Background: an optimization exercise with open tools, aiming at a short achievable clock period and few clock cycles. Do not read the settings as production practice.
In this exercise RTL edits were held to simulation tests only and were not proved equivalent to the original.
The series may have gaps, and a smaller design here may also do less where the tests do not look.

### CTS result over the die, run 1

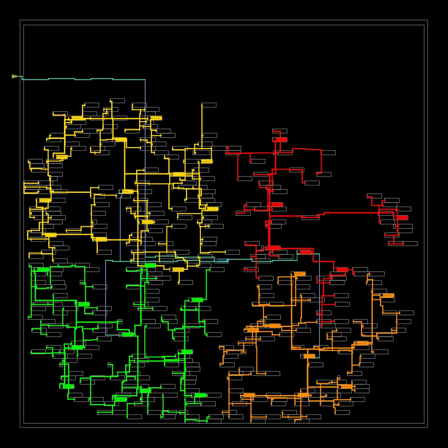
### Ports around the boundary, run 1

Pins as bars across the die edge, other pins in gray.
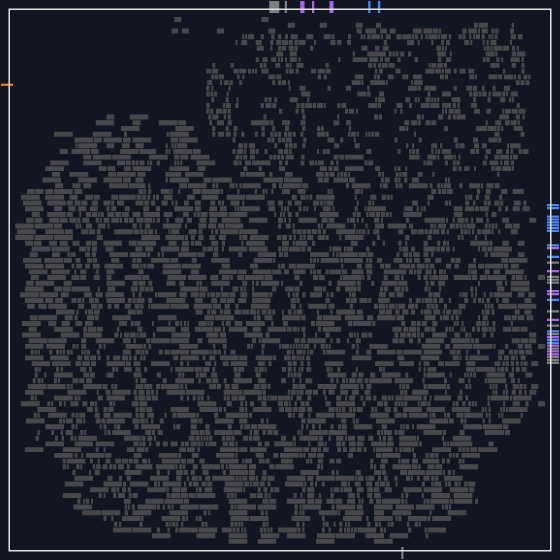
### Signal metal coverage by tile, run 1

26 x 26 tiles, from black (low) to pale yellow (high), scaled to the fullest tile. Values are wire area over tile area, all layers added.
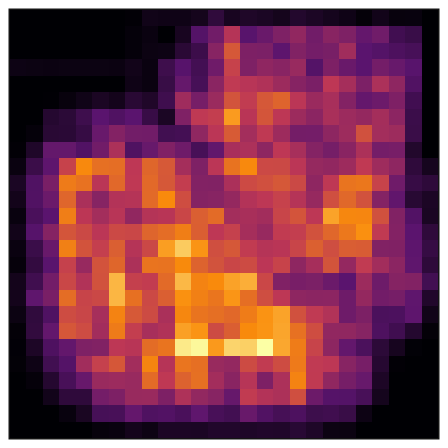
<file path="flow/constraint.sdc">
create_clock -name core_clock -period 9.0 [get_ports {Clock}]
set_input_delay 1.8000 -clock core_clock [delete_from_list [all_inputs] [get_ports {Clock}]]
set_output_delay 1.8000 -clock core_clock [all_outputs]
set_load 0.01 [all_outputs]
</file>
<file path="flow/design.v">
`timescale 1ns / 1ps
module Register(
		input [15:0] DIN,
		input WR_EN,
		input Reset,
		input CLK,
		output reg [15:0] DOUT
    );
	always @(posedge CLK or posedge Reset) begin
		if(Reset == 1)
			DOUT <= 0;
		else if (WR_EN == 1'b1)
				DOUT <= DIN;
		else
			DOUT <= DOUT;
	end
endmodule
`timescale 1ns / 1ps
module Decoder#(parameter N = 4, M = 16)(
		 input [N - 1 : 0] In,
		 input Reset,
		 output [M - 1 : 0] Out
    );
	 assign Out = (1 << In) & (~Reset);
endmodule
`timescale 1ns / 1ps
module SignExtender(
		input [15:0] In,
		input Reset,
		output reg [15:0] Out
    );
	parameter SIGN_BIT = 3;
	reg [15 -(SIGN_BIT + 1): 0] SignRail;
	always @(In or Reset)
		if (In[SIGN_BIT])
			SignRail <= 16'hFFFF;
		else
			SignRail <= 16'h0;
	always @(In or Reset or SignRail)
		if (Reset == 1)
			Out <= 0;
		else
			Out <= {SignRail, In[SIGN_BIT:0]};
endmodule
`timescale 1ns / 1ps
module ZeroExtender(
		input [15:0] In,
		input Reset,
		output reg [15:0] Out
	);
	parameter MSB = 3;
	wire [15 - (MSB + 1) : 0] ZeroRail = 16'h0;
	always @(In or Reset or ZeroRail)
		if (Reset)
			Out <= 16'b0;
		else 
			Out <= {ZeroRail, In[MSB:0]};
endmodule
`timescale 1ns / 1ps
module RegisterFile(
		input [3:0] RsAddr,
		input [2:0] RsShortAddr,
		input [2:0] RtAddr,
		input [3:0] RdAddr,
		input [2:0] RdShortAddr,
		input [3:0] WriteAddr,
		input [15:0] WriteData,
		input WriteEnable,
		input Reset,
		input Clock,
		output reg [15:0] Rs,
		output reg [15:0] RsShort,
		output reg [15:0] Rt,
		output reg [15:0] Rd,
		output reg [15:0] RdShort
	);
	wire [14:0] EnableLine;
	wire [15:0] OutputMatrix[15:0], DecodedAddr;
	Decoder Addresser (
		 .In(WriteAddr), 
		 .Reset(Reset), 
		 .Out(DecodedAddr)
	);
	assign EnableLine = DecodedAddr[15:1];
	assign OutputMatrix[0] = 0;
	generate
		genvar i;
		for (i = 1; i < 16; i = i + 1) begin : RegisterMatrix
			Register Reg(
				.DIN(WriteData), 
				.WR_EN(~Reset & WriteEnable & EnableLine[i - 1]), 
				.Reset(Reset), 
				.CLK(Clock), 
				.DOUT(OutputMatrix[i])
			);
		end
	endgenerate
	always @(Reset, RsAddr, RsShortAddr, RtAddr, RdAddr, RdShortAddr, OutputMatrix[RsAddr], OutputMatrix[RsShortAddr], OutputMatrix[RtAddr], OutputMatrix[RdAddr], OutputMatrix[RdShortAddr]) begin
		if (Reset) begin
			Rs <= 0;
			RsShort <= 0;
			Rt <= 0;
			Rd <= 0;
			RdShort <= 0;
		end
		else begin
			Rs <= OutputMatrix[RsAddr];
			RsShort <= OutputMatrix[RsShortAddr];
			Rt <= OutputMatrix[RtAddr];
			Rd <= OutputMatrix[RdAddr];
			RdShort <= OutputMatrix[RdShortAddr];
		end
	end
endmodule
`timescale 1ns / 1ns
module ALU(
		input [15:0] A,
		input [15:0] B,
		input [2:0] S,
		output GR,
		output EQ,
		output LT,
		output OVFL,
		output Z,
		output reg [15:0] R
    );
	 parameter Add = 3'd0, Sub = 3'd1, And = 3'd2, Or = 3'd3, Not = 3'd4, LeftShift = 3'd5, RightShift = 3'd6, Comp = 3'd7;
	 assign GR = A > B;
	 assign EQ = A == B;
	 assign LT = A < B;
	 assign Z = R == 0;
	 assign OVFL = ((S == Add) & ((A[15] & B[15] & ~R[15]) | (~A[15] & ~B[15] & R[15])))
						| ((S == Sub) & ((A[15] & ~B[15] & ~R[15]) | (~A[15] & B[15] & ~R[15])));
	 always @(S, A, B)
		case(S)
			Add: 
				R <= A + B;	
			Sub:
				R <= A - B;
			And:
				R <= A & B;
			Or:
				R <= A | B;
			Not:
				R <= ~A;
			LeftShift:
				R <= A << B;
			RightShift:
				R <= A >> B;
			Comp: begin
				if (A > B) 
					R <= 16'b1;
				else if (A < B)
					R <= 16'hFFFF;
				else
					R <= 16'b0;
			end
			default:
				R <= 16'd0;
		endcase
endmodule
`timescale 1ns / 1ps
module ALU_Subsystem(
		 input [15:0] A, B, PC_In, SE, SEL1, ZE,
		 input ALU_SrcA, ZE_SE,
		 input [1:0] ALU_SrcB,
		 input [2:0] ALU_Op,
		 input Reset, Clock,
		 output reg [15:0] ALU_Out, 
		 output [15:0] ALU_Result,
		 output EQ, GR, LT, Zero, Ovfl
    );
	 reg [15:0] SrcA, SrcB, ZE_Or_SE;
	 ALU MainALU (
		 .A(SrcA), 
		 .B(SrcB), 
		 .S(ALU_Op), 
		 .GR(GR), 
		 .EQ(EQ), 
		 .LT(LT), 
		 .OVFL(Ovfl), 
		 .Z(Zero), 
		 .R(ALU_Result)
    );
	always @(posedge Clock or posedge Reset)
		if (Reset)
			ALU_Out <= 0;
		else
			ALU_Out <= ALU_Result;
	 always @(A, PC_In, ALU_SrcA)
        if (ALU_SrcA)
            SrcA <= A;
        else
            SrcA <= PC_In;
	 always @(B, ZE_Or_SE, SEL1, ALU_SrcB) 
        case(ALU_SrcB)
            2'b00:
                SrcB <= B;
            2'b01:
                SrcB <= 16'd2;
            2'b10:
                SrcB <= SEL1;
            2'b11:
                SrcB <= ZE_Or_SE;
        endcase
	 always @(ZE, SE, ZE_SE)
        if (ZE_SE)
            ZE_Or_SE <= SE;
        else
            ZE_Or_SE <= ZE;
endmodule
`timescale 1ns / 1ps
module DecodeSubsystem(
		input [10:0] InstrParam, 
		input [15:0] ALUIN, MemoryIn, PCIN,
		input UpperLower, WriteEnable, HoldOldPCValue, OldNew,
		input [1:0] RegDest, RegData, RsRd, RsRt,
		input Reset, Clock,
		output reg [15:0] A, B,
		output [10:0] JumpImmediate, 
		output [15: 0] ZE, SE, SEL1
	);
	reg [15:0] ImmediateLoad, WriteData;
	wire [15:0] Upper, Lower, RsOut, RsShortOut, RtOut, RdOut, RdShort;
	wire [15:0] Rs, RsShort, Rt, Rd;
	reg [3:0] WriteAddr;
	always @(RegDest, InstrParam) begin
		case(RegDest)
			2'b00: 
				WriteAddr <= InstrParam[10:7];  
			2'b01: 
				WriteAddr <= {1'b0, InstrParam[10:8]};  
			2'b10: 
				WriteAddr <= 4'd5;  
			3'b11:
				WriteAddr <= 4'd0;
		endcase
	end
	wire [15:0] OldPCValue;
	Register OldPC (
		.DIN(PCIN), 
		.WR_EN(~HoldOldPCValue), 
		.Reset(Reset), 
		.CLK(Clock), 
		.DOUT(OldPCValue)
	);
	always @(RegData, RegDest, InstrParam, MemoryIn, ALUIN, PCIN, OldPCValue, ImmediateLoad, OldNew) begin
		case(RegData)
			2'b00: 
				WriteData <= MemoryIn;
			2'b01: 
				WriteData <= ALUIN;
			2'b10: 
				if (OldNew)
					WriteData <= PCIN;
				else 
					WriteData <= OldPCValue;
			3'b11:
				WriteData <= ImmediateLoad;
		endcase
	end
	assign Upper = {InstrParam[7:0], RdShort[7:0]};
	assign Lower = {RdShort[15:8], InstrParam[7:0]};
	always @(Upper, Lower, UpperLower) begin
		if (UpperLower) begin
			ImmediateLoad <= Lower;
		end
		else begin
			ImmediateLoad <= Upper;
		end
	end
	RegisterFile RegFile (
		.RsAddr(InstrParam[6:3]), 
		.RsShortAddr(InstrParam[6:4]), 
		.RtAddr(InstrParam[2:0]), 
		.RdAddr(InstrParam[10:7]), 
		.RdShortAddr(InstrParam[10:8]), 
		.WriteAddr(WriteAddr), 
		.WriteData(WriteData), 
		.WriteEnable(WriteEnable), 
		.Reset(Reset), 
		.Clock(Clock), 
		.Rs(RsOut), 
		.RsShort(RsShortOut), 
		.Rt(RtOut), 
		.Rd(RdOut), 
		.RdShort(RdShort)
	);
	ZeroExtender #(.MSB(3)) Z (
		.In(InstrParam[3:0]), 
		.Reset(Reset), 
		.Out(ZE)
	);
	SignExtender #(.SIGN_BIT(3)) S (
		.In(InstrParam[3:0]), 
		.Reset(Reset), 
		.Out(SE)
    );
	assign SEL1 = SE << 1'b1;
	assign JumpImmediate = InstrParam[10:0];
	Register RsReg (
		.DIN(RsOut), 
		.WR_EN(1'b1), 
		.Reset(Reset), 
		.CLK(Clock), 
		.DOUT(Rs)
	);
	Register RsShortReg (
		.DIN(RsShortOut), 
		.WR_EN(1'b1), 
		.Reset(Reset), 
		.CLK(Clock), 
		.DOUT(RsShort)
	);
	Register RtReg (
		.DIN(RtOut), 
		.WR_EN(1'b1), 
		.Reset(Reset), 
		.CLK(Clock), 
		.DOUT(Rt)
	);
	Register RdReg (
		.DIN(RdOut), 
		.WR_EN(1'b1), 
		.Reset(Reset), 
		.CLK(Clock), 
		.DOUT(Rd)
	);
	always @(Rs, RsShort, Rt, Rd, RsRd, RsRt) begin			
		case(RsRd)
			2'b00:
				A <= Rs;
			2'b01:
				A <= RsShort;
			2'b10:
				A <= Rd;
			2'b11:
				A <= SEL1;
		endcase
		case(RsRt)
			2'b00:
				B <= RsShort;
			2'b01:
				B <= Rt;
			2'b10:
				B <= Rd;
			2'b11:
				B <= 0;
		endcase
	end
endmodule
`timescale 1ns / 1ps
module PCMemorySubsystem(
		input [10:0] JumpImmediate,
		input [15:0] ALU_Result,
		input [15:0] ALU_Out,
		input [15:0] SrcA,
		input [15:0] SrcB,
		input [1:0] PC_Source,
		input PC_Write,
		input InstData,
		input IR_Write,
		input MemWrite,
		input [15:0] MemRData,
		input Reset,
		input Clock,
		output [15:0] PC_Out,
		output [15:0] MemoryOut,
		output [15:0] Instruction,
		output [13:0] MemAddr,
		output [15:0] MemWData,
		output MemWE
	);
	reg [15:0] MemoryAddress, PC_In;
	Register PC (
		.DIN(PC_In), 
		.WR_EN(PC_Write), 
		.Reset(Reset), 
		.CLK(Clock), 
		.DOUT(PC_Out)
	);
	assign MemAddr = MemoryAddress[14:1];
	assign MemWData = SrcB;
	assign MemWE = MemWrite;
	assign MemoryOut = MemRData;
	Register InstructionRegister (
		.DIN(MemoryOut), 
		.WR_EN(IR_Write), 
		.Reset(Reset), 
		.CLK(Clock), 
		.DOUT(Instruction)
	);
	always @(PC_Out, JumpImmediate, ALU_Result, ALU_Out, SrcA, PC_Source) begin
		case(PC_Source)
			2'b00:
				PC_In <= {PC_Out[15:11], JumpImmediate};
			2'b01:
				PC_In <= ALU_Result;
			2'b10:
				PC_In <= ALU_Out;
			2'b11:
				PC_In <= SrcA;
		endcase
	end
	always @(PC_Out, ALU_Out, InstData) begin
		if (InstData)
			MemoryAddress <= ALU_Out;
		else
			MemoryAddress <= PC_Out;
	end
endmodule
`timescale 1ns / 1ps
module PCMemoryDecodeSubsystem(
		input [15:0] ALU_Out, ALU_Result,
		input [1:0] PC_Source, RegData, RegDest, RsRd, RsRt,
		input PC_Write, InstData, MemoryWrite, IR_Write, WriteReg, UpperLower, HoldOldPCValue, OldNew,
		input [15:0] MemRData,
		input Reset, Clock,
		output [13:0] MemAddr,
		output [15:0] MemWData,
		output MemWE,
		output [15:0] A, B, PC_Out, ZE, SE, SEL1,
		output [4:0] Opcode
	);
	wire [10:0] JumpImmediate;
	wire [15:0] DataMemory, Instruction;
	assign Opcode = Instruction[15:11];
	PCMemorySubsystem PC_Memory (
		.JumpImmediate(JumpImmediate), 
		.ALU_Out(ALU_Out), 
		.ALU_Result(ALU_Result),
		.SrcA(A), 
		.SrcB(B), 
		.PC_Source(PC_Source), 
		.PC_Write(PC_Write), 
		.InstData(InstData), 
		.IR_Write(IR_Write), 
		.MemWrite(MemoryWrite), 
		.MemRData(MemRData),
		.Reset(Reset), 
		.Clock(Clock), 
		.PC_Out(PC_Out), 
		.MemoryOut(DataMemory), 
		.Instruction(Instruction),
		.MemAddr(MemAddr),
		.MemWData(MemWData),
		.MemWE(MemWE)
	);
	DecodeSubsystem RegFileOutputs (
		.InstrParam(Instruction[10:0]), 
		.ALUIN(ALU_Out),
		.PCIN(PC_Out),
		.MemoryIn(DataMemory),  
		.RsRt(RsRt), 
		.UpperLower(UpperLower), 
		.WriteEnable(WriteReg), 
		.RegDest(RegDest), 
		.RegData(RegData), 
		.RsRd(RsRd), 
		.HoldOldPCValue(HoldOldPCValue),
		.OldNew(OldNew),
		.Reset(Reset), 
		.Clock(Clock), 
		.A(A), 
		.B(B), 
		.JumpImmediate(JumpImmediate), 
		.ZE(ZE), 
		.SE(SE), 
		.SEL1(SEL1)
	);
endmodule
`timescale 1ns / 1ps
module PCMemoryDecodeALU_Subsystem(
		input WritePC,
		input InstData,
		input WriteMemory,
		input WriteIR,
		input HoldOldPCValue,
		input OldNew,
		input [1:0] RegData,
		input [1:0] RegDest,
		input WriteRegister,
		input [1:0] RsRd,
		input [1:0] RsRt,
		input ZE_SE,
		input ALU_SrcA,
		input [1:0] ALU_SrcB,
		input UpperLower,
		input [2:0] ALU_Op,
		input [1:0] PC_Src,
		input [15:0] MemRData,
		input Reset, 
		input Clock,
		output [13:0] MemAddr,
		output [15:0] MemWData,
		output MemWE,
		output [4:0] Opcode,
		output EQ, GR, LT, Zero, Ovfl
	);
	wire [15:0] ALU_Out, ALU_Result, A, B, ZE, SE, SEL1, PC_Out;
	PCMemoryDecodeSubsystem OperandsAndMemory (
		.ALU_Out(ALU_Out),
		.ALU_Result(ALU_Result),
		.PC_Source(PC_Src), 
		.RegData(RegData), 
		.RegDest(RegDest), 
		.RsRd(RsRd), 
		.PC_Write(WritePC), 
		.InstData(InstData), 
		.MemoryWrite(WriteMemory), 
		.IR_Write(WriteIR), 
		.WriteReg(WriteRegister), 
		.RsRt(RsRt), 
		.UpperLower(UpperLower), 
		.HoldOldPCValue(HoldOldPCValue),
		.OldNew(OldNew),
		.MemRData(MemRData),
		.Reset(Reset), 
		.Clock(Clock),
		.MemAddr(MemAddr),
		.MemWData(MemWData),
		.MemWE(MemWE),
		.PC_Out(PC_Out),
		.A(A), 
		.B(B), 
		.ZE(ZE), 
		.SE(SE), 
		.SEL1(SEL1), 
		.Opcode(Opcode)
	);
	ALU_Subsystem ALU (
		.A(A), 
		.B(B), 
		.PC_In(PC_Out), 
		.SE(SE), 
		.SEL1(SEL1), 
		.ZE(ZE), 
		.ALU_SrcA(ALU_SrcA), 
		.ZE_SE(ZE_SE), 
		.ALU_SrcB(ALU_SrcB), 
		.ALU_Op(ALU_Op), 
		.Reset(Reset), 
		.Clock(Clock), 
		.ALU_Out(ALU_Out), 
		.ALU_Result(ALU_Result),
		.EQ(EQ), 
		.GR(GR), 
		.LT(LT), 
		.Zero(Zero), 
		.Ovfl(Ovfl)
	);
endmodule
`timescale 1ns / 1ps
module FiniteStateMachineInVerilog(
		input Clock,Reset,
		input [4:0] opcode,
		output reg PCWrite, MemRead, MemWrite, IRWrite, ALUSrcA, InstData, WriteReg, ZeSe, UpperLower, BNE, BEQ, BLT, BLET, BGT, BGET, HoldOldPCValue, OldNew,
		output reg[1:0] ALUSrcB, PCSource, RegDest, RegData, RsRd, RsRt,
		output reg[2:0] ALUOp
	);
	reg[4:0] currentState, nextState;
	localparam startState = 5'd0, nextPCState = 5'd1, jumpState = 5'd2, callState = 5'd3, Load1State = 5'd4, load2State = 5'd5, 
				  store2State = 5'd6, luiState = 5'd7, lliState = 5'd8, addiState = 5'd9, srlState = 5'd10, sllState = 5'd11, 
				  beqState = 5'd12, bneState = 5'd13, bltState = 5'd14, bgtState = 5'd15, bletState = 5'd16, bgetState = 5'd17, 
				  addState = 5'd18, subState = 5'd19, andState = 5'd20, orState = 5'd21, notState = 5'd22, compState = 5'd23, 
				  nopState = 5'd25, jrState = 5'd26, regstoreState = 5'd27, ResetState = 5'd28, Load3State = 5'd29, Store3State = 5'd30, Store1State = 5'd31;
	localparam add=5'b00000, addi=5'b00001, sub=5'b00010, jump=5'b00011, call=5'b00100, beq=5'b00101, bne=5'b00110, load=5'b00111,
				  lli=5'b01000, lui=5'b01001, store=5'b01010, OR=5'b01011, AND=5'b01100, NOT=5'b01101, nop=5'b01110, comp=5'b01111, 
				  sll=5'b10000, srl=5'b10001, blt=5'b10010, bgt=5'b10011, blet=5'b10100, bget=5'b10101, jr=5'b10110; 
	always @(currentState, opcode)
		case (currentState)
		ResetState: 	nextState <= startState;
		startState:		nextState <= nextPCState;
		nextPCState:	case(opcode)
							jump:		nextState <= jumpState;
							call:		nextState <= callState;
							load:	   nextState <= Load1State;
							store:   nextState <= Store1State;
							lui:		nextState <= luiState;
							lli: 		nextState <= lliState;
							srl:	 	nextState <= srlState;
							sll:	 	nextState <= sllState;
							bne:	 	nextState <= bneState;
							beq:	 	nextState <= beqState;
							blt:	 	nextState <= bltState;
							bgt:	 	nextState <= bgtState;
							blet:	 	nextState <= bletState;
							bget:	 	nextState <= bgetState;
							addi:	 	nextState <= addiState;
							add:	 	nextState <= addState;
							sub:	 	nextState <= subState;
							AND:	 	nextState <= andState;
							OR:		nextState <= orState;
							NOT:	 	nextState <= notState;
							comp:	 	nextState <= compState;
							nop:		nextState <= nopState;
							jr:		nextState <= jrState;
							default: nextState <= currentState;
							endcase
		jumpState:		nextState <= ResetState;
		callState:		nextState <= ResetState;
		Load1State:		nextState <= load2State;
		load2State:		nextState <= Load3State;
		Load3State:		nextState <= ResetState;
		Store1State: 	nextState <= store2State;
		store2State:	nextState <= Store3State;
		Store3State: 	nextState <= ResetState;
		luiState:		nextState <= startState;
		lliState: 		nextState <= startState;
		srlState:	 	nextState <= regstoreState;
		sllState:	 	nextState <= regstoreState;
		bneState:	 	nextState <= ResetState;
		beqState:	 	nextState <= ResetState;
		bltState:	 	nextState <= ResetState;
		bgtState:	 	nextState <= ResetState;
		bletState:	 	nextState <= ResetState;
		bgetState:	 	nextState <= ResetState;
		addiState:	 	nextState <= regstoreState;
		addState:	 	nextState <= regstoreState;
		subState:	 	nextState <= regstoreState;
		andState:	 	nextState <= regstoreState;
		orState:		nextState <= regstoreState;
		notState:	 	nextState <= regstoreState;
		nopState:		nextState <= startState;
		compState:	 	nextState <= regstoreState;
		jrState:			nextState <= ResetState;
		regstoreState:	nextState <= startState;
					default:		nextState <= currentState;
		endcase
	always @(posedge Reset, posedge Clock) begin
		if(Reset) currentState <= ResetState;
		else currentState <= nextState;
	end
	always @(currentState) begin
		OldNew <= 0;
		HoldOldPCValue = 1;
		case(currentState)
		ResetState: begin
			PCWrite <= 0;
			InstData <= 0;
			MemRead <= 0;
			MemWrite <= 0;
			IRWrite <= 0;
			InstData <= 0;
			ALUSrcA <= 0;
			ALUSrcB <= 2'b00;
			PCSource <= 2'b00;
			WriteReg <= 0;
			ZeSe <= 0;
			UpperLower <= 0;
			RsRt <= 0;
			BNE <= 0;
			BEQ <= 0;
			BLT <= 0;
			BLET <= 0;
			BGT <= 0;
			BGET <= 0;
			RegDest <= 2'b00;
			RegData <= 2'b00;
			RsRd <= 2'b00;
			ALUOp = 3'b000;
		end
		startState: begin 
						PCWrite <= 1;
						InstData <= 0;
						OldNew <= 0;
						MemRead <= 1;
						MemWrite <= 0;
						IRWrite <= 1;
						ALUSrcA <= 0;
						ALUSrcB <= 2'b01;
						PCSource <= 2'b01;
						WriteReg <= 0;
						ZeSe <= 0;
						UpperLower <= 0;
						RsRt <= 0;
						BNE <= 0;
						BEQ <= 0;
						BLT <= 0;
						BLET <= 0;
						BGT <= 0;
						BGET <= 0;
						RegDest <= 2'b00;
						RegData <= 2'b00;
						RsRd <= 2'b00;
						ALUOp = 3'b000;
						HoldOldPCValue = 0;
						end
		nextPCState:		begin 
						PCWrite <= 0;
						InstData <= 0;
						MemRead <= 0;
						MemWrite <= 0;
						IRWrite <= 0;
						ALUSrcA <= 0;
						ALUSrcB <= 2'b10;
						PCSource <= 2'b01;
						WriteReg <= 0;
						ZeSe <= 1;
						UpperLower <= 0;
						RsRt <= 0;
						BNE <= 0;
						BEQ <= 0;
						BLT <= 0;
						BLET <= 0;
						BGT <= 0;
						BGET <= 0;
						RegDest <= 2'b00;
						RegData <= 2'b00;
						RsRd <= 2'b00;
						ALUOp = 3'b000;
						HoldOldPCValue = 1;
						end
		jumpState:	begin 
						PCWrite <= 1;
						InstData <= 0;
						MemRead <= 0;
						MemWrite <= 0;
						IRWrite <= 0;
						ALUSrcA <= 0;
						ALUSrcB <= 2'b00;
						PCSource <= 2'b00;
						WriteReg <= 0;
						ZeSe <= 0;
						UpperLower <= 0;
						RsRt <= 0;
						BNE <= 0;
						BEQ <= 0;
						BLT <= 0;
						BLET <= 0;
						BGT <= 0;
						BGET <= 0;
						RegDest <= 2'b00;
						RegData <= 2'b00;
						RsRd <= 2'b00;
						ALUOp = 3'b000;
						end
		callState:	begin 
						PCWrite <= 1;
						OldNew <= 1;
						InstData <= 0;
						MemRead <= 0;
						MemWrite <= 0;
						IRWrite <= 0;
						ALUSrcA <= 0;
						ALUSrcB <= 2'b00;
						PCSource <= 2'b00;
						WriteReg <= 1;
						ZeSe <= 0;
						UpperLower <= 0;
						RsRt <= 0;
						BNE <= 0;
						BEQ <= 0;
						BLT <= 0;
						BLET <= 0;
						BGT <= 0;
						BGET <= 0;
						RegDest <= 2'b10;
						RegData <= 2'b10;
						RsRd <= 00;
						ALUOp = 3'b000;
						end	
		Load1State:begin 
						PCWrite <= 0;
						InstData <= 1;
						MemRead <= 0;
						MemWrite <= 0;
						IRWrite <= 0;
						ALUSrcA <= 1;
						ALUSrcB <= 2'b11;
						PCSource <= 2'b00;
						WriteReg <= 0;
						ZeSe <= 0;
						UpperLower <= 0;
						RsRt <= 0;
						BNE <= 0;
						BEQ <= 0;
						BLT <= 0;
						BLET <= 0;
						BGT <= 0;
						BGET <= 0;
						RegDest <= 2'b00;
						RegData <= 2'b00;
						RsRd <= 2'b01;
						RsRt <= 2;
						ALUOp = 3'b000;
						end
		load2State: begin 
						PCWrite <= 0;
						InstData <= 1;
						MemRead <= 0;
						MemWrite <= 0;
						IRWrite <= 0;
						ALUSrcA <= 0;
						ALUSrcB <= 2'b00;
						PCSource <= 2'b00;
						WriteReg <= 0;
						ZeSe <= 0;
						UpperLower <= 0;
						RsRt <= 2;
						BNE <= 0;
						BEQ <= 0;
						BLT <= 0;
						BLET <= 0;
						BGT <= 0;
						BGET <= 0;
						RegDest <= 2'b00;
						RegData <= 2'b00;
						RsRd <= 2'b01;
						ALUOp = 3'b000;
						end
		Load3State: begin 
			PCWrite <= 0;
			InstData <= 1;
			MemRead <= 1;
			MemWrite <= 0;
			IRWrite <= 0;
			ALUSrcA <= 0;
			ALUSrcB <= 2'b00;
			PCSource <= 2'b00;
			WriteReg <= 1;
			ZeSe <= 0;
			UpperLower <= 0;
			RsRt <= 0;
			BNE <= 0;
			BEQ <= 0;
			BLT <= 0;
			BLET <= 0;
			BGT <= 0;
			BGET <= 0;
			RegDest <= 2'b00;
			RegData <= 2'b00;
			RsRd <= 2'b00;
			ALUOp = 3'b000;
		end
		Store1State: begin
						PCWrite <= 0;
						InstData <= 1;
						MemRead <= 0;
						MemWrite <= 0;
						IRWrite <= 0;
						ALUSrcA <= 1;
						ALUSrcB <= 2'b11;
						PCSource <= 2'b00;
						WriteReg <= 0;
						ZeSe <= 0;
						UpperLower <= 0;
						RsRt <= 0;
						BNE <= 0;
						BEQ <= 0;
						BLT <= 0;
						BLET <= 0;
						BGT <= 0;
						BGET <= 0;
						RegDest <= 2'b00;
						RegData <= 2'b00;
						RsRd <= 2'b01;
						RsRt <= 2;
						ALUOp = 3'b000;
						end
		store2State:begin 
						PCWrite <= 0;
						InstData <= 1;
						MemRead <= 0;
						MemWrite <= 0;
						IRWrite <= 0;
						ALUSrcA <= 1;
						ALUSrcB <= 2'b11;
						PCSource <= 2'b00;
						WriteReg <= 0;
						ZeSe <= 0;
						UpperLower <= 0;
						RsRt <= 2;
						BNE <= 0;
						BEQ <= 0;
						BLT <= 0;
						BLET <= 0;
						BGT <= 0;
						BGET <= 0;
						RegDest <= 2'b00;
						RegData <= 2'b00;
						RsRd <= 2'b01;
						ALUOp = 3'b000;
						end
		Store3State:begin 
						PCWrite <= 0;
						InstData <= 1;
						MemRead <= 0;
						MemWrite <= 1;
						IRWrite <= 0;
						ALUSrcA <= 0;
						ALUSrcB <= 2'b00;
						PCSource <= 2'b00;
						WriteReg <= 0;
						ZeSe <= 0;
						UpperLower <= 0;
						RsRt <= 2;
						BNE <= 0;
						BEQ <= 0;
						BLT <= 0;
						BLET <= 0;
						BGT <= 0;
						BGET <= 0;
						RegDest <= 2'b00;
						RegData <= 2'b00;
						RsRd <= 2'b01;
						ALUOp = 3'b000;
						end
		luiState:	begin 
						PCWrite <= 0;
						InstData <= 0;
						MemRead <= 0;
						MemWrite <= 0;
						IRWrite <= 0;
						ALUSrcA <= 0;
						ALUSrcB <= 2'b00;
						PCSource <= 2'b00;
						WriteReg <= 1;
						ZeSe <= 0;
						UpperLower <= 0;
						RsRt <= 0;
						BNE <= 0;
						BEQ <= 0;
						BLT <= 0;
						BLET <= 0;
						BGT <= 0;
						BGET <= 0;
						RegDest <= 2'b01;
						RegData <= 2'b11;
						RsRd <= 2'b00;
						ALUOp = 3'b000;
						end
		lliState: 	begin 
						PCWrite <= 0;
						InstData <= 0;
						MemRead <= 0;
						MemWrite <= 0;
						IRWrite <= 0;
						ALUSrcA <= 0;
						ALUSrcB <= 2'b00;
						PCSource <= 2'b00;
						WriteReg <= 1;
						ZeSe <= 0;
						UpperLower <= 1;
						RsRt <= 0;
						BNE <= 0;
						BEQ <= 0;
						BLT <= 0;
						BLET <= 0;
						BGT <= 0;
						BGET <= 0;
						RegDest <= 2'b01;
						RegData <= 2'b11;
						RsRd <= 2'b00;
						ALUOp = 3'b000;
						end
		addiState:	begin 
						PCWrite <= 0;
						InstData <= 0;
						MemRead <= 0;
						MemWrite <= 0;
						IRWrite <= 0;
						ALUSrcA <= 1;
						ALUSrcB <= 2'b11;
						PCSource <= 2'b00;
						WriteReg <= 0;
						ZeSe <= 1;
						UpperLower <= 0;
						RsRt <= 0;
						BNE <= 0;
						BEQ <= 0;
						BLT <= 0;
						BLET <= 0;
						BGT <= 0;
						BGET <= 0;
						RegDest <= 2'b00;
						RegData <= 2'b00;
						RsRd <= 2'b01;
						ALUOp = 3'b000;
						end
		srlState:	begin 
						PCWrite <= 0;
						InstData <= 0;
						MemRead <= 0;
						MemWrite <= 0;
						IRWrite <= 0;
						ALUSrcA <= 1;
						ALUSrcB <= 2'b11;
						PCSource <= 2'b00;
						WriteReg <= 0;
						ZeSe <= 0;
						UpperLower <= 0;
						RsRt <= 0;
						BNE <= 0;
						BEQ <= 0;
						BLT <= 0;
						BLET <= 0;
						BGT <= 0;
						BGET <= 0;
						RegDest <= 2'b00;
						RegData <= 2'b00;
						RsRd <= 2'b01;
						ALUOp = 3'b110;
						end
		sllState:	begin 
						PCWrite <= 0;
						InstData <= 0;
						MemRead <= 0;
						MemWrite <= 0;
						IRWrite <= 0;
						ALUSrcA <= 1;
						ALUSrcB <= 2'b11;
						PCSource <= 2'b00;
						WriteReg <= 0;
						ZeSe <= 0;
						UpperLower <= 0;
						RsRt <= 0;
						BNE <= 0;
						BEQ <= 0;
						BLT <= 0;
						BLET <= 0;
						BGT <= 0;
						BGET <= 0;
						RegDest <= 2'b00;
						RegData <= 2'b00;
						RsRd <= 2'b01;
						ALUOp = 3'b101;
						end
		bneState:	begin 
						PCWrite <= 0;
						InstData <= 0;
						MemRead <= 0;
						MemWrite <= 0;
						IRWrite <= 0;
						ALUSrcA <= 1;
						ALUSrcB <= 2'b00;
						PCSource <= 2'b10;
						WriteReg <= 0;
						ZeSe <= 0;
						UpperLower <= 0;
						RsRt <= 0;
						BNE <= 1;
						BEQ <= 0;
						BLT <= 0;
						BLET <= 0;
						BGT <= 0;
						BGET <= 0;
						RegDest <= 2'b00;
						RegData <= 2'b00;
						RsRd <= 2'b10;
						ALUOp = 3'b001;
						end
		beqState:	begin 
						PCWrite <= 0;
						InstData <= 0;
						MemRead <= 0;
						MemWrite <= 0;
						IRWrite <= 0;
						ALUSrcA <= 1;
						ALUSrcB <= 2'b00;
						PCSource <= 2'b10;
						WriteReg <= 0;
						ZeSe <= 0;
						UpperLower <= 0;
						RsRt <= 0;
						BNE <= 0;
						BEQ <= 1;
						BLT <= 0;
						BLET <= 0;
						BGT <= 0;
						BGET <= 0;
						RegDest <= 2'b00;
						RegData <= 2'b00;
						RsRd <= 2'b10;
						ALUOp = 3'b001;
						end
		bltState:	begin 
						PCWrite <= 0;
						InstData <= 0;
						MemRead <= 0;
						MemWrite <= 0;
						IRWrite <= 0;
						ALUSrcA <= 1;
						ALUSrcB <= 2'b00;
						PCSource <= 2'b10;
						WriteReg <= 0;
						ZeSe <= 0;
						UpperLower <= 0;
						RsRt <= 0;
						BNE <= 0;
						BEQ <= 0;
						BLT <= 1;
						BLET <= 0;
						BGT <= 0;
						BGET <= 0;
						RegDest <= 2'b00;
						RegData <= 2'b00;
						RsRd <= 2'b10;
						ALUOp = 3'b001;
						end
		bgtState:   begin 
						PCWrite <= 0;
						InstData <= 0;
						MemRead <= 0;
						MemWrite <= 0;
						IRWrite <= 0;
						ALUSrcA <= 1;
						ALUSrcB <= 2'b00;
						PCSource <= 2'b10;
						WriteReg <= 0;
						ZeSe <= 0;
						UpperLower <= 0;
						RsRt <= 0;
						BNE <= 0;
						BEQ <= 0;
						BLT <= 0;
						BLET <= 0;
						BGT <= 1;
						BGET <= 0;
						RegDest <= 2'b00;
						RegData <= 2'b00;
						RsRd <= 2'b10;
						ALUOp = 3'b001;
						end
		bletState:	begin 
						PCWrite <= 0;
						InstData <= 0;
						MemRead <= 0;
						MemWrite <= 0;
						IRWrite <= 0;
						ALUSrcA <= 1;
						ALUSrcB <= 2'b00;
						PCSource <= 2'b10;
						WriteReg <= 0;
						ZeSe <= 0;
						UpperLower <= 0;
						RsRt <= 0;
						BNE <= 0;
						BEQ <= 0;
						BLT <= 0;
						BLET <= 1;
						BGT <= 0;
						BGET <= 0;
						RegDest <= 2'b00;
						RegData <= 2'b00;
						RsRd <= 2'b10;
						ALUOp = 3'b001;
						end
		bgetState:	begin 
						PCWrite <= 0;
						InstData <= 0;
						MemRead <= 0;
						MemWrite <= 0;
						IRWrite <= 0;
						ALUSrcA <= 1;
						ALUSrcB <= 2'b00;
						PCSource <= 2'b10;
						WriteReg <= 0;
						ZeSe <= 0;
						UpperLower <= 0;
						RsRt <= 0;
						BNE <= 0;
						BEQ <= 0;
						BLT <= 0;
						BLET <= 0;
						BGT <= 0;
						BGET <= 1;
						RegDest <= 2'b00;
						RegData <= 2'b00;
						RsRd <= 2'b10;
						ALUOp = 3'b001;
						end
		addState:	begin 
						PCWrite <= 0;
						InstData <= 0;
						MemRead <= 0;
						MemWrite <= 0;
						IRWrite <= 0;
						ALUSrcA <= 1;
						ALUSrcB <= 2'b00;
						PCSource <= 2'b01;
						WriteReg <= 0;
						ZeSe <= 0;
						UpperLower <= 0;
						RsRt <= 1;
						BNE <= 0;
						BEQ <= 0;
						BLT <= 0;
						BLET <= 0;
						BGT <= 0;
						BGET <= 0;
						RegDest <= 2'b00;
						RegData <= 2'b00;
						RsRd <= 2'b00;
						ALUOp = 3'b000;
						end
		subState: 	begin 
						PCWrite <= 0;
						InstData <= 0;
						MemRead <= 0;
						MemWrite <= 0;
						IRWrite <= 0;
						ALUSrcA <= 1;
						ALUSrcB <= 2'b00;
						PCSource <= 2'b01;
						WriteReg <= 0;
						ZeSe <= 0;
						UpperLower <= 0;
						RsRt <= 1;
						BNE <= 0;
						BEQ <= 0;
						BLT <= 0;
						BLET <= 0;
						BGT <= 0;
						BGET <= 0;
						RegDest <= 2'b00;
						RegData <= 2'b00;
						RsRd <= 2'b00;
						ALUOp = 3'b001;
						end
		andState: 	begin 
						PCWrite <= 0;
						InstData <= 0;
						MemRead <= 0;
						MemWrite <= 0;
						IRWrite <= 0;
						ALUSrcA <= 1;
						ALUSrcB <= 2'b00;
						PCSource <= 2'b01;
						WriteReg <= 0;
						ZeSe <= 0;
						UpperLower <= 0;
						RsRt <= 1;
						BNE <= 0;
						BEQ <= 0;
						BLT <= 0;
						BLET <= 0;
						BGT <= 0;
						BGET <= 0;
						RegDest <= 2'b00;
						RegData <= 2'b00;
						RsRd <= 2'b00;
						ALUOp = 3'b010;
						end
		orState:	 	begin 
						PCWrite <= 0;
						InstData <= 0;
						MemRead <= 0;
						MemWrite <= 0;
						IRWrite <= 0;
						ALUSrcA <= 1;
						ALUSrcB <= 2'b00;
						PCSource <= 2'b01;
						WriteReg <= 0;
						ZeSe <= 0;
						UpperLower <= 0;
						RsRt <= 1;
						BNE <= 0;
						BEQ <= 0;
						BLT <= 0;
						BLET <= 0;
						BGT <= 0;
						BGET <= 0;
						RegDest <= 2'b00;
						RegData <= 2'b00;
						RsRd <= 2'b00;
						ALUOp = 3'b011;
						end
		notState:	begin 
						PCWrite <= 0;
						InstData <= 0;
						MemRead <= 0;
						MemWrite <= 0;
						IRWrite <= 0;
						ALUSrcA <= 1;
						ALUSrcB <= 2'b00;
						PCSource <= 2'b01;
						WriteReg <= 0;
						ZeSe <= 0;
						UpperLower <= 0;
						RsRt <= 1;
						BNE <= 0;
						BEQ <= 0;
						BLT <= 0;
						BLET <= 0;
						BGT <= 0;
						BGET <= 0;
						RegDest <= 2'b00;
						RegData <= 2'b00;
						RsRd <= 2'b00;
						ALUOp = 3'b100;
						end
		nopState:	begin 
						PCWrite <= 0;
						InstData <= 0;
						MemRead <= 0;
						MemWrite <= 0;
						IRWrite <= 0;
						ALUSrcA <= 0;
						ALUSrcB <= 2'b00;
						PCSource <= 2'b00;
						WriteReg <= 0;
						ZeSe <= 0;
						UpperLower <= 0;
						RsRt <= 0;
						BNE <= 0;
						BEQ <= 0;
						BLT <= 0;
						BLET <= 0;
						BGT <= 0;
						BGET <= 0;
						RegDest <= 2'b00;
						RegData <= 2'b00;
						RsRd <= 2'b00;
						ALUOp = 3'b000;
						end
		compState:	begin 
						PCWrite <= 0;
						InstData <= 0;
						MemRead <= 0;
						MemWrite <= 0;
						IRWrite <= 0;
						ALUSrcA <= 1;
						ALUSrcB <= 2'b00;
						PCSource <= 2'b01;
						WriteReg <= 0;
						ZeSe <= 0;
						UpperLower <= 0;
						RsRt <= 1;
						BNE <= 0;
						BEQ <= 0;
						BLT <= 0;
						BLET <= 0;
						BGT <= 0;
						BGET <= 0;
						RegDest <= 2'b00;
						RegData <= 2'b00;
						RsRd <= 2'b00;
						ALUOp = 3'b111;
						end
		jrState:		begin
						PCWrite <= 1;
						InstData <= 0;
						MemRead <= 0;
						MemWrite <= 0;
						IRWrite <= 0;
						ALUSrcA <= 1;
						ALUSrcB <= 2'b00;
						PCSource <= 2'b11;
						WriteReg <= 0;
						ZeSe <= 0;
						UpperLower <= 0;
						RsRt <= 0;
						BNE <= 0;
						BEQ <= 0;
						BLT <= 0;
						BLET <= 0;
						BGT <= 0;
						BGET <= 0;
						RegDest <= 2'b00;
						RegData <= 2'b00;
						RsRd <= 2'b10;
						ALUOp = 3'b000;
						end
		regstoreState: begin 
							PCWrite <= 0;
							InstData <= 0;
							MemRead <= 0;
							MemWrite <= 0;
							IRWrite <= 0;
							ALUSrcA <= 0;
							ALUSrcB <= 2'b00;
							PCSource <= 2'b00;
							WriteReg <= 1;
							ZeSe <= 0;
							UpperLower <= 0;
							RsRt <= 1;
							BNE <= 0;
							BEQ <= 0;
							BLT <= 0;
							BLET <= 0;
							BGT <= 0;
							BGET <= 0;
							RegDest <= 2'b00;
							RegData <= 2'b01;
							RsRd <= 2'b00;
							ALUOp = 3'b000;
							end
					default: begin
								PCWrite <= 0;
								InstData <= 0;
								MemRead <= 0;
								MemWrite <= 0;
								IRWrite <= 0;
								ALUSrcA <= 0;
								ALUSrcB <= 2'b00;
								PCSource <= 2'b00;
								WriteReg <= 1;
								ZeSe <= 0;
								UpperLower <= 0;
								RsRt <= 1;
								BNE <= 0;
								BEQ <= 0;
								BLT <= 0;
								BLET <= 0;
								BGT <= 0;
								BGET <= 0;
								RegDest <= 2'b00;
								RegData <= 2'b01;
								RsRd <= 2'b00;
								ALUOp = 3'b000;
								end
		endcase
	end
endmodule
`timescale 1ns / 1ps
module IntegratedDatapath(
	input Reset,
	input Clock,
	output [13:0] MemAddr,
	output [15:0] MemWData,
	output MemWE,
	input [15:0] MemRData
);
wire InstData;
wire WritePC, PCWrite, WriteMemory, WriteIR, WriteRegister, ZE_SE, UpperLower, ALU_SrcA, HoldOldPCValue, OldNew; 
wire BNE, BEQ, BLT, BLET, BGT, BGET;
wire EQ, GR, LT, Ovfl, Zero;
wire [1:0] PC_Src, ALU_SrcB, RsRd, RsRt, RegDest, RegData;
wire [2:0] ALU_Op;
wire [4:0] Opcode;
assign WritePC = PCWrite | (BEQ & EQ) | (BNE & ~EQ) | (BLT & LT) | (BGT & GR) | (BLET & (EQ | LT)) | (BGET & (EQ | GR));
FiniteStateMachineInVerilog Control (
		.Clock(Clock), 
		.Reset(Reset), 
		.opcode(Opcode), 
		.PCWrite(PCWrite), 
		.MemRead(), 
		.MemWrite(WriteMemory), 
		.IRWrite(WriteIR), 
		.ALUSrcA(ALU_SrcA), 
		.InstData(InstData), 
		.WriteReg(WriteRegister), 
		.ZeSe(ZE_SE), 
		.UpperLower(UpperLower), 
		.RsRt(RsRt), 
		.BNE(BNE), 
		.BEQ(BEQ), 
		.BLT(BLT), 
		.BLET(BLET), 
		.BGT(BGT), 
		.BGET(BGET), 
		.ALUSrcB(ALU_SrcB), 
		.PCSource(PC_Src), 
		.RegDest(RegDest), 
		.RegData(RegData), 
		.RsRd(RsRd),
		.ALUOp(ALU_Op),
		.HoldOldPCValue(HoldOldPCValue),
		.OldNew(OldNew)
	);
	PCMemoryDecodeALU_Subsystem Datapath (
		.WritePC(WritePC), 
		.InstData(InstData), 
		.WriteMemory(WriteMemory), 
		.WriteIR(WriteIR), 
		.RegData(RegData), 
		.RegDest(RegDest), 
		.WriteRegister(WriteRegister), 
		.RsRd(RsRd), 
		.RsRt(RsRt), 
		.ZE_SE(ZE_SE), 
		.ALU_SrcA(ALU_SrcA), 
		.ALU_SrcB(ALU_SrcB), 
		.UpperLower(UpperLower), 
		.ALU_Op(ALU_Op), 
		.PC_Src(PC_Src), 
		.HoldOldPCValue(HoldOldPCValue),
		.OldNew(OldNew),
		.MemRData(MemRData),
		.Reset(Reset), 
		.Clock(Clock), 
		.MemAddr(MemAddr),
		.MemWData(MemWData),
		.MemWE(MemWE),
		.Opcode(Opcode), 
		.EQ(EQ), 
		.GR(GR), 
		.LT(LT), 
		.Zero(Zero), 
		.Ovfl(Ovfl)
	);
endmodule
</file>
<file path="flow/config.mk">
export PLATFORM = sky130hd
export DESIGN_NAME = IntegratedDatapath
export DESIGN_NICKNAME = IntegratedDatapath
export VERILOG_FILES = /design/flow/design.v
export SDC_FILE = /design/flow/constraint.sdc
export NUM_CORES = 4
export LEC_CHECK = 0
export CAP_MARGIN = 20
export CORE_MARGIN = 2
export CORE_UTILIZATION = 40
export SLEW_MARGIN = 20
</file>
<file path="flow/run.sh">
#!/bin/bash
# synth_recipe.tcl (not shown) runs the flow's synth.tcl, then flattens the netlist and writes it again
# the make line also repeats each setting of config.mk as NAME=value (left out here)
make -C /OpenROAD-flow-scripts/flow DESIGN_CONFIG=/design/flow/config.mk WORK_HOME=/design/flow/orfs CLKGATE_MAP_FILE= SYNTH_SCRIPT=/design/flow/synth_recipe.tcl finish
</file>
==> flow_summary.toml, run 1 <==
[outcome]
outcome = "finished clean"

[synth]
syn-mean-instance-area_um2 = 8.52
synth_top_family_by_area = "compound AO/OA/AOI/OAI gates"
synth_compound_area_share_pct = 28.2
synth_area_leaders = "dfrtp_1, mux2_2, a21oi_1"
synth_nets = 3053
ys_warn_count = 11
synth_xor_area_share_pct = 0.620
synthAdderAreaFrac_pct = 2.52
ys_ff_latch = 357
synth.most_common_cell = "dfrtp_1"
synthMuxAreaShare_pct = 12.1
synth_common_cells = "dfrtp_1, nand2_1, nor2_1"
synthArstFlopShare_pct = 100
synth_cell_types = 101
synth_cells = 2985

[die]
num_io_pins = 49
initial_core_util_pct = 40.4
core-area_um2 = 63000
fp.dieArea_um2 = 65600
die-height_um = 256

[timing]
hold_violations = 0
relSlewSlack_pct = 15.3
rsz0062_at_grt = "false"
setup_viol = 0
worst_pin_slew_ps = 1270
fmax_mhz = 138
finalCriticalPeriod_ps = 7250

[drt]
drtPass1Iterations = 7
ant_nets = 0
routed_via_density = 7.04

[placement]
globalplace.congestion = 1.07
pre_cts_slack_ps = 1520
port_buffers = 48

[grt]
grt_overflow_total = 0
grt_max_degree = 144
antenna_found_initial = 7
grt_pass1_wl_um = 181000
grt_pass1_vias = 25300

[worst_setup_path]
slowest_stage = "dfstp_2"
arrival_ps = 7700
cpMostUsedCell = "nand2_1"
critPathTopFamily = "simple AND/OR/NAND/NOR gates"
worst_ep_required_time_ps = 9450
cp_max_fo = 42
path_cells = "and2b_4 -> o21a_2 -> nor3_2 -> a221oi_1 -> inv_1 -> a21oi_1 -> ha_1 -> nand4_1 -> or4_1 -> nor4_1 -> o21ai_0 -> mux2i_1 -> nand2_1 -> o311ai_0 -> nand2_1 -> nor2_4 -> mux2_1"
cp-start-kind = "flop"

[clock_network]
postCtsSetupRepairBufs = 0
ctsLongestPathBuffers = 3
clock_latency_ps = 620
cts_tree = "built"
cts-resized-gates = 0
path_clk_slew_ps = 60

[final_layout]
nNetsFinal = 2992
syn_to_final_growth_pct = 11.8
Testbench counts for the RTL of run 1, summed over its fixed seeds: cycles 434,709.
Notes on 'CTS result over the die' above:
clock sinks: 357
clock root buffer master: clkbuf_16
Num CTS Buffers: 40
H-Tree Depth: 2
Seq cells: 357

Notes on 'Ports around the boundary' above:
`Clock`: shown in orange, pins 1, direction input, edge west. `MemAddr`: shown in purple, pins 14, direction output, edge 9 east, 5 north. `MemWData`: shown in blue, pins 16, direction output, edge 14 east, 2 north.
All pins by edge: 34 east, 13 north, 1 west, 1 south.

Notes on 'Signal metal coverage by tile' above:
28% of the tiles are over half the peak. The emptiest ninth of the die: north-west. The fullest tile reaches 1.0. The densest ninth of the die: center. 13% of the tiles are nearly empty.
drt wl/cell: 33.1 um
Vias: 26800
total track usage: 37.2%
Total Wirelength: 126000 um

[run 1: cells in the final DEF (no fill, tap or decap), types with 31 or more instances in the layout]
cell type,count
dfrtp_1,342
nand2_1,314
nor2_1,282
a21oi_1,242
o21ai_0,228
mux2_2,157
a22oi_1,106
buf_4,100
a221oi_1,81
mux2i_1,80
nand3_1,76
inv_1,59
nor3_1,52
a31oi_1,52
clkdlybuf4s50_1,48
ha_1,46
clkbuf_16,40
a22o_1,33
a222oi_1,32
a211oi_1,31
nand2b_1,31
nor2b_1,31
[run 1: per-layer routing]
metal / part of all wire (%) / vias to the layer above / routed length (um) / track usage (%)
met5: 0.064 / - / 80 / 0
met4: 7.0 / 6 / 8790 / 20.6
met3: 14 / 627 / 17400 / 12.1
met2: 41 / 2243 / 51100 / 53.2
met1: 38 / 12800 / 48300 / 49.4
li1: - / 11100 / - / -
[run 1: through the flow]
step / setup TNS [ps] / utilization, % / instance area [um^2] / std cells / hold slack, ps
2_1_floorplan: -62910 / - / 25600 / 2985 / 462
3_3_place_gp: 0 / 42.9 / 27000 / 3728 / 484
3_5_place_dp: 0 / 42.9 / 27000 / 3728 / 492
4_1_cts: 0 / 45.0 / 28400 / 3799 / 505
5_1_grt: 0 / 45.1 / 28400 / 3800 / 536
6_report: 0 / 45.1 / 28400 / 3802 / 510
[run 1: area by class of cell]
class                           instances  area [um^2]
Tap cell                              846         1060
Timing Repair Buffer                  150         1260
Multi-Input combinational cell       2309        15500
Clock buffer                           54         1110
Antenna cell                            3         7.51
Fill cell                            6224        34500
Inverter                               66          251
Clock inverter                         17          243
Sequential cell                       357         8950
[run 1: worst paths after layout]
kind	from	cells after the start	to	slack, ps
max in group asynchronous	Reset	4	async pin	5140
hold reg to reg	flop	2	flop	510
setup reg to reg	Control.currentState[3]	17	Datapath.OperandsAndMemory.PC_Memory.PC.DOUT[12]	1750
hold / removal	flop	2	flop	510
min in group asynchronous	Reset	3	Datapath.OperandsAndMemory.PC_Memory.PC.DOUT[1]	2200
setup / recovery	Control.currentState[3]	17	Datapath.OperandsAndMemory.PC_Memory.PC.DOUT[12]	1750
## Run 2: files that changed since run 1, shown whole
==> flow/design.v <==
`timescale 1ns / 1ps
module IntegratedDatapath(
	input Reset,
	input Clock,
	output [13:0] MemAddr,
	output [15:0] MemWData,
	output MemWE,
	input [15:0] MemRData
);
localparam [4:0] OP_ADD=5'd0, OP_ADDI=5'd1, OP_SUB=5'd2, OP_JUMP=5'd3, OP_CALL=5'd4,
	OP_BEQ=5'd5, OP_BNE=5'd6, OP_LOAD=5'd7, OP_LLI=5'd8, OP_LUI=5'd9, OP_STORE=5'd10,
	OP_OR=5'd11, OP_AND=5'd12, OP_NOT=5'd13, OP_NOP=5'd14, OP_COMP=5'd15, OP_SLL=5'd16,
	OP_SRL=5'd17, OP_BLT=5'd18, OP_BGT=5'd19, OP_BLET=5'd20, OP_BGET=5'd21, OP_JR=5'd22;
reg  [15:0] fpc;                  
reg         d_valid;
reg  [15:0] d_pcp2;               
reg         e_valid;
reg  [15:0] e_pc, e_pcp2, e_alt;  
reg         e_pt;                 
reg         e_add, e_addi, e_sub, e_and, e_or, e_not, e_comp, e_sll, e_srl,
            e_lli, e_lui, e_call, e_load, e_store, e_jr;
reg         e_beq, e_bne, e_blt, e_bgt, e_blet, e_bget;
reg  [3:0]  e_rs, e_rd, e_dst;
reg  [2:0]  e_rt, e_rss, e_rds;
reg         u_rs, u_rt, u_rd, u_rss, u_rds;
reg  [15:0] v_rs, v_rt, v_rd, v_rss, v_rds;
reg  [7:0]  e_imm;
reg         e_wr;                 
reg         x_v;                  
reg  [3:0]  x_dst;
reg  [15:0] x_res;
reg         m_busy, m_ld, m_st;
reg  [3:0]  m_dst;
reg  [15:0] m_addr, m_wdata;
reg         lw_v;                 
reg  [3:0]  lw_dst;
reg         w_v;                  
reg  [3:0]  w_dst;
reg  [15:0] w_res;
wire fetch = ~m_busy;
assign MemAddr  = m_busy ? m_addr[14:1] : fpc[14:1];
assign MemWData = m_wdata;
assign MemWE    = m_st;
wire [15:0] rf [0:15];
assign rf[0] = 16'd0;
wire        rf_we_e;
wire [3:0]  rf_wa_e;
wire [15:0] rf_wd_e;
genvar gi;
generate
	for (gi = 1; gi < 16; gi = gi + 1) begin : RF
		reg [15:0] r;
		always @(posedge Clock or posedge Reset)
			if (Reset)
				r <= 16'd0;
			else if (rf_we_e && rf_wa_e == gi)
				r <= rf_wd_e;
			else if (lw_v && lw_dst == gi)
				r <= MemRData;
		assign rf[gi] = r;
	end
endgenerate
wire [15:0] ir = MemRData;
wire [4:0]  op = ir[15:11];
wire d_add = op == OP_ADD, d_addi = op == OP_ADDI, d_sub = op == OP_SUB;
wire d_jump = op == OP_JUMP, d_call = op == OP_CALL;
wire d_beq = op == OP_BEQ, d_bne = op == OP_BNE, d_blt = op == OP_BLT;
wire d_bgt = op == OP_BGT, d_blet = op == OP_BLET, d_bget = op == OP_BGET;
wire d_load = op == OP_LOAD, d_store = op == OP_STORE;
wire d_lli = op == OP_LLI, d_lui = op == OP_LUI;
wire d_or = op == OP_OR, d_and = op == OP_AND, d_not = op == OP_NOT;
wire d_comp = op == OP_COMP, d_sll = op == OP_SLL, d_srl = op == OP_SRL;
wire d_jr = op == OP_JR;
wire d_br = d_beq | d_bne | d_blt | d_bgt | d_blet | d_bget;
wire d_rtype = d_add | d_sub | d_or | d_and | d_comp;
wire [15:0] d_rs_v  = rf[ir[6:3]];
wire [15:0] d_rt_v  = rf[{1'b0, ir[2:0]}];
wire [15:0] d_rd_v  = rf[ir[10:7]];
wire [15:0] d_rss_v = rf[{1'b0, ir[6:4]}];
wire [15:0] d_rds_v = rf[{1'b0, ir[10:8]}];
wire [15:0] d_brt = d_pcp2 + {{11{ir[3]}}, ir[3:0], 1'b0};
wire [15:0] d_jt  = {d_pcp2[15:11], ir[10:0]};
wire        d_pt  = d_br & ir[3];
wire [3:0]  d_dst = d_call ? 4'd5 : (d_lli | d_lui) ? {1'b0, ir[10:8]} : ir[10:7];
wire        d_wr  = (d_rtype | d_not | d_addi | d_sll | d_srl | d_lli | d_lui | d_call) & (d_dst != 4'd0);
wire        e_flush;
wire        d_redirect = d_valid & ~e_flush & (d_jump | d_call | d_jr | d_pt);
wire [15:0] d_target = d_jr ? d_rd_v : (d_jump | d_call) ? d_jt : d_brt;
wire hx_rs  = x_v & (x_dst == e_rs),          hw_rs  = w_v & (w_dst == e_rs);
wire hx_rt  = x_v & (x_dst == {1'b0, e_rt}),  hw_rt  = w_v & (w_dst == {1'b0, e_rt});
wire hx_rd  = x_v & (x_dst == e_rd),          hw_rd  = w_v & (w_dst == e_rd);
wire hx_rss = x_v & (x_dst == {1'b0, e_rss}), hw_rss = w_v & (w_dst == {1'b0, e_rss});
wire hx_rds = x_v & (x_dst == {1'b0, e_rds}), hw_rds = w_v & (w_dst == {1'b0, e_rds});
wire [15:0] f_rs  = hx_rs  ? x_res : hw_rs  ? w_res : v_rs;
wire [15:0] f_rt  = hx_rt  ? x_res : hw_rt  ? w_res : v_rt;
wire [15:0] f_rd  = hx_rd  ? x_res : hw_rd  ? w_res : v_rd;
wire [15:0] f_rss = hx_rss ? x_res : hw_rss ? w_res : v_rss;
wire [15:0] f_rds = hx_rds ? x_res : hw_rds ? w_res : v_rds;
wire stall = e_valid & lw_v & (
	(u_rs  & lw_dst == e_rs) | (u_rt  & lw_dst == {1'b0, e_rt}) |
	(u_rd  & lw_dst == e_rd) | (u_rss & lw_dst == {1'b0, e_rss}) |
	(u_rds & lw_dst == {1'b0, e_rds}));
wire replay = e_valid & m_ld & (
	(u_rs  & m_dst == e_rs) | (u_rt  & m_dst == {1'b0, e_rt}) |
	(u_rd  & m_dst == e_rd) | (u_rss & m_dst == {1'b0, e_rss}) |
	(u_rds & m_dst == {1'b0, e_rds}));
wire e_done = e_valid & ~stall & ~replay;
wire [15:0] se4 = {{12{e_imm[3]}}, e_imm[3:0]};
wire [15:0] ze4 = {12'd0, e_imm[3:0]};
wire [15:0] r_add  = f_rs + f_rt;
wire [15:0] r_sub  = f_rs - f_rt;
wire [15:0] r_addi = f_rss + se4;
wire [15:0] r_sll  = f_rss << e_imm[3:0];
wire [15:0] r_srl  = f_rss >> e_imm[3:0];
wire        c_gt   = f_rs > f_rt;
wire        c_lt   = f_rs < f_rt;
wire [15:0] r_comp = c_gt ? 16'd1 : c_lt ? 16'hFFFF : 16'd0;
wire [15:0] r_lli  = {f_rds[15:8], e_imm};
wire [15:0] r_lui  = {e_imm, f_rds[7:0]};
assign rf_wd_e =
	({16{e_add}}  & r_add)  | ({16{e_sub}}  & r_sub)  | ({16{e_addi}} & r_addi) |
	({16{e_and}}  & (f_rs & f_rt)) | ({16{e_or}} & (f_rs | f_rt)) | ({16{e_not}} & ~f_rs) |
	({16{e_comp}} & r_comp) | ({16{e_sll}}  & r_sll)  | ({16{e_srl}}  & r_srl)  |
	({16{e_lli}}  & r_lli)  | ({16{e_lui}}  & r_lui)  | ({16{e_call}} & e_pcp2);
assign rf_we_e = e_done & e_wr;
assign rf_wa_e = e_dst;
wire b_eq = f_rd == f_rss;
wire b_lt = f_rd < f_rss;
wire b_gt = f_rd > f_rss;
wire taken = (e_beq & b_eq) | (e_bne & ~b_eq) | (e_blt & b_lt) | (e_bgt & b_gt) |
	(e_blet & ~b_gt) | (e_bget & ~b_lt);
wire e_br = e_beq | e_bne | e_blt | e_bgt | e_blet | e_bget;
wire br_mis = e_br & (taken != e_pt);
wire jr_mis = e_jr & (hx_rd | hw_rd);
wire e_redirect = e_done & (br_mis | jr_mis);
assign e_flush = e_redirect | replay;
wire [15:0] e_target = replay ? e_pc : e_jr ? f_rd : e_alt;
wire [15:0] ldst_addr = f_rss + ze4;
always @(posedge Clock or posedge Reset) begin
	if (Reset) begin
		fpc <= 16'd0;
		d_valid <= 1'b0; d_pcp2 <= 16'd0;
		e_valid <= 1'b0; e_pc <= 16'd0; e_pcp2 <= 16'd0; e_alt <= 16'd0; e_pt <= 1'b0;
		e_add <= 1'b0; e_addi <= 1'b0; e_sub <= 1'b0; e_and <= 1'b0; e_or <= 1'b0;
		e_not <= 1'b0; e_comp <= 1'b0; e_sll <= 1'b0; e_srl <= 1'b0; e_lli <= 1'b0;
		e_lui <= 1'b0; e_call <= 1'b0; e_load <= 1'b0; e_store <= 1'b0; e_jr <= 1'b0;
		e_beq <= 1'b0; e_bne <= 1'b0; e_blt <= 1'b0; e_bgt <= 1'b0; e_blet <= 1'b0; e_bget <= 1'b0;
		e_rs <= 4'd0; e_rd <= 4'd0; e_dst <= 4'd0; e_rt <= 3'd0; e_rss <= 3'd0; e_rds <= 3'd0;
		u_rs <= 1'b0; u_rt <= 1'b0; u_rd <= 1'b0; u_rss <= 1'b0; u_rds <= 1'b0;
		v_rs <= 16'd0; v_rt <= 16'd0; v_rd <= 16'd0; v_rss <= 16'd0; v_rds <= 16'd0;
		e_imm <= 8'd0; e_wr <= 1'b0;
		x_v <= 1'b0; x_dst <= 4'd0; x_res <= 16'd0;
		m_busy <= 1'b0; m_ld <= 1'b0; m_st <= 1'b0; m_dst <= 4'd0; m_addr <= 16'd0; m_wdata <= 16'd0;
		lw_v <= 1'b0; lw_dst <= 4'd0;
		w_v <= 1'b0; w_dst <= 4'd0; w_res <= 16'd0;
	end else begin
		if (e_flush)
			fpc <= e_target;
		else if (d_redirect)
			fpc <= d_target;
		else if (fetch)
			fpc <= fpc + 16'd2;
		d_valid <= fetch & ~e_flush & ~d_redirect;
		d_pcp2 <= fpc + 16'd2;
		if (stall & ~replay) begin
			v_rs <= f_rs; v_rt <= f_rt; v_rd <= f_rd; v_rss <= f_rss; v_rds <= f_rds;
		end else begin
			e_valid <= d_valid & ~e_flush;
			e_pc <= d_pcp2 - 16'd2;
			e_pcp2 <= d_pcp2;
			e_alt <= d_pt ? d_pcp2 : d_brt;
			e_pt <= d_pt;
			e_add <= d_add; e_addi <= d_addi; e_sub <= d_sub; e_and <= d_and; e_or <= d_or;
			e_not <= d_not; e_comp <= d_comp; e_sll <= d_sll; e_srl <= d_srl; e_lli <= d_lli;
			e_lui <= d_lui; e_call <= d_call; e_load <= d_load; e_store <= d_store; e_jr <= d_jr;
			e_beq <= d_beq; e_bne <= d_bne; e_blt <= d_blt; e_bgt <= d_bgt; e_blet <= d_blet; e_bget <= d_bget;
			e_rs <= ir[6:3]; e_rt <= ir[2:0]; e_rd <= ir[10:7]; e_rss <= ir[6:4]; e_rds <= ir[10:8];
			u_rs <= d_rtype | d_not;
			u_rt <= d_rtype;
			u_rd <= d_store | d_br | d_jr;
			u_rss <= d_addi | d_sll | d_srl | d_load | d_store | d_br;
			u_rds <= d_lli | d_lui;
			v_rs <= d_rs_v; v_rt <= d_rt_v; v_rd <= d_rd_v; v_rss <= d_rss_v; v_rds <= d_rds_v;
			e_imm <= ir[7:0];
			e_dst <= d_dst;
			e_wr <= d_wr;
		end
		x_v <= rf_we_e;
		x_dst <= rf_wa_e;
		x_res <= rf_wd_e;
		m_ld <= e_done & e_load & (e_rd != 4'd0);
		m_st <= e_done & e_store;
		m_busy <= e_done & (e_store | (e_load & (e_rd != 4'd0)));
		m_dst <= e_rd;
		m_addr <= ldst_addr;
		m_wdata <= f_rd;
		lw_v <= m_ld & ~(rf_we_e & rf_wa_e == m_dst);
		lw_dst <= m_dst;
		w_v <= lw_v;
		w_dst <= lw_dst;
		w_res <= MemRData;
	end
end
endmodule
==> flow/config.mk <==
export PLATFORM = sky130hd
export DESIGN_NAME = IntegratedDatapath
export DESIGN_NICKNAME = IntegratedDatapath
export VERILOG_FILES = /design/flow/design.v
export SDC_FILE = /design/flow/constraint.sdc
export NUM_CORES = 4
export LEC_CHECK = 0
export CAP_MARGIN = 20
export CORE_MARGIN = 2
export CORE_UTILIZATION = 40
export SETUP_SLACK_MARGIN = 5
export SLEW_MARGIN = 20
==> run 2 against run 1 <==
  * Clock skew shrank 15 ps
  * Clock-buffer cell count grew 38
  * Die area grew 49%
  * Still clean on timing, DRC and antenna
  * Flip-flop and latch count grew 170
==> flow_summary.toml, run 2 <==
[outcome]
outcome = "finished clean"

[timing]
setup_viol = 0
fmax_mhz = 201
setup-tns-final_ps = 0
relSlewSlack_pct = 11.6
finalCriticalPeriod_ps = 4970

[die]
num_io_pins = 49
core-area_um2 = 94700
initial_core_util_pct = 40.2
fp.dieArea_um2 = 97800

[final_layout]
final_cell_mix = "dfrtp_1, nand2_1, buf_4, nor2_1, mux2i_1"
nNetsFinal = 4580

[worst_setup_path]
critPathTopFamily = "compound AO/OA/AOI/OAI gates"
rr_endpoint = "fpc[14]"
worst_ep_required_time_ps = 9530
cp_num_cells = 17
cp-start-kind = "flop"
endpoint = "fpc[14]"
r2r_slack_ps = 4030
arrival_ps = 5490

[clock_network]
path_clk_slew_ps = 60
cts_tree = "built"
clock_latency_ps = 680
ctsLongestPathBuffers = 3

[synth]
synth_nets = 4447
syn-mean-instance-area_um2 = 8.77
synth_cells = 4346
synth_area_leaders = "dfrtp_1, mux2i_1, nand2_1"
ys_warn_count = 1
synth.most_common_cell = "dfrtp_1"
ys_ff_latch = 527

[grt]
grt_pass1_vias = 37000
grtUsageTotal_pct = 41.2
antenna_found_initial = 12
grt_overflow_total = 0
grt_pass1_wl_um = 289000

[drt]
ant_nets = 0
routed_via_density = 6.89
post_drt_wl_per_cell_um = 35.9
wirelength_um = 208000

[worst_hold_path]
holdPathStages = 0

[placement]
globalplace.congestion = 1.06
port_buffers = 48
dpl_cell_area_um2 = 40200

[power_and_ir_drop]
Testbench counts for the RTL of run 2, summed over its fixed seeds: cycles 143,667.
==> run 2: metal layers <==
layer	GRT usage (%)	part of all wire (%)	vias to the layer above
li1	-	-	16300
met1	53.4	38	19800
met2	59.0	41	3009
met3	13.3	13	918
met4	26.6	8.5	14
met5	0	0.11	-
==> run 2: worst min path at each step <==
stage / end / slack (ps) / start
after CTS: d_pcp2[0] / 400 / fpc[0]
final: d_pcp2[0] / 410 / fpc[0]
after global placement: d_pcp2[0] / 390 / fpc[0]
after detailed placement: d_pcp2[0] / 390 / fpc[0]
after floorplan: m_dst[1] / 350 / e_rds[0]
after global routing: d_pcp2[0] / 410 / fpc[0]
==> run 2: kinds of logic after synthesis <==
family,share of synthesized area [%]
xor gates and xnor gates,3.76
DFF,34.6
and+or+nand+nor,15.3
buffers and inverters,5.20
adders and majority gates,2.80
AOI/OAI and AO/OA,24.0
muxes,14.3
==> run 2: metrics by stage <==
step / hold slack (ps) / utilization (%) / setup WS, ps
after floorplan: 349 / - / 37.9
after global placement: 386 / 42.5 / 2420
after detailed placement: 386 / 42.5 / 2260
after CTS: 398 / 48.6 / 4090
after global routing: 411 / 50.5 / 3890
final: 407 / 50.5 / 4030
==> run 2: layout make-up <==
cell class                      count  area (um^2)
Fill cell                        8870        46900
Multi-Input combinational cell   3325        25900
Sequential cell                   527        13200
Timing Repair Buffer              448         4430
Clock buffer                       92         1940
Tap cell                         1265         1580
Inverter                          110          459
Clock inverter                     29          299
Antenna cell                        2         5.00
==> run 2: what timing repair did <==
| item | CTS | global route |
|---|---|---|
| gates cloned | 18 | 2 |
| pin swaps | 112 | 67 |
| resized for setup | 465 | 356 |
| setup buffers | 175 | 54 |
| setup endpoints to repair | 380 | 305 |
### Placement view, run 2

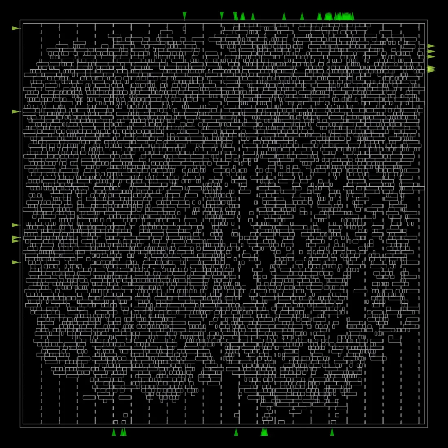
Well Taps: 1265
Seq cells: 527
final core occ: 50.5%
Layout Cells excl Fill: 5798
Seq area share: 27.6%

### M3 wires, run 2

Scale bar: 100 um.
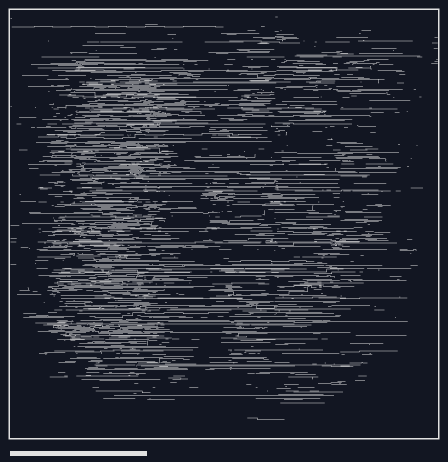
The longest straight run is 183 um. The wires run mostly horizontal.

### CTS result over the die, run 2

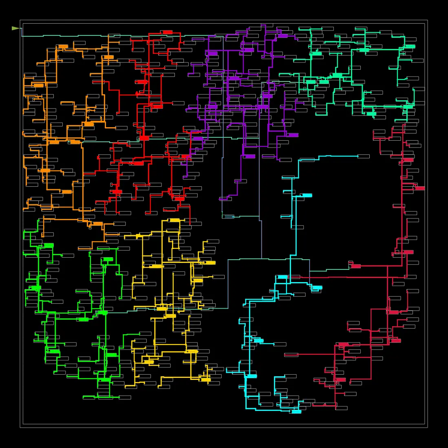
clock sinks: 527
Num CTS Buffers: 67
H-Tree Depth: 3

### A small window of the routed layout, run 2

Region (210, 53) to (260, 103) um. Cells in gray, sequential cells in the stronger gray; small squares are vias.
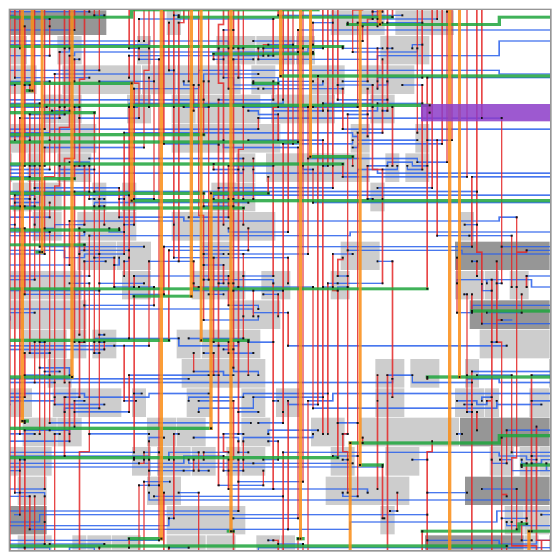
metal 5: shown in purple. metal 4: shown in orange. metal 1: shown in blue. metal 3: shown in green. metal 2: shown in red.
123 logic cells have their middle in the window. Most frequent: buf_4 (15), nor2_1 (11). Sequential cells in the window: 6.

## Run 3: files that changed since run 2, shown whole
removed: flow/run.sh
==> flow/design.v <==
`timescale 1ns / 1ps
module KSAdd #(parameter W = 16) (
	input  [W-1:0] a,
	input  [W-1:0] b,
	input          cin,
	output [W-1:0] s,
	output         cout
);
	localparam L = 4;    
	wire [W-1:0] p0 = a ^ b;
	wire [W-1:0] g [0:L];
	wire [W-1:0] p [0:L];
	assign g[0] = {a[W-1:1] & b[W-1:1], (a[0] & b[0]) | (p0[0] & cin)};
	assign p[0] = p0;
	genvar l, i;
	generate
		for (l = 0; l < L; l = l + 1) begin : LV
			for (i = 0; i < W; i = i + 1) begin : B
				if (i >= (1 << l)) begin : C
					assign g[l+1][i] = g[l][i] | (p[l][i] & g[l][i - (1 << l)]);
					assign p[l+1][i] = p[l][i] & p[l][i - (1 << l)];
				end else begin : P
					assign g[l+1][i] = g[l][i];
					assign p[l+1][i] = p[l][i];
				end
			end
		end
	endgenerate
	assign s = p0 ^ {g[L][W-2:0], cin};
	assign cout = g[L][W-1];
endmodule
module UCmp (
	input  [15:0] a,
	input  [15:0] b,
	output        eq,
	output        lt,
	output        gt
);
	wire ge, le;
	KSAdd u_ge (.a(a), .b(~b), .cin(1'b1), .s(), .cout(ge));
	KSAdd u_le (.a(b), .b(~a), .cin(1'b1), .s(), .cout(le));
	assign eq = a == b;
	assign lt = ~ge;
	assign gt = ~le;
endmodule
`timescale 1ns / 1ps
module IntegratedDatapath(
	input Reset,
	input Clock,
	output [13:0] MemAddr,
	output [15:0] MemWData,
	output MemWE,
	input [15:0] MemRData
);
localparam [4:0] OP_ADD=5'd0, OP_ADDI=5'd1, OP_SUB=5'd2, OP_JUMP=5'd3, OP_CALL=5'd4,
	OP_BEQ=5'd5, OP_BNE=5'd6, OP_LOAD=5'd7, OP_LLI=5'd8, OP_LUI=5'd9, OP_STORE=5'd10,
	OP_OR=5'd11, OP_AND=5'd12, OP_NOT=5'd13, OP_NOP=5'd14, OP_COMP=5'd15, OP_SLL=5'd16,
	OP_SRL=5'd17, OP_BLT=5'd18, OP_BGT=5'd19, OP_BLET=5'd20, OP_BGET=5'd21, OP_JR=5'd22;
localparam NB = 16;               
localparam NC = 32;               
reg  [15:0] fpc;                  
reg  [13:0] addr_q;               
reg  [15:0] ras;                  
reg         d_valid;
reg  [15:0] d_pc, d_pcp2;
reg         d_hit;
reg  [NB-1:0] d_hitv;
reg  [15:0] d_tgt, d_bins;
reg         d_fc;                 
reg  [15:0] d_cir;
reg         d_mf;                 
reg         e_valid;              
reg         e_go;                 
reg         e_stl;                
reg         e_rep;                
reg  [15:0] e_pc, e_pcp2, e_alt;  
reg  [15:0] e_npc;                
reg  [15:0] e_brt, e_jt, e_ir;
reg         e_pt;                 
reg         e_hit;                
reg  [NB-1:0] e_hitv;
reg         e_add, e_addi, e_sub, e_and, e_or, e_not, e_comp, e_sll, e_srl,
            e_lli, e_lui, e_call, e_jump, e_load, e_store, e_jr, e_br;
reg         e_ldv;                
reg         e_teq, e_tlt, e_tgt;  
reg         e_meq, e_mlt, e_mgt;  
reg  [3:0]  e_rs, e_rd, e_dst;
reg  [2:0]  e_rt, e_rss, e_rds;
reg  [15:0] v_rs, v_rt, v_rd, v_rss, v_rds;
reg         hx_rs, hx_rt, hx_rd, hx_rss, hx_rds;    
reg  [7:0]  e_imm;
reg         e_wr;                 
reg         x_v;                  
reg  [3:0]  x_dst;                
reg  [15:0] x_res;
reg         m_busy, m_ld, m_st;
reg  [3:0]  m_dst;
reg  [15:0] m_wdata;
reg         lw_v;                 
reg  [3:0]  lw_dst;
wire          stall;
wire [NC-1:0] chitv;
wire [15:0]   cdat_c [0:NC];
assign cdat_c[0] = 16'd0;
wire          c_fill = d_mf & ~d_fc & ~stall;
wire          c_same = m_st & (addr_q == d_pc[14:1]);
genvar ci;
generate
	for (ci = 0; ci < NC; ci = ci + 1) begin : IC
		reg        v;
		reg [8:0]  tag;
		reg [15:0] dat;
		always @(posedge Clock or posedge Reset)
			if (Reset) begin
				v <= 1'b0; tag <= 9'd0; dat <= 16'd0;
			end else if (c_fill && d_pc[5:1] == ci && !c_same) begin
				v <= 1'b1; tag <= d_pc[14:6]; dat <= MemRData;
			end else if (m_st && addr_q[4:0] == ci && tag == addr_q[13:5]) begin
				v <= 1'b0;
			end
		assign chitv[ci] = v & (tag == fpc[14:6]) & (fpc[5:1] == ci);
		assign cdat_c[ci + 1] = cdat_c[ci] | ({16{chitv[ci]}} & dat);
	end
endgenerate
wire c_hit = |chitv;
wire fetch = (~m_busy | c_hit) & ~stall;
wire [15:0] fpc_p2;
KSAdd u_fpc (.a(fpc), .b(16'd2), .cin(1'b0), .s(fpc_p2), .cout());
assign MemAddr  = addr_q;
assign MemWData = m_wdata;
assign MemWE    = m_st;
wire [15:0] rf [0:15];
assign rf[0] = 16'd0;
genvar gi;
generate
	for (gi = 1; gi < 16; gi = gi + 1) begin : RF
		reg [15:0] r;
		always @(posedge Clock or posedge Reset)
			if (Reset)
				r <= 16'd0;
			else if (x_v && x_dst == gi)
				r <= x_res;
			else if (lw_v && lw_dst == gi)
				r <= MemRData;
		assign rf[gi] = r;
	end
endgenerate
wire          b_alloc, b_inval, b_fix;
wire [15:0]   b_wtgt;
wire          b_wret;
reg           bu_alloc, bu_inval, bu_fix, bu_ret;
reg  [15:0]   bu_pc, bu_ir, bu_tgt;
reg  [NB-1:0] bu_hitv;
reg  [3:0]    b_ptr;
wire [NB-1:0] bhit, bexist;
wire [15:0]   btgt_c [0:NB];
wire [15:0]   bins_c [0:NB];
wire [NB:0]   bret_c;
assign btgt_c[0] = 16'd0;
assign bins_c[0] = 16'd0;
assign bret_c[0] = 1'b0;
generate
	for (gi = 0; gi < NB; gi = gi + 1) begin : BTB
		reg        v, ret;
		reg [15:0] tag, tgt, ins;
		always @(posedge Clock or posedge Reset)
			if (Reset) begin
				v <= 1'b0; ret <= 1'b0; tag <= 16'd0; tgt <= 16'd0; ins <= 16'd0;
			end else if (bu_alloc && b_ptr == gi) begin
				v <= 1'b1; ret <= bu_ret; tag <= bu_pc; tgt <= bu_tgt; ins <= bu_ir;
			end else if (bu_inval && bu_hitv[gi]) begin
				v <= 1'b0;
			end else if (bu_fix && bu_hitv[gi]) begin
				tgt <= bu_tgt;
			end
		assign bhit[gi] = v & (tag == fpc);
		assign bexist[gi] = v & (tag == e_pc);
		assign btgt_c[gi + 1] = btgt_c[gi] | ({16{bhit[gi]}} & tgt);
		assign bins_c[gi + 1] = bins_c[gi] | ({16{bhit[gi]}} & ins);
		assign bret_c[gi + 1] = bret_c[gi] | (bhit[gi] & ret);
	end
endgenerate
wire        f_hit = |bhit;
wire [15:0] f_tgt = bret_c[NB] ? ras : btgt_c[NB];
wire [15:0] ir = d_fc ? d_cir : MemRData;
wire [4:0]  op = ir[15:11];
wire d_add = op == OP_ADD, d_addi = op == OP_ADDI, d_sub = op == OP_SUB;
wire d_jump = op == OP_JUMP, d_call = op == OP_CALL;
wire d_beq = op == OP_BEQ, d_bne = op == OP_BNE, d_blt = op == OP_BLT;
wire d_bgt = op == OP_BGT, d_blet = op == OP_BLET, d_bget = op == OP_BGET;
wire d_load = op == OP_LOAD, d_store = op == OP_STORE;
wire d_lli = op == OP_LLI, d_lui = op == OP_LUI;
wire d_or = op == OP_OR, d_and = op == OP_AND, d_not = op == OP_NOT;
wire d_comp = op == OP_COMP, d_sll = op == OP_SLL, d_srl = op == OP_SRL;
wire d_jr = op == OP_JR;
wire d_br = d_beq | d_bne | d_blt | d_bgt | d_blet | d_bget;
wire d_rtype = d_add | d_sub | d_or | d_and | d_comp;
wire [3:0] i_rs = ir[6:3], i_rt = {1'b0, ir[2:0]}, i_rd = ir[10:7];
wire [3:0] i_rss = {1'b0, ir[6:4]}, i_rds = {1'b0, ir[10:8]};
wire [15:0] d_rs_v  = (x_v & (x_dst == i_rs))  ? x_res : (lw_v & (lw_dst == i_rs))  ? MemRData : rf[i_rs];
wire [15:0] d_rt_v  = (x_v & (x_dst == i_rt))  ? x_res : (lw_v & (lw_dst == i_rt))  ? MemRData : rf[i_rt];
wire [15:0] d_rd_v  = (x_v & (x_dst == i_rd))  ? x_res : (lw_v & (lw_dst == i_rd))  ? MemRData : rf[i_rd];
wire [15:0] d_rss_v = (x_v & (x_dst == i_rss)) ? x_res : (lw_v & (lw_dst == i_rss)) ? MemRData : rf[i_rss];
wire [15:0] d_rds_v = (x_v & (x_dst == i_rds)) ? x_res : (lw_v & (lw_dst == i_rds)) ? MemRData : rf[i_rds];
wire [15:0] d_brt;
KSAdd u_brt (.a(d_pcp2), .b({{11{ir[3]}}, ir[3:0], 1'b0}), .cin(1'b0), .s(d_brt), .cout());
wire [15:0] d_jt  = {d_pcp2[15:11], ir[10:0]};
wire        d_sjr = d_jr & (i_rd == 4'd5);
wire        d_stk = d_jump | d_call | (d_br & ir[3]) | d_sjr;
wire [15:0] d_starget = d_sjr ? ras : (d_jump | d_call) ? d_jt : d_brt;
wire        d_match = d_hit & (ir == d_bins);    
wire        d_ptk = d_match | d_stk;
wire [15:0] d_npc = d_match ? d_tgt : d_starget;
wire        e_flush;
assign      stall = e_stl;
wire        d_redirect = d_valid & ~e_flush & ~stall & (d_hit ? ~d_match : d_stk);
wire [15:0] d_target = d_stk ? d_starget : d_pcp2;
wire [3:0]  d_dst = d_call ? 4'd5 : (d_lli | d_lui) ? i_rds : i_rd;
wire        d_wr  = (d_rtype | d_not | d_addi | d_sll | d_srl | d_lli | d_lui | d_call) & (d_dst != 4'd0);
wire u_rs = d_rtype | d_not;
wire u_rt = d_rtype;
wire u_rd = d_store | d_br | d_jr;
wire u_rss = d_addi | d_sll | d_srl | d_load | d_store | d_br;
wire u_rds = d_lli | d_lui;
wire t_eq = d_beq | d_blet | d_bget;
wire t_lt = d_bne | d_blt | d_blet;
wire t_gt = d_bne | d_bgt | d_bget;
wire ew = e_go & e_wr;
wire p_hx_rs = ew & (e_dst == i_rs), p_hx_rt = ew & (e_dst == i_rt), p_hx_rd = ew & (e_dst == i_rd);
wire p_hx_rss = ew & (e_dst == i_rss), p_hx_rds = ew & (e_dst == i_rds);
wire ml = m_ld & ~(ew & (e_dst == m_dst));
wire p_stall = ml & (
	(u_rs & (m_dst == i_rs)) | (u_rt & (m_dst == i_rt)) | (u_rd & (m_dst == i_rd)) |
	(u_rss & (m_dst == i_rss)) | (u_rds & (m_dst == i_rds)));
wire el = e_go & e_ldv;
wire p_replay = el & (
	(u_rs & (e_rd == i_rs)) | (u_rt & (e_rd == i_rt)) | (u_rd & (e_rd == i_rd)) |
	(u_rss & (e_rd == i_rss)) | (u_rds & (e_rd == i_rds)));
wire [15:0] f_rs  = hx_rs  ? x_res : v_rs;
wire [15:0] f_rt  = hx_rt  ? x_res : v_rt;
wire [15:0] f_rd  = hx_rd  ? x_res : v_rd;
wire [15:0] f_rss = hx_rss ? x_res : v_rss;
wire [15:0] f_rds = hx_rds ? x_res : v_rds;
wire [15:0] se4 = {{12{e_imm[3]}}, e_imm[3:0]};
wire [15:0] ze4 = {12'd0, e_imm[3:0]};
wire [15:0] r_add, r_sub, r_addi, ldst_addr;
wire        c_ge, c_le;
KSAdd u_add  (.a(f_rs),  .b(f_rt),   .cin(1'b0), .s(r_add),  .cout());
KSAdd u_sub  (.a(f_rs),  .b(~f_rt),  .cin(1'b1), .s(r_sub),  .cout(c_ge));
KSAdd u_cle  (.a(f_rt),  .b(~f_rs),  .cin(1'b1), .s(),       .cout(c_le));
KSAdd u_addi (.a(f_rss), .b(se4),    .cin(1'b0), .s(r_addi), .cout());
KSAdd u_ldst (.a(f_rss), .b(ze4),    .cin(1'b0), .s(ldst_addr), .cout());
wire [15:0] r_sll  = f_rss << e_imm[3:0];
wire [15:0] r_srl  = f_rss >> e_imm[3:0];
wire        c_gt   = ~c_le;
wire        c_lt   = ~c_ge;
wire [15:0] r_comp = c_gt ? 16'd1 : c_lt ? 16'hFFFF : 16'd0;
wire [15:0] r_lli  = {f_rds[15:8], e_imm};
wire [15:0] r_lui  = {e_imm, f_rds[7:0]};
wire [15:0] e_res =
	({16{e_add}}  & r_add)  | ({16{e_sub}}  & r_sub)  | ({16{e_addi}} & r_addi) |
	({16{e_and}}  & (f_rs & f_rt)) | ({16{e_or}} & (f_rs | f_rt)) | ({16{e_not}} & ~f_rs) |
	({16{e_comp}} & r_comp) | ({16{e_sll}}  & r_sll)  | ({16{e_srl}}  & r_srl)  |
	({16{e_lli}}  & r_lli)  | ({16{e_lui}}  & r_lui)  | ({16{e_call}} & e_pcp2);
wire e_we = e_go & e_wr;
wire eq0, lt0, gt0, eq1, lt1, gt1, eq2, lt2, gt2;
UCmp u_c0 (.a(v_rd),  .b(v_rss), .eq(eq0), .lt(lt0), .gt(gt0));
UCmp u_c1 (.a(x_res), .b(v_rss), .eq(eq1), .lt(lt1), .gt(gt1));
UCmp u_c2 (.a(v_rd),  .b(x_res), .eq(eq2), .lt(lt2), .gt(gt2));
wire tk0 = (eq0 & e_teq) | (lt0 & e_tlt) | (gt0 & e_tgt);
wire tk1 = (eq1 & e_teq) | (lt1 & e_tlt) | (gt1 & e_tgt);
wire tk2 = (eq2 & e_teq) | (lt2 & e_tlt) | (gt2 & e_tgt);
wire mi0 = (eq0 & e_meq) | (lt0 & e_mlt) | (gt0 & e_mgt);
wire mi1 = (eq1 & e_meq) | (lt1 & e_mlt) | (gt1 & e_mgt);
wire mi2 = (eq2 & e_meq) | (lt2 & e_mlt) | (gt2 & e_mgt);
wire taken  = hx_rd ? (hx_rss ? e_teq : tk1) : (hx_rss ? tk2 : tk0);
wire br_mis = hx_rd ? (hx_rss ? e_meq : mi1) : (hx_rss ? mi2 : mi0);
wire jne0 = v_rd != e_npc;
wire jne1 = x_res != e_npc;
wire jr_mis = e_jr & (~e_pt | (hx_rd ? jne1 : jne0));
wire e_redirect = e_go & (br_mis | jr_mis);
assign e_flush = e_redirect | e_rep;
wire [15:0] e_target = e_rep ? e_pc : e_jr ? f_rd : e_alt;
wire e_taken = e_jump | e_call | e_jr | (e_br & taken);
assign b_alloc = e_go & e_taken & ~e_hit & ~(|bexist) & ~(bu_alloc & (bu_pc == e_pc));
assign b_inval = e_go & e_br & ~taken & e_hit;
assign b_fix   = e_go & e_jr & e_hit & jr_mis;
assign b_wtgt  = e_jr ? f_rd : e_br ? e_brt : e_jt;
assign b_wret  = e_jr & (e_rd == 4'd5);
wire [15:0] fpc_seq = fetch ? (f_hit ? f_tgt : fpc_p2) : fpc;
wire [15:0] fpc_nx = e_flush ? e_target : d_redirect ? d_target : fpc_seq;
wire        m_next = e_go & (e_store | e_ldv);
always @(posedge Clock or posedge Reset) begin
	if (Reset) begin
		fpc <= 16'd0; addr_q <= 14'd0; ras <= 16'd0; b_ptr <= 4'd0;
		d_valid <= 1'b0; d_pc <= 16'd0; d_pcp2 <= 16'd0;
		d_hit <= 1'b0; d_hitv <= {NB{1'b0}}; d_tgt <= 16'd0; d_bins <= 16'd0;
		d_fc <= 1'b0; d_cir <= 16'd0; d_mf <= 1'b0;
		e_valid <= 1'b0; e_go <= 1'b0; e_stl <= 1'b0; e_rep <= 1'b0;
		e_pc <= 16'd0; e_pcp2 <= 16'd0; e_alt <= 16'd0; e_npc <= 16'd0;
		e_brt <= 16'd0; e_jt <= 16'd0; e_ir <= 16'd0;
		e_pt <= 1'b0; e_hit <= 1'b0; e_hitv <= {NB{1'b0}};
		e_add <= 1'b0; e_addi <= 1'b0; e_sub <= 1'b0; e_and <= 1'b0; e_or <= 1'b0;
		e_not <= 1'b0; e_comp <= 1'b0; e_sll <= 1'b0; e_srl <= 1'b0; e_lli <= 1'b0;
		e_lui <= 1'b0; e_call <= 1'b0; e_jump <= 1'b0; e_load <= 1'b0; e_store <= 1'b0;
		e_jr <= 1'b0; e_br <= 1'b0; e_ldv <= 1'b0;
		e_teq <= 1'b0; e_tlt <= 1'b0; e_tgt <= 1'b0; e_meq <= 1'b0; e_mlt <= 1'b0; e_mgt <= 1'b0;
		e_rs <= 4'd0; e_rd <= 4'd0; e_dst <= 4'd0; e_rt <= 3'd0; e_rss <= 3'd0; e_rds <= 3'd0;
		v_rs <= 16'd0; v_rt <= 16'd0; v_rd <= 16'd0; v_rss <= 16'd0; v_rds <= 16'd0;
		hx_rs <= 1'b0; hx_rt <= 1'b0; hx_rd <= 1'b0; hx_rss <= 1'b0; hx_rds <= 1'b0;
		e_imm <= 8'd0; e_wr <= 1'b0;
		x_v <= 1'b0; x_dst <= 4'd0; x_res <= 16'd0;
		m_busy <= 1'b0; m_ld <= 1'b0; m_st <= 1'b0; m_dst <= 4'd0; m_wdata <= 16'd0;
		lw_v <= 1'b0; lw_dst <= 4'd0;
		bu_alloc <= 1'b0; bu_inval <= 1'b0; bu_fix <= 1'b0; bu_ret <= 1'b0;
		bu_pc <= 16'd0; bu_ir <= 16'd0; bu_tgt <= 16'd0; bu_hitv <= {NB{1'b0}};
	end else begin
		fpc <= fpc_nx;
		addr_q <= m_next ? ldst_addr[14:1] : fpc_nx[14:1];
		if (~stall) begin
			d_valid <= fetch & ~e_flush & ~d_redirect;
			d_pcp2 <= fpc_p2;
			d_pc <= fpc;
			d_hit <= f_hit;
			d_hitv <= bhit;
			d_tgt <= f_tgt;
			d_bins <= bins_c[NB];
			d_fc <= c_hit;
			d_cir <= cdat_c[NC];
			d_mf <= ~m_busy;
		end
		if (d_valid & d_call & ~stall)
			ras <= d_pcp2;
		bu_alloc <= b_alloc; bu_inval <= b_inval; bu_fix <= b_fix; bu_ret <= b_wret;
		bu_pc <= e_pc; bu_ir <= e_ir; bu_tgt <= b_wtgt; bu_hitv <= e_hitv;
		if (bu_alloc)
			b_ptr <= b_ptr + 4'd1;
		if (stall) begin
			v_rs  <= (lw_v & (lw_dst == e_rs))           ? MemRData : f_rs;
			v_rt  <= (lw_v & (lw_dst == {1'b0, e_rt}))  ? MemRData : f_rt;
			v_rd  <= (lw_v & (lw_dst == e_rd))           ? MemRData : f_rd;
			v_rss <= (lw_v & (lw_dst == {1'b0, e_rss})) ? MemRData : f_rss;
			v_rds <= (lw_v & (lw_dst == {1'b0, e_rds})) ? MemRData : f_rds;
			hx_rs <= 1'b0; hx_rt <= 1'b0; hx_rd <= 1'b0; hx_rss <= 1'b0; hx_rds <= 1'b0;
			e_go <= 1'b1;
			e_stl <= 1'b0;
			e_rep <= 1'b0;
		end else begin
			e_valid <= d_valid & ~e_flush;
			e_go  <= d_valid & ~e_flush & ~p_stall & ~p_replay;
			e_stl <= d_valid & ~e_flush & p_stall & ~p_replay;
			e_rep <= d_valid & ~e_flush & p_replay;
			e_pc <= d_pc;
			e_pcp2 <= d_pcp2;
			e_alt <= d_ptk ? d_pcp2 : d_brt;
			e_npc <= d_npc;
			e_brt <= d_brt;
			e_jt <= d_jt;
			e_ir <= ir;
			e_pt <= d_ptk;
			e_hit <= d_match;
			e_hitv <= d_hitv & {NB{d_match}};
			e_add <= d_add; e_addi <= d_addi; e_sub <= d_sub; e_and <= d_and; e_or <= d_or;
			e_not <= d_not; e_comp <= d_comp; e_sll <= d_sll; e_srl <= d_srl; e_lli <= d_lli;
			e_lui <= d_lui; e_call <= d_call; e_jump <= d_jump; e_load <= d_load; e_store <= d_store;
			e_jr <= d_jr; e_br <= d_br;
			e_ldv <= d_load & (i_rd != 4'd0);
			e_teq <= t_eq; e_tlt <= t_lt; e_tgt <= t_gt;
			e_meq <= d_br & (t_eq ^ d_ptk);
			e_mlt <= d_br & (t_lt ^ d_ptk);
			e_mgt <= d_br & (t_gt ^ d_ptk);
			e_rs <= i_rs; e_rt <= ir[2:0]; e_rd <= i_rd; e_rss <= ir[6:4]; e_rds <= ir[10:8];
			v_rs <= d_rs_v; v_rt <= d_rt_v; v_rd <= d_rd_v; v_rss <= d_rss_v; v_rds <= d_rds_v;
			hx_rs <= p_hx_rs; hx_rt <= p_hx_rt; hx_rd <= p_hx_rd; hx_rss <= p_hx_rss; hx_rds <= p_hx_rds;
			e_imm <= ir[7:0];
			e_dst <= d_dst;
			e_wr <= d_wr;
		end
		x_v <= e_we;
		x_dst <= e_dst;
		x_res <= e_res;
		m_ld <= e_go & e_ldv;
		m_st <= e_go & e_store;
		m_busy <= m_next;
		m_dst <= e_rd;
		m_wdata <= f_rd;
		lw_v <= m_ld & ~(e_we & (e_dst == m_dst));
		lw_dst <= m_dst;
	end
end
endmodule
==> flow/flow/run.sh <==
#!/bin/bash
set -uo pipefail
bash standard.sh ADDER_MAP_FILE= SETUP_SLACK_MARGIN=6.5 MATCH_CELL_FOOTPRINT=0 finish > flow_make.log 2>&1
status=$?
tail -5 flow_make.log
exit $status
==> flow/standard.sh <==
#!/bin/bash
# synth_recipe.tcl (not shown) runs the flow's synth.tcl, then flattens the netlist and writes it again
# the make line also repeats each setting of config.mk as NAME=value (left out here)
make -C /OpenROAD-flow-scripts/flow DESIGN_CONFIG=/design/flow/config.mk WORK_HOME=/design/flow/orfs CLKGATE_MAP_FILE= SYNTH_SCRIPT=/design/flow/synth_recipe.tcl "${@:-finish}"
==> flow/config.mk <==
export PLATFORM = sky130hd
export DESIGN_NAME = IntegratedDatapath
export DESIGN_NICKNAME = IntegratedDatapath
export VERILOG_FILES = /design/flow/design.v
export SDC_FILE = /design/flow/constraint.sdc
export NUM_CORES = 4
export LEC_CHECK = 0
export CAP_MARGIN = 20
export CORE_MARGIN = 2
export CORE_UTILIZATION = 40
export SLEW_MARGIN = 20
### Ports around the boundary, run 3

Pins as bars across the die edge, other pins in gray.
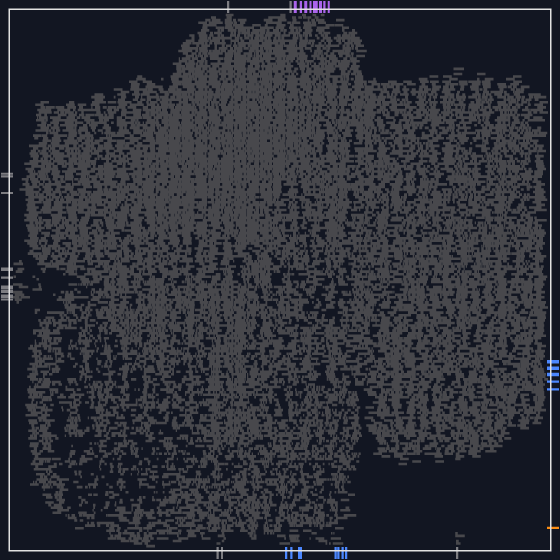
`MemAddr`: shown in purple, pins 14, direction output, edge north. `MemWData`: shown in blue, pins 16, direction output, edge 8 east, 8 south. `Clock`: shown in orange, pins 1, direction input, edge east.
All pins by edge: 16 north, 13 west, 11 south, 9 east.

### M3 wires, run 3

Scale bar: 200 um.
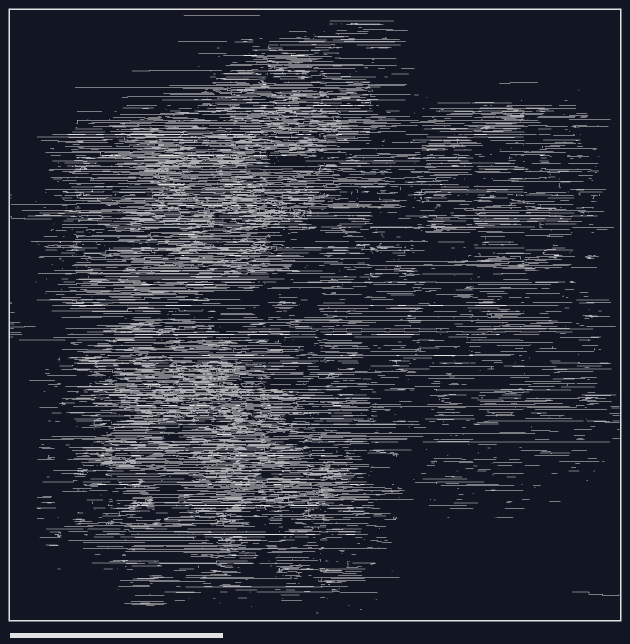
The layer carries 93.9 mm of wire. The longest straight run is 232 um. 2201 nets have wire on it. The wires run mostly horizontal.
GR Util met3: 14.8%
Total Wirelength: 679000 um
Vias: 119000

==> run 3 against run 2 <==
  * Clock-buffer cell count increased by 305
  * Non-clock buffer count increased by 1378
  * Flip-flop and latch count increased by 1834
  * First-iteration DRC count increased to 2.6 times the previous value
  * Highest routed layer unchanged
==> flow_summary.toml, run 3 <==
[final_layout]
signal_buffers = 1826
final-clk-cell-share_pct = 5.15
final_cell_mix = "dfrtp_1, mux2_2, xnor2_1, nand2_1, buf_4"
buf_share_pct = 14.0
top_area_cell_class = "multi-input combinational cells"
nClkBuffers = 397
multi_input_area_share_pct = 43.5
final_common_cell = "dfrtp_1"

[grt]
grt_overflow_total = 0
grt_max_degree = 168
grt_pass1_vias = 115000
grt_pass1_wl_um = 913000
grtUsageTotal_pct = 39.3

[drt]
drtPass1Iterations = 11
ant_nets = 0
post_drt_wl_per_cell_um = 38.1

[synth]
synth_nets = 12200
synth_common_cells = "dfrtp_1, mux2_2, xnor2_1"
synth_area_leaders = "dfrtp_1, mux2_2, xnor2_1"
ys_warn_count = 2
synthArstFlopShare_pct = 100
synth_cell_types = 100
ys_ff_latch = 2361
syn-mean-instance-area_um2 = 10.6
synth.most_common_cell = "dfrtp_1"

[clock_network]
cts_tree = "built"
clock_latency_ps = 1010
ctsLongestPathBuffers = 4
path_clk_slew_ps = 60

[die]
fp.dieArea_um2 = 328000
num_io_pins = 49
die-height_um = 572

[timing]
finalCriticalPeriod_ps = 4100
hold_violations = 0
setup-tns-final_ps = 0
setup_viol = 0
relSlewSlack_pct = 15.5
worst_pin_slew_ps = 1260
rsz0062_at_grt = "true"

[outcome]
outcome = "finished clean"

[worst_setup_path]
arrival_ps = 4920
cp-start-kind = "flop"
worst_ep_required_time_ps = 9830
cp_max_fo = 8

[placement]
globalplace.congestion = 1.02
dp_cells = 15900
Testbench counts for the RTL of run 3, summed over its fixed seeds: cycles 117,510.
### Placement view, run 3

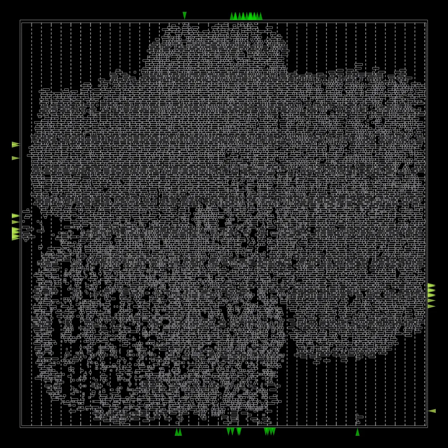
Layout Cells excl Fill: 17800
Well Taps: 4305
fillers: 26400

### CTS result over the die, run 3

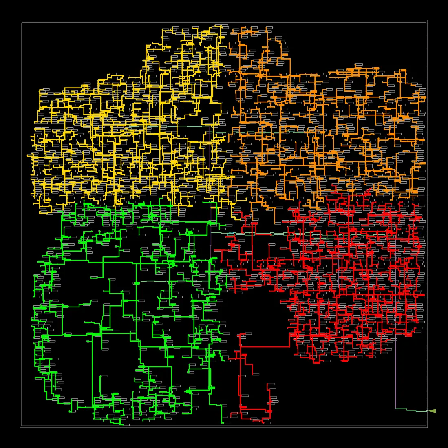
H-Tree Depth: 5
Num CTS Buffers: 275
clock sinks: 2361

[run 3: changes by cell type after synthesis, sizes merged, moves of 289 or more]
cell    delta
a21oi    +289
xnor2   +1004
mux2    +1601
clkbuf   +463
nand2    +591
dfrtp   +1834
[run 3: stage by stage]
stage	cell area, um^2	worst slack [ps]	hold WS, ps	util, %
2_1_floorplan	129000	-25610	350	-
3_3_place_gp	134000	2760	361	41.8
3_5_place_dp	134000	2750	363	41.8
4_1_cts	168000	5120	343	52.2
5_1_grt	174000	4910	377	54.3
6_report	174000	4900	366	54.3
[run 3: cell families (layout without fill, tap and decap cells)]
logic type	after synthesis	in the layout	share of synthesized area, %
adder cells (fa/ha/maj)	48	48	0.373
AO/OA/AOI/OAI	2334	2335	12.0
other	0	22	0
AND/OR/NAND/NOR	2746	2756	10.1
multiplexers	2155	2156	18.5
buffers and inverters	1178	2424	3.86
flip-flops	2361	2361	45.7
XOR/XNOR	1401	1401	9.49
[run 3: what timing repair did]
item / CTS / global route
pin swaps: 558 / 364
gates cloned: 209 / 37
gates resized for setup: 3078 / 915
setup endpoints to repair: 3808 / 2626
buffers inserted: 904 / 219
[run 3: worst paths after layout]
path / startpoint / to / slack [ps] / cells after the start
setup / recovery: fpc[1] / addr_q[2] / 4900 / 18
hold / removal: e_hitv[14] / bu_hitv[14] / 370 / 0
setup reg to reg: fpc[1] / addr_q[2] / 4900 / 18
hold reg to reg: e_hitv[14] / bu_hitv[14] / 370 / 0
max in group asynchronous: Reset / IC[25].dat[15] / 6920 / 5
min in group asynchronous: Reset / BTB[6].tgt[7] / 1020 / 2
[run 3: worst max-delay path, stage by stage (launching register included)]
cell	delay (ps)
dfrtp_4	600
buf_4	190
and3b_2	310
buf_6	150
nand3_1	100
nor4_2	230
and3_4	280
buf_12	180
nor4_1	70
and4_4	210
a41o_4	260
buf_12	160
buf_4	130
buf_6	100
a21o_1	140
a211oi_1	240
o21a_1	170
o31ai_2	70
mux2_4	290
[run 3: per-layer routing]
layer,part of all wire (%),global-route usage [%],vias to the layer above
met3,14,14.8,3321
met1,36,48.1,60200
li1,-,-,46100
met4,9.6,29.0,42
met2,41,56.1,9456
met5,0.092,1.01,-

## port drivers added, routing unchanged
How much do the figures lean on ideal ports? The routed layouts below were timed once more, with nothing changed but the port constraints.
Step 1 assumes that a clkbuf_16 drives the clock port and a buf_2 every other input.
Step 2 adds t to the input delays and takes it off the output delays; t is the mean of the earliest and latest rising clock arrival at the registers after step 1. Input paths then give back, and output paths get back, about the clock's delay inside the block.
a / b / c = ideal ports / drivers / drivers and shift; a / b = the first two.
run | t, ns | setup slack, ns | worst hold slack (ns)
run 1 | 0.653 | 1.749 / 1.749 / 1.234 | 0.510 / 0.510 / 0.510
run 2 | 0.726 | 4.033 / 4.033 / 3.666 | 0.407 / 0.407 / 0.407
run 3 | 1.083 | 4.904 / 4.904 / 3.843 | 0.366 / 0.366 / 0.366
After both steps every run listed still meets setup and hold. The setup slack of run 3, which loses most, moves by 0.000 ns with the drivers and by -1.061 ns with both steps.
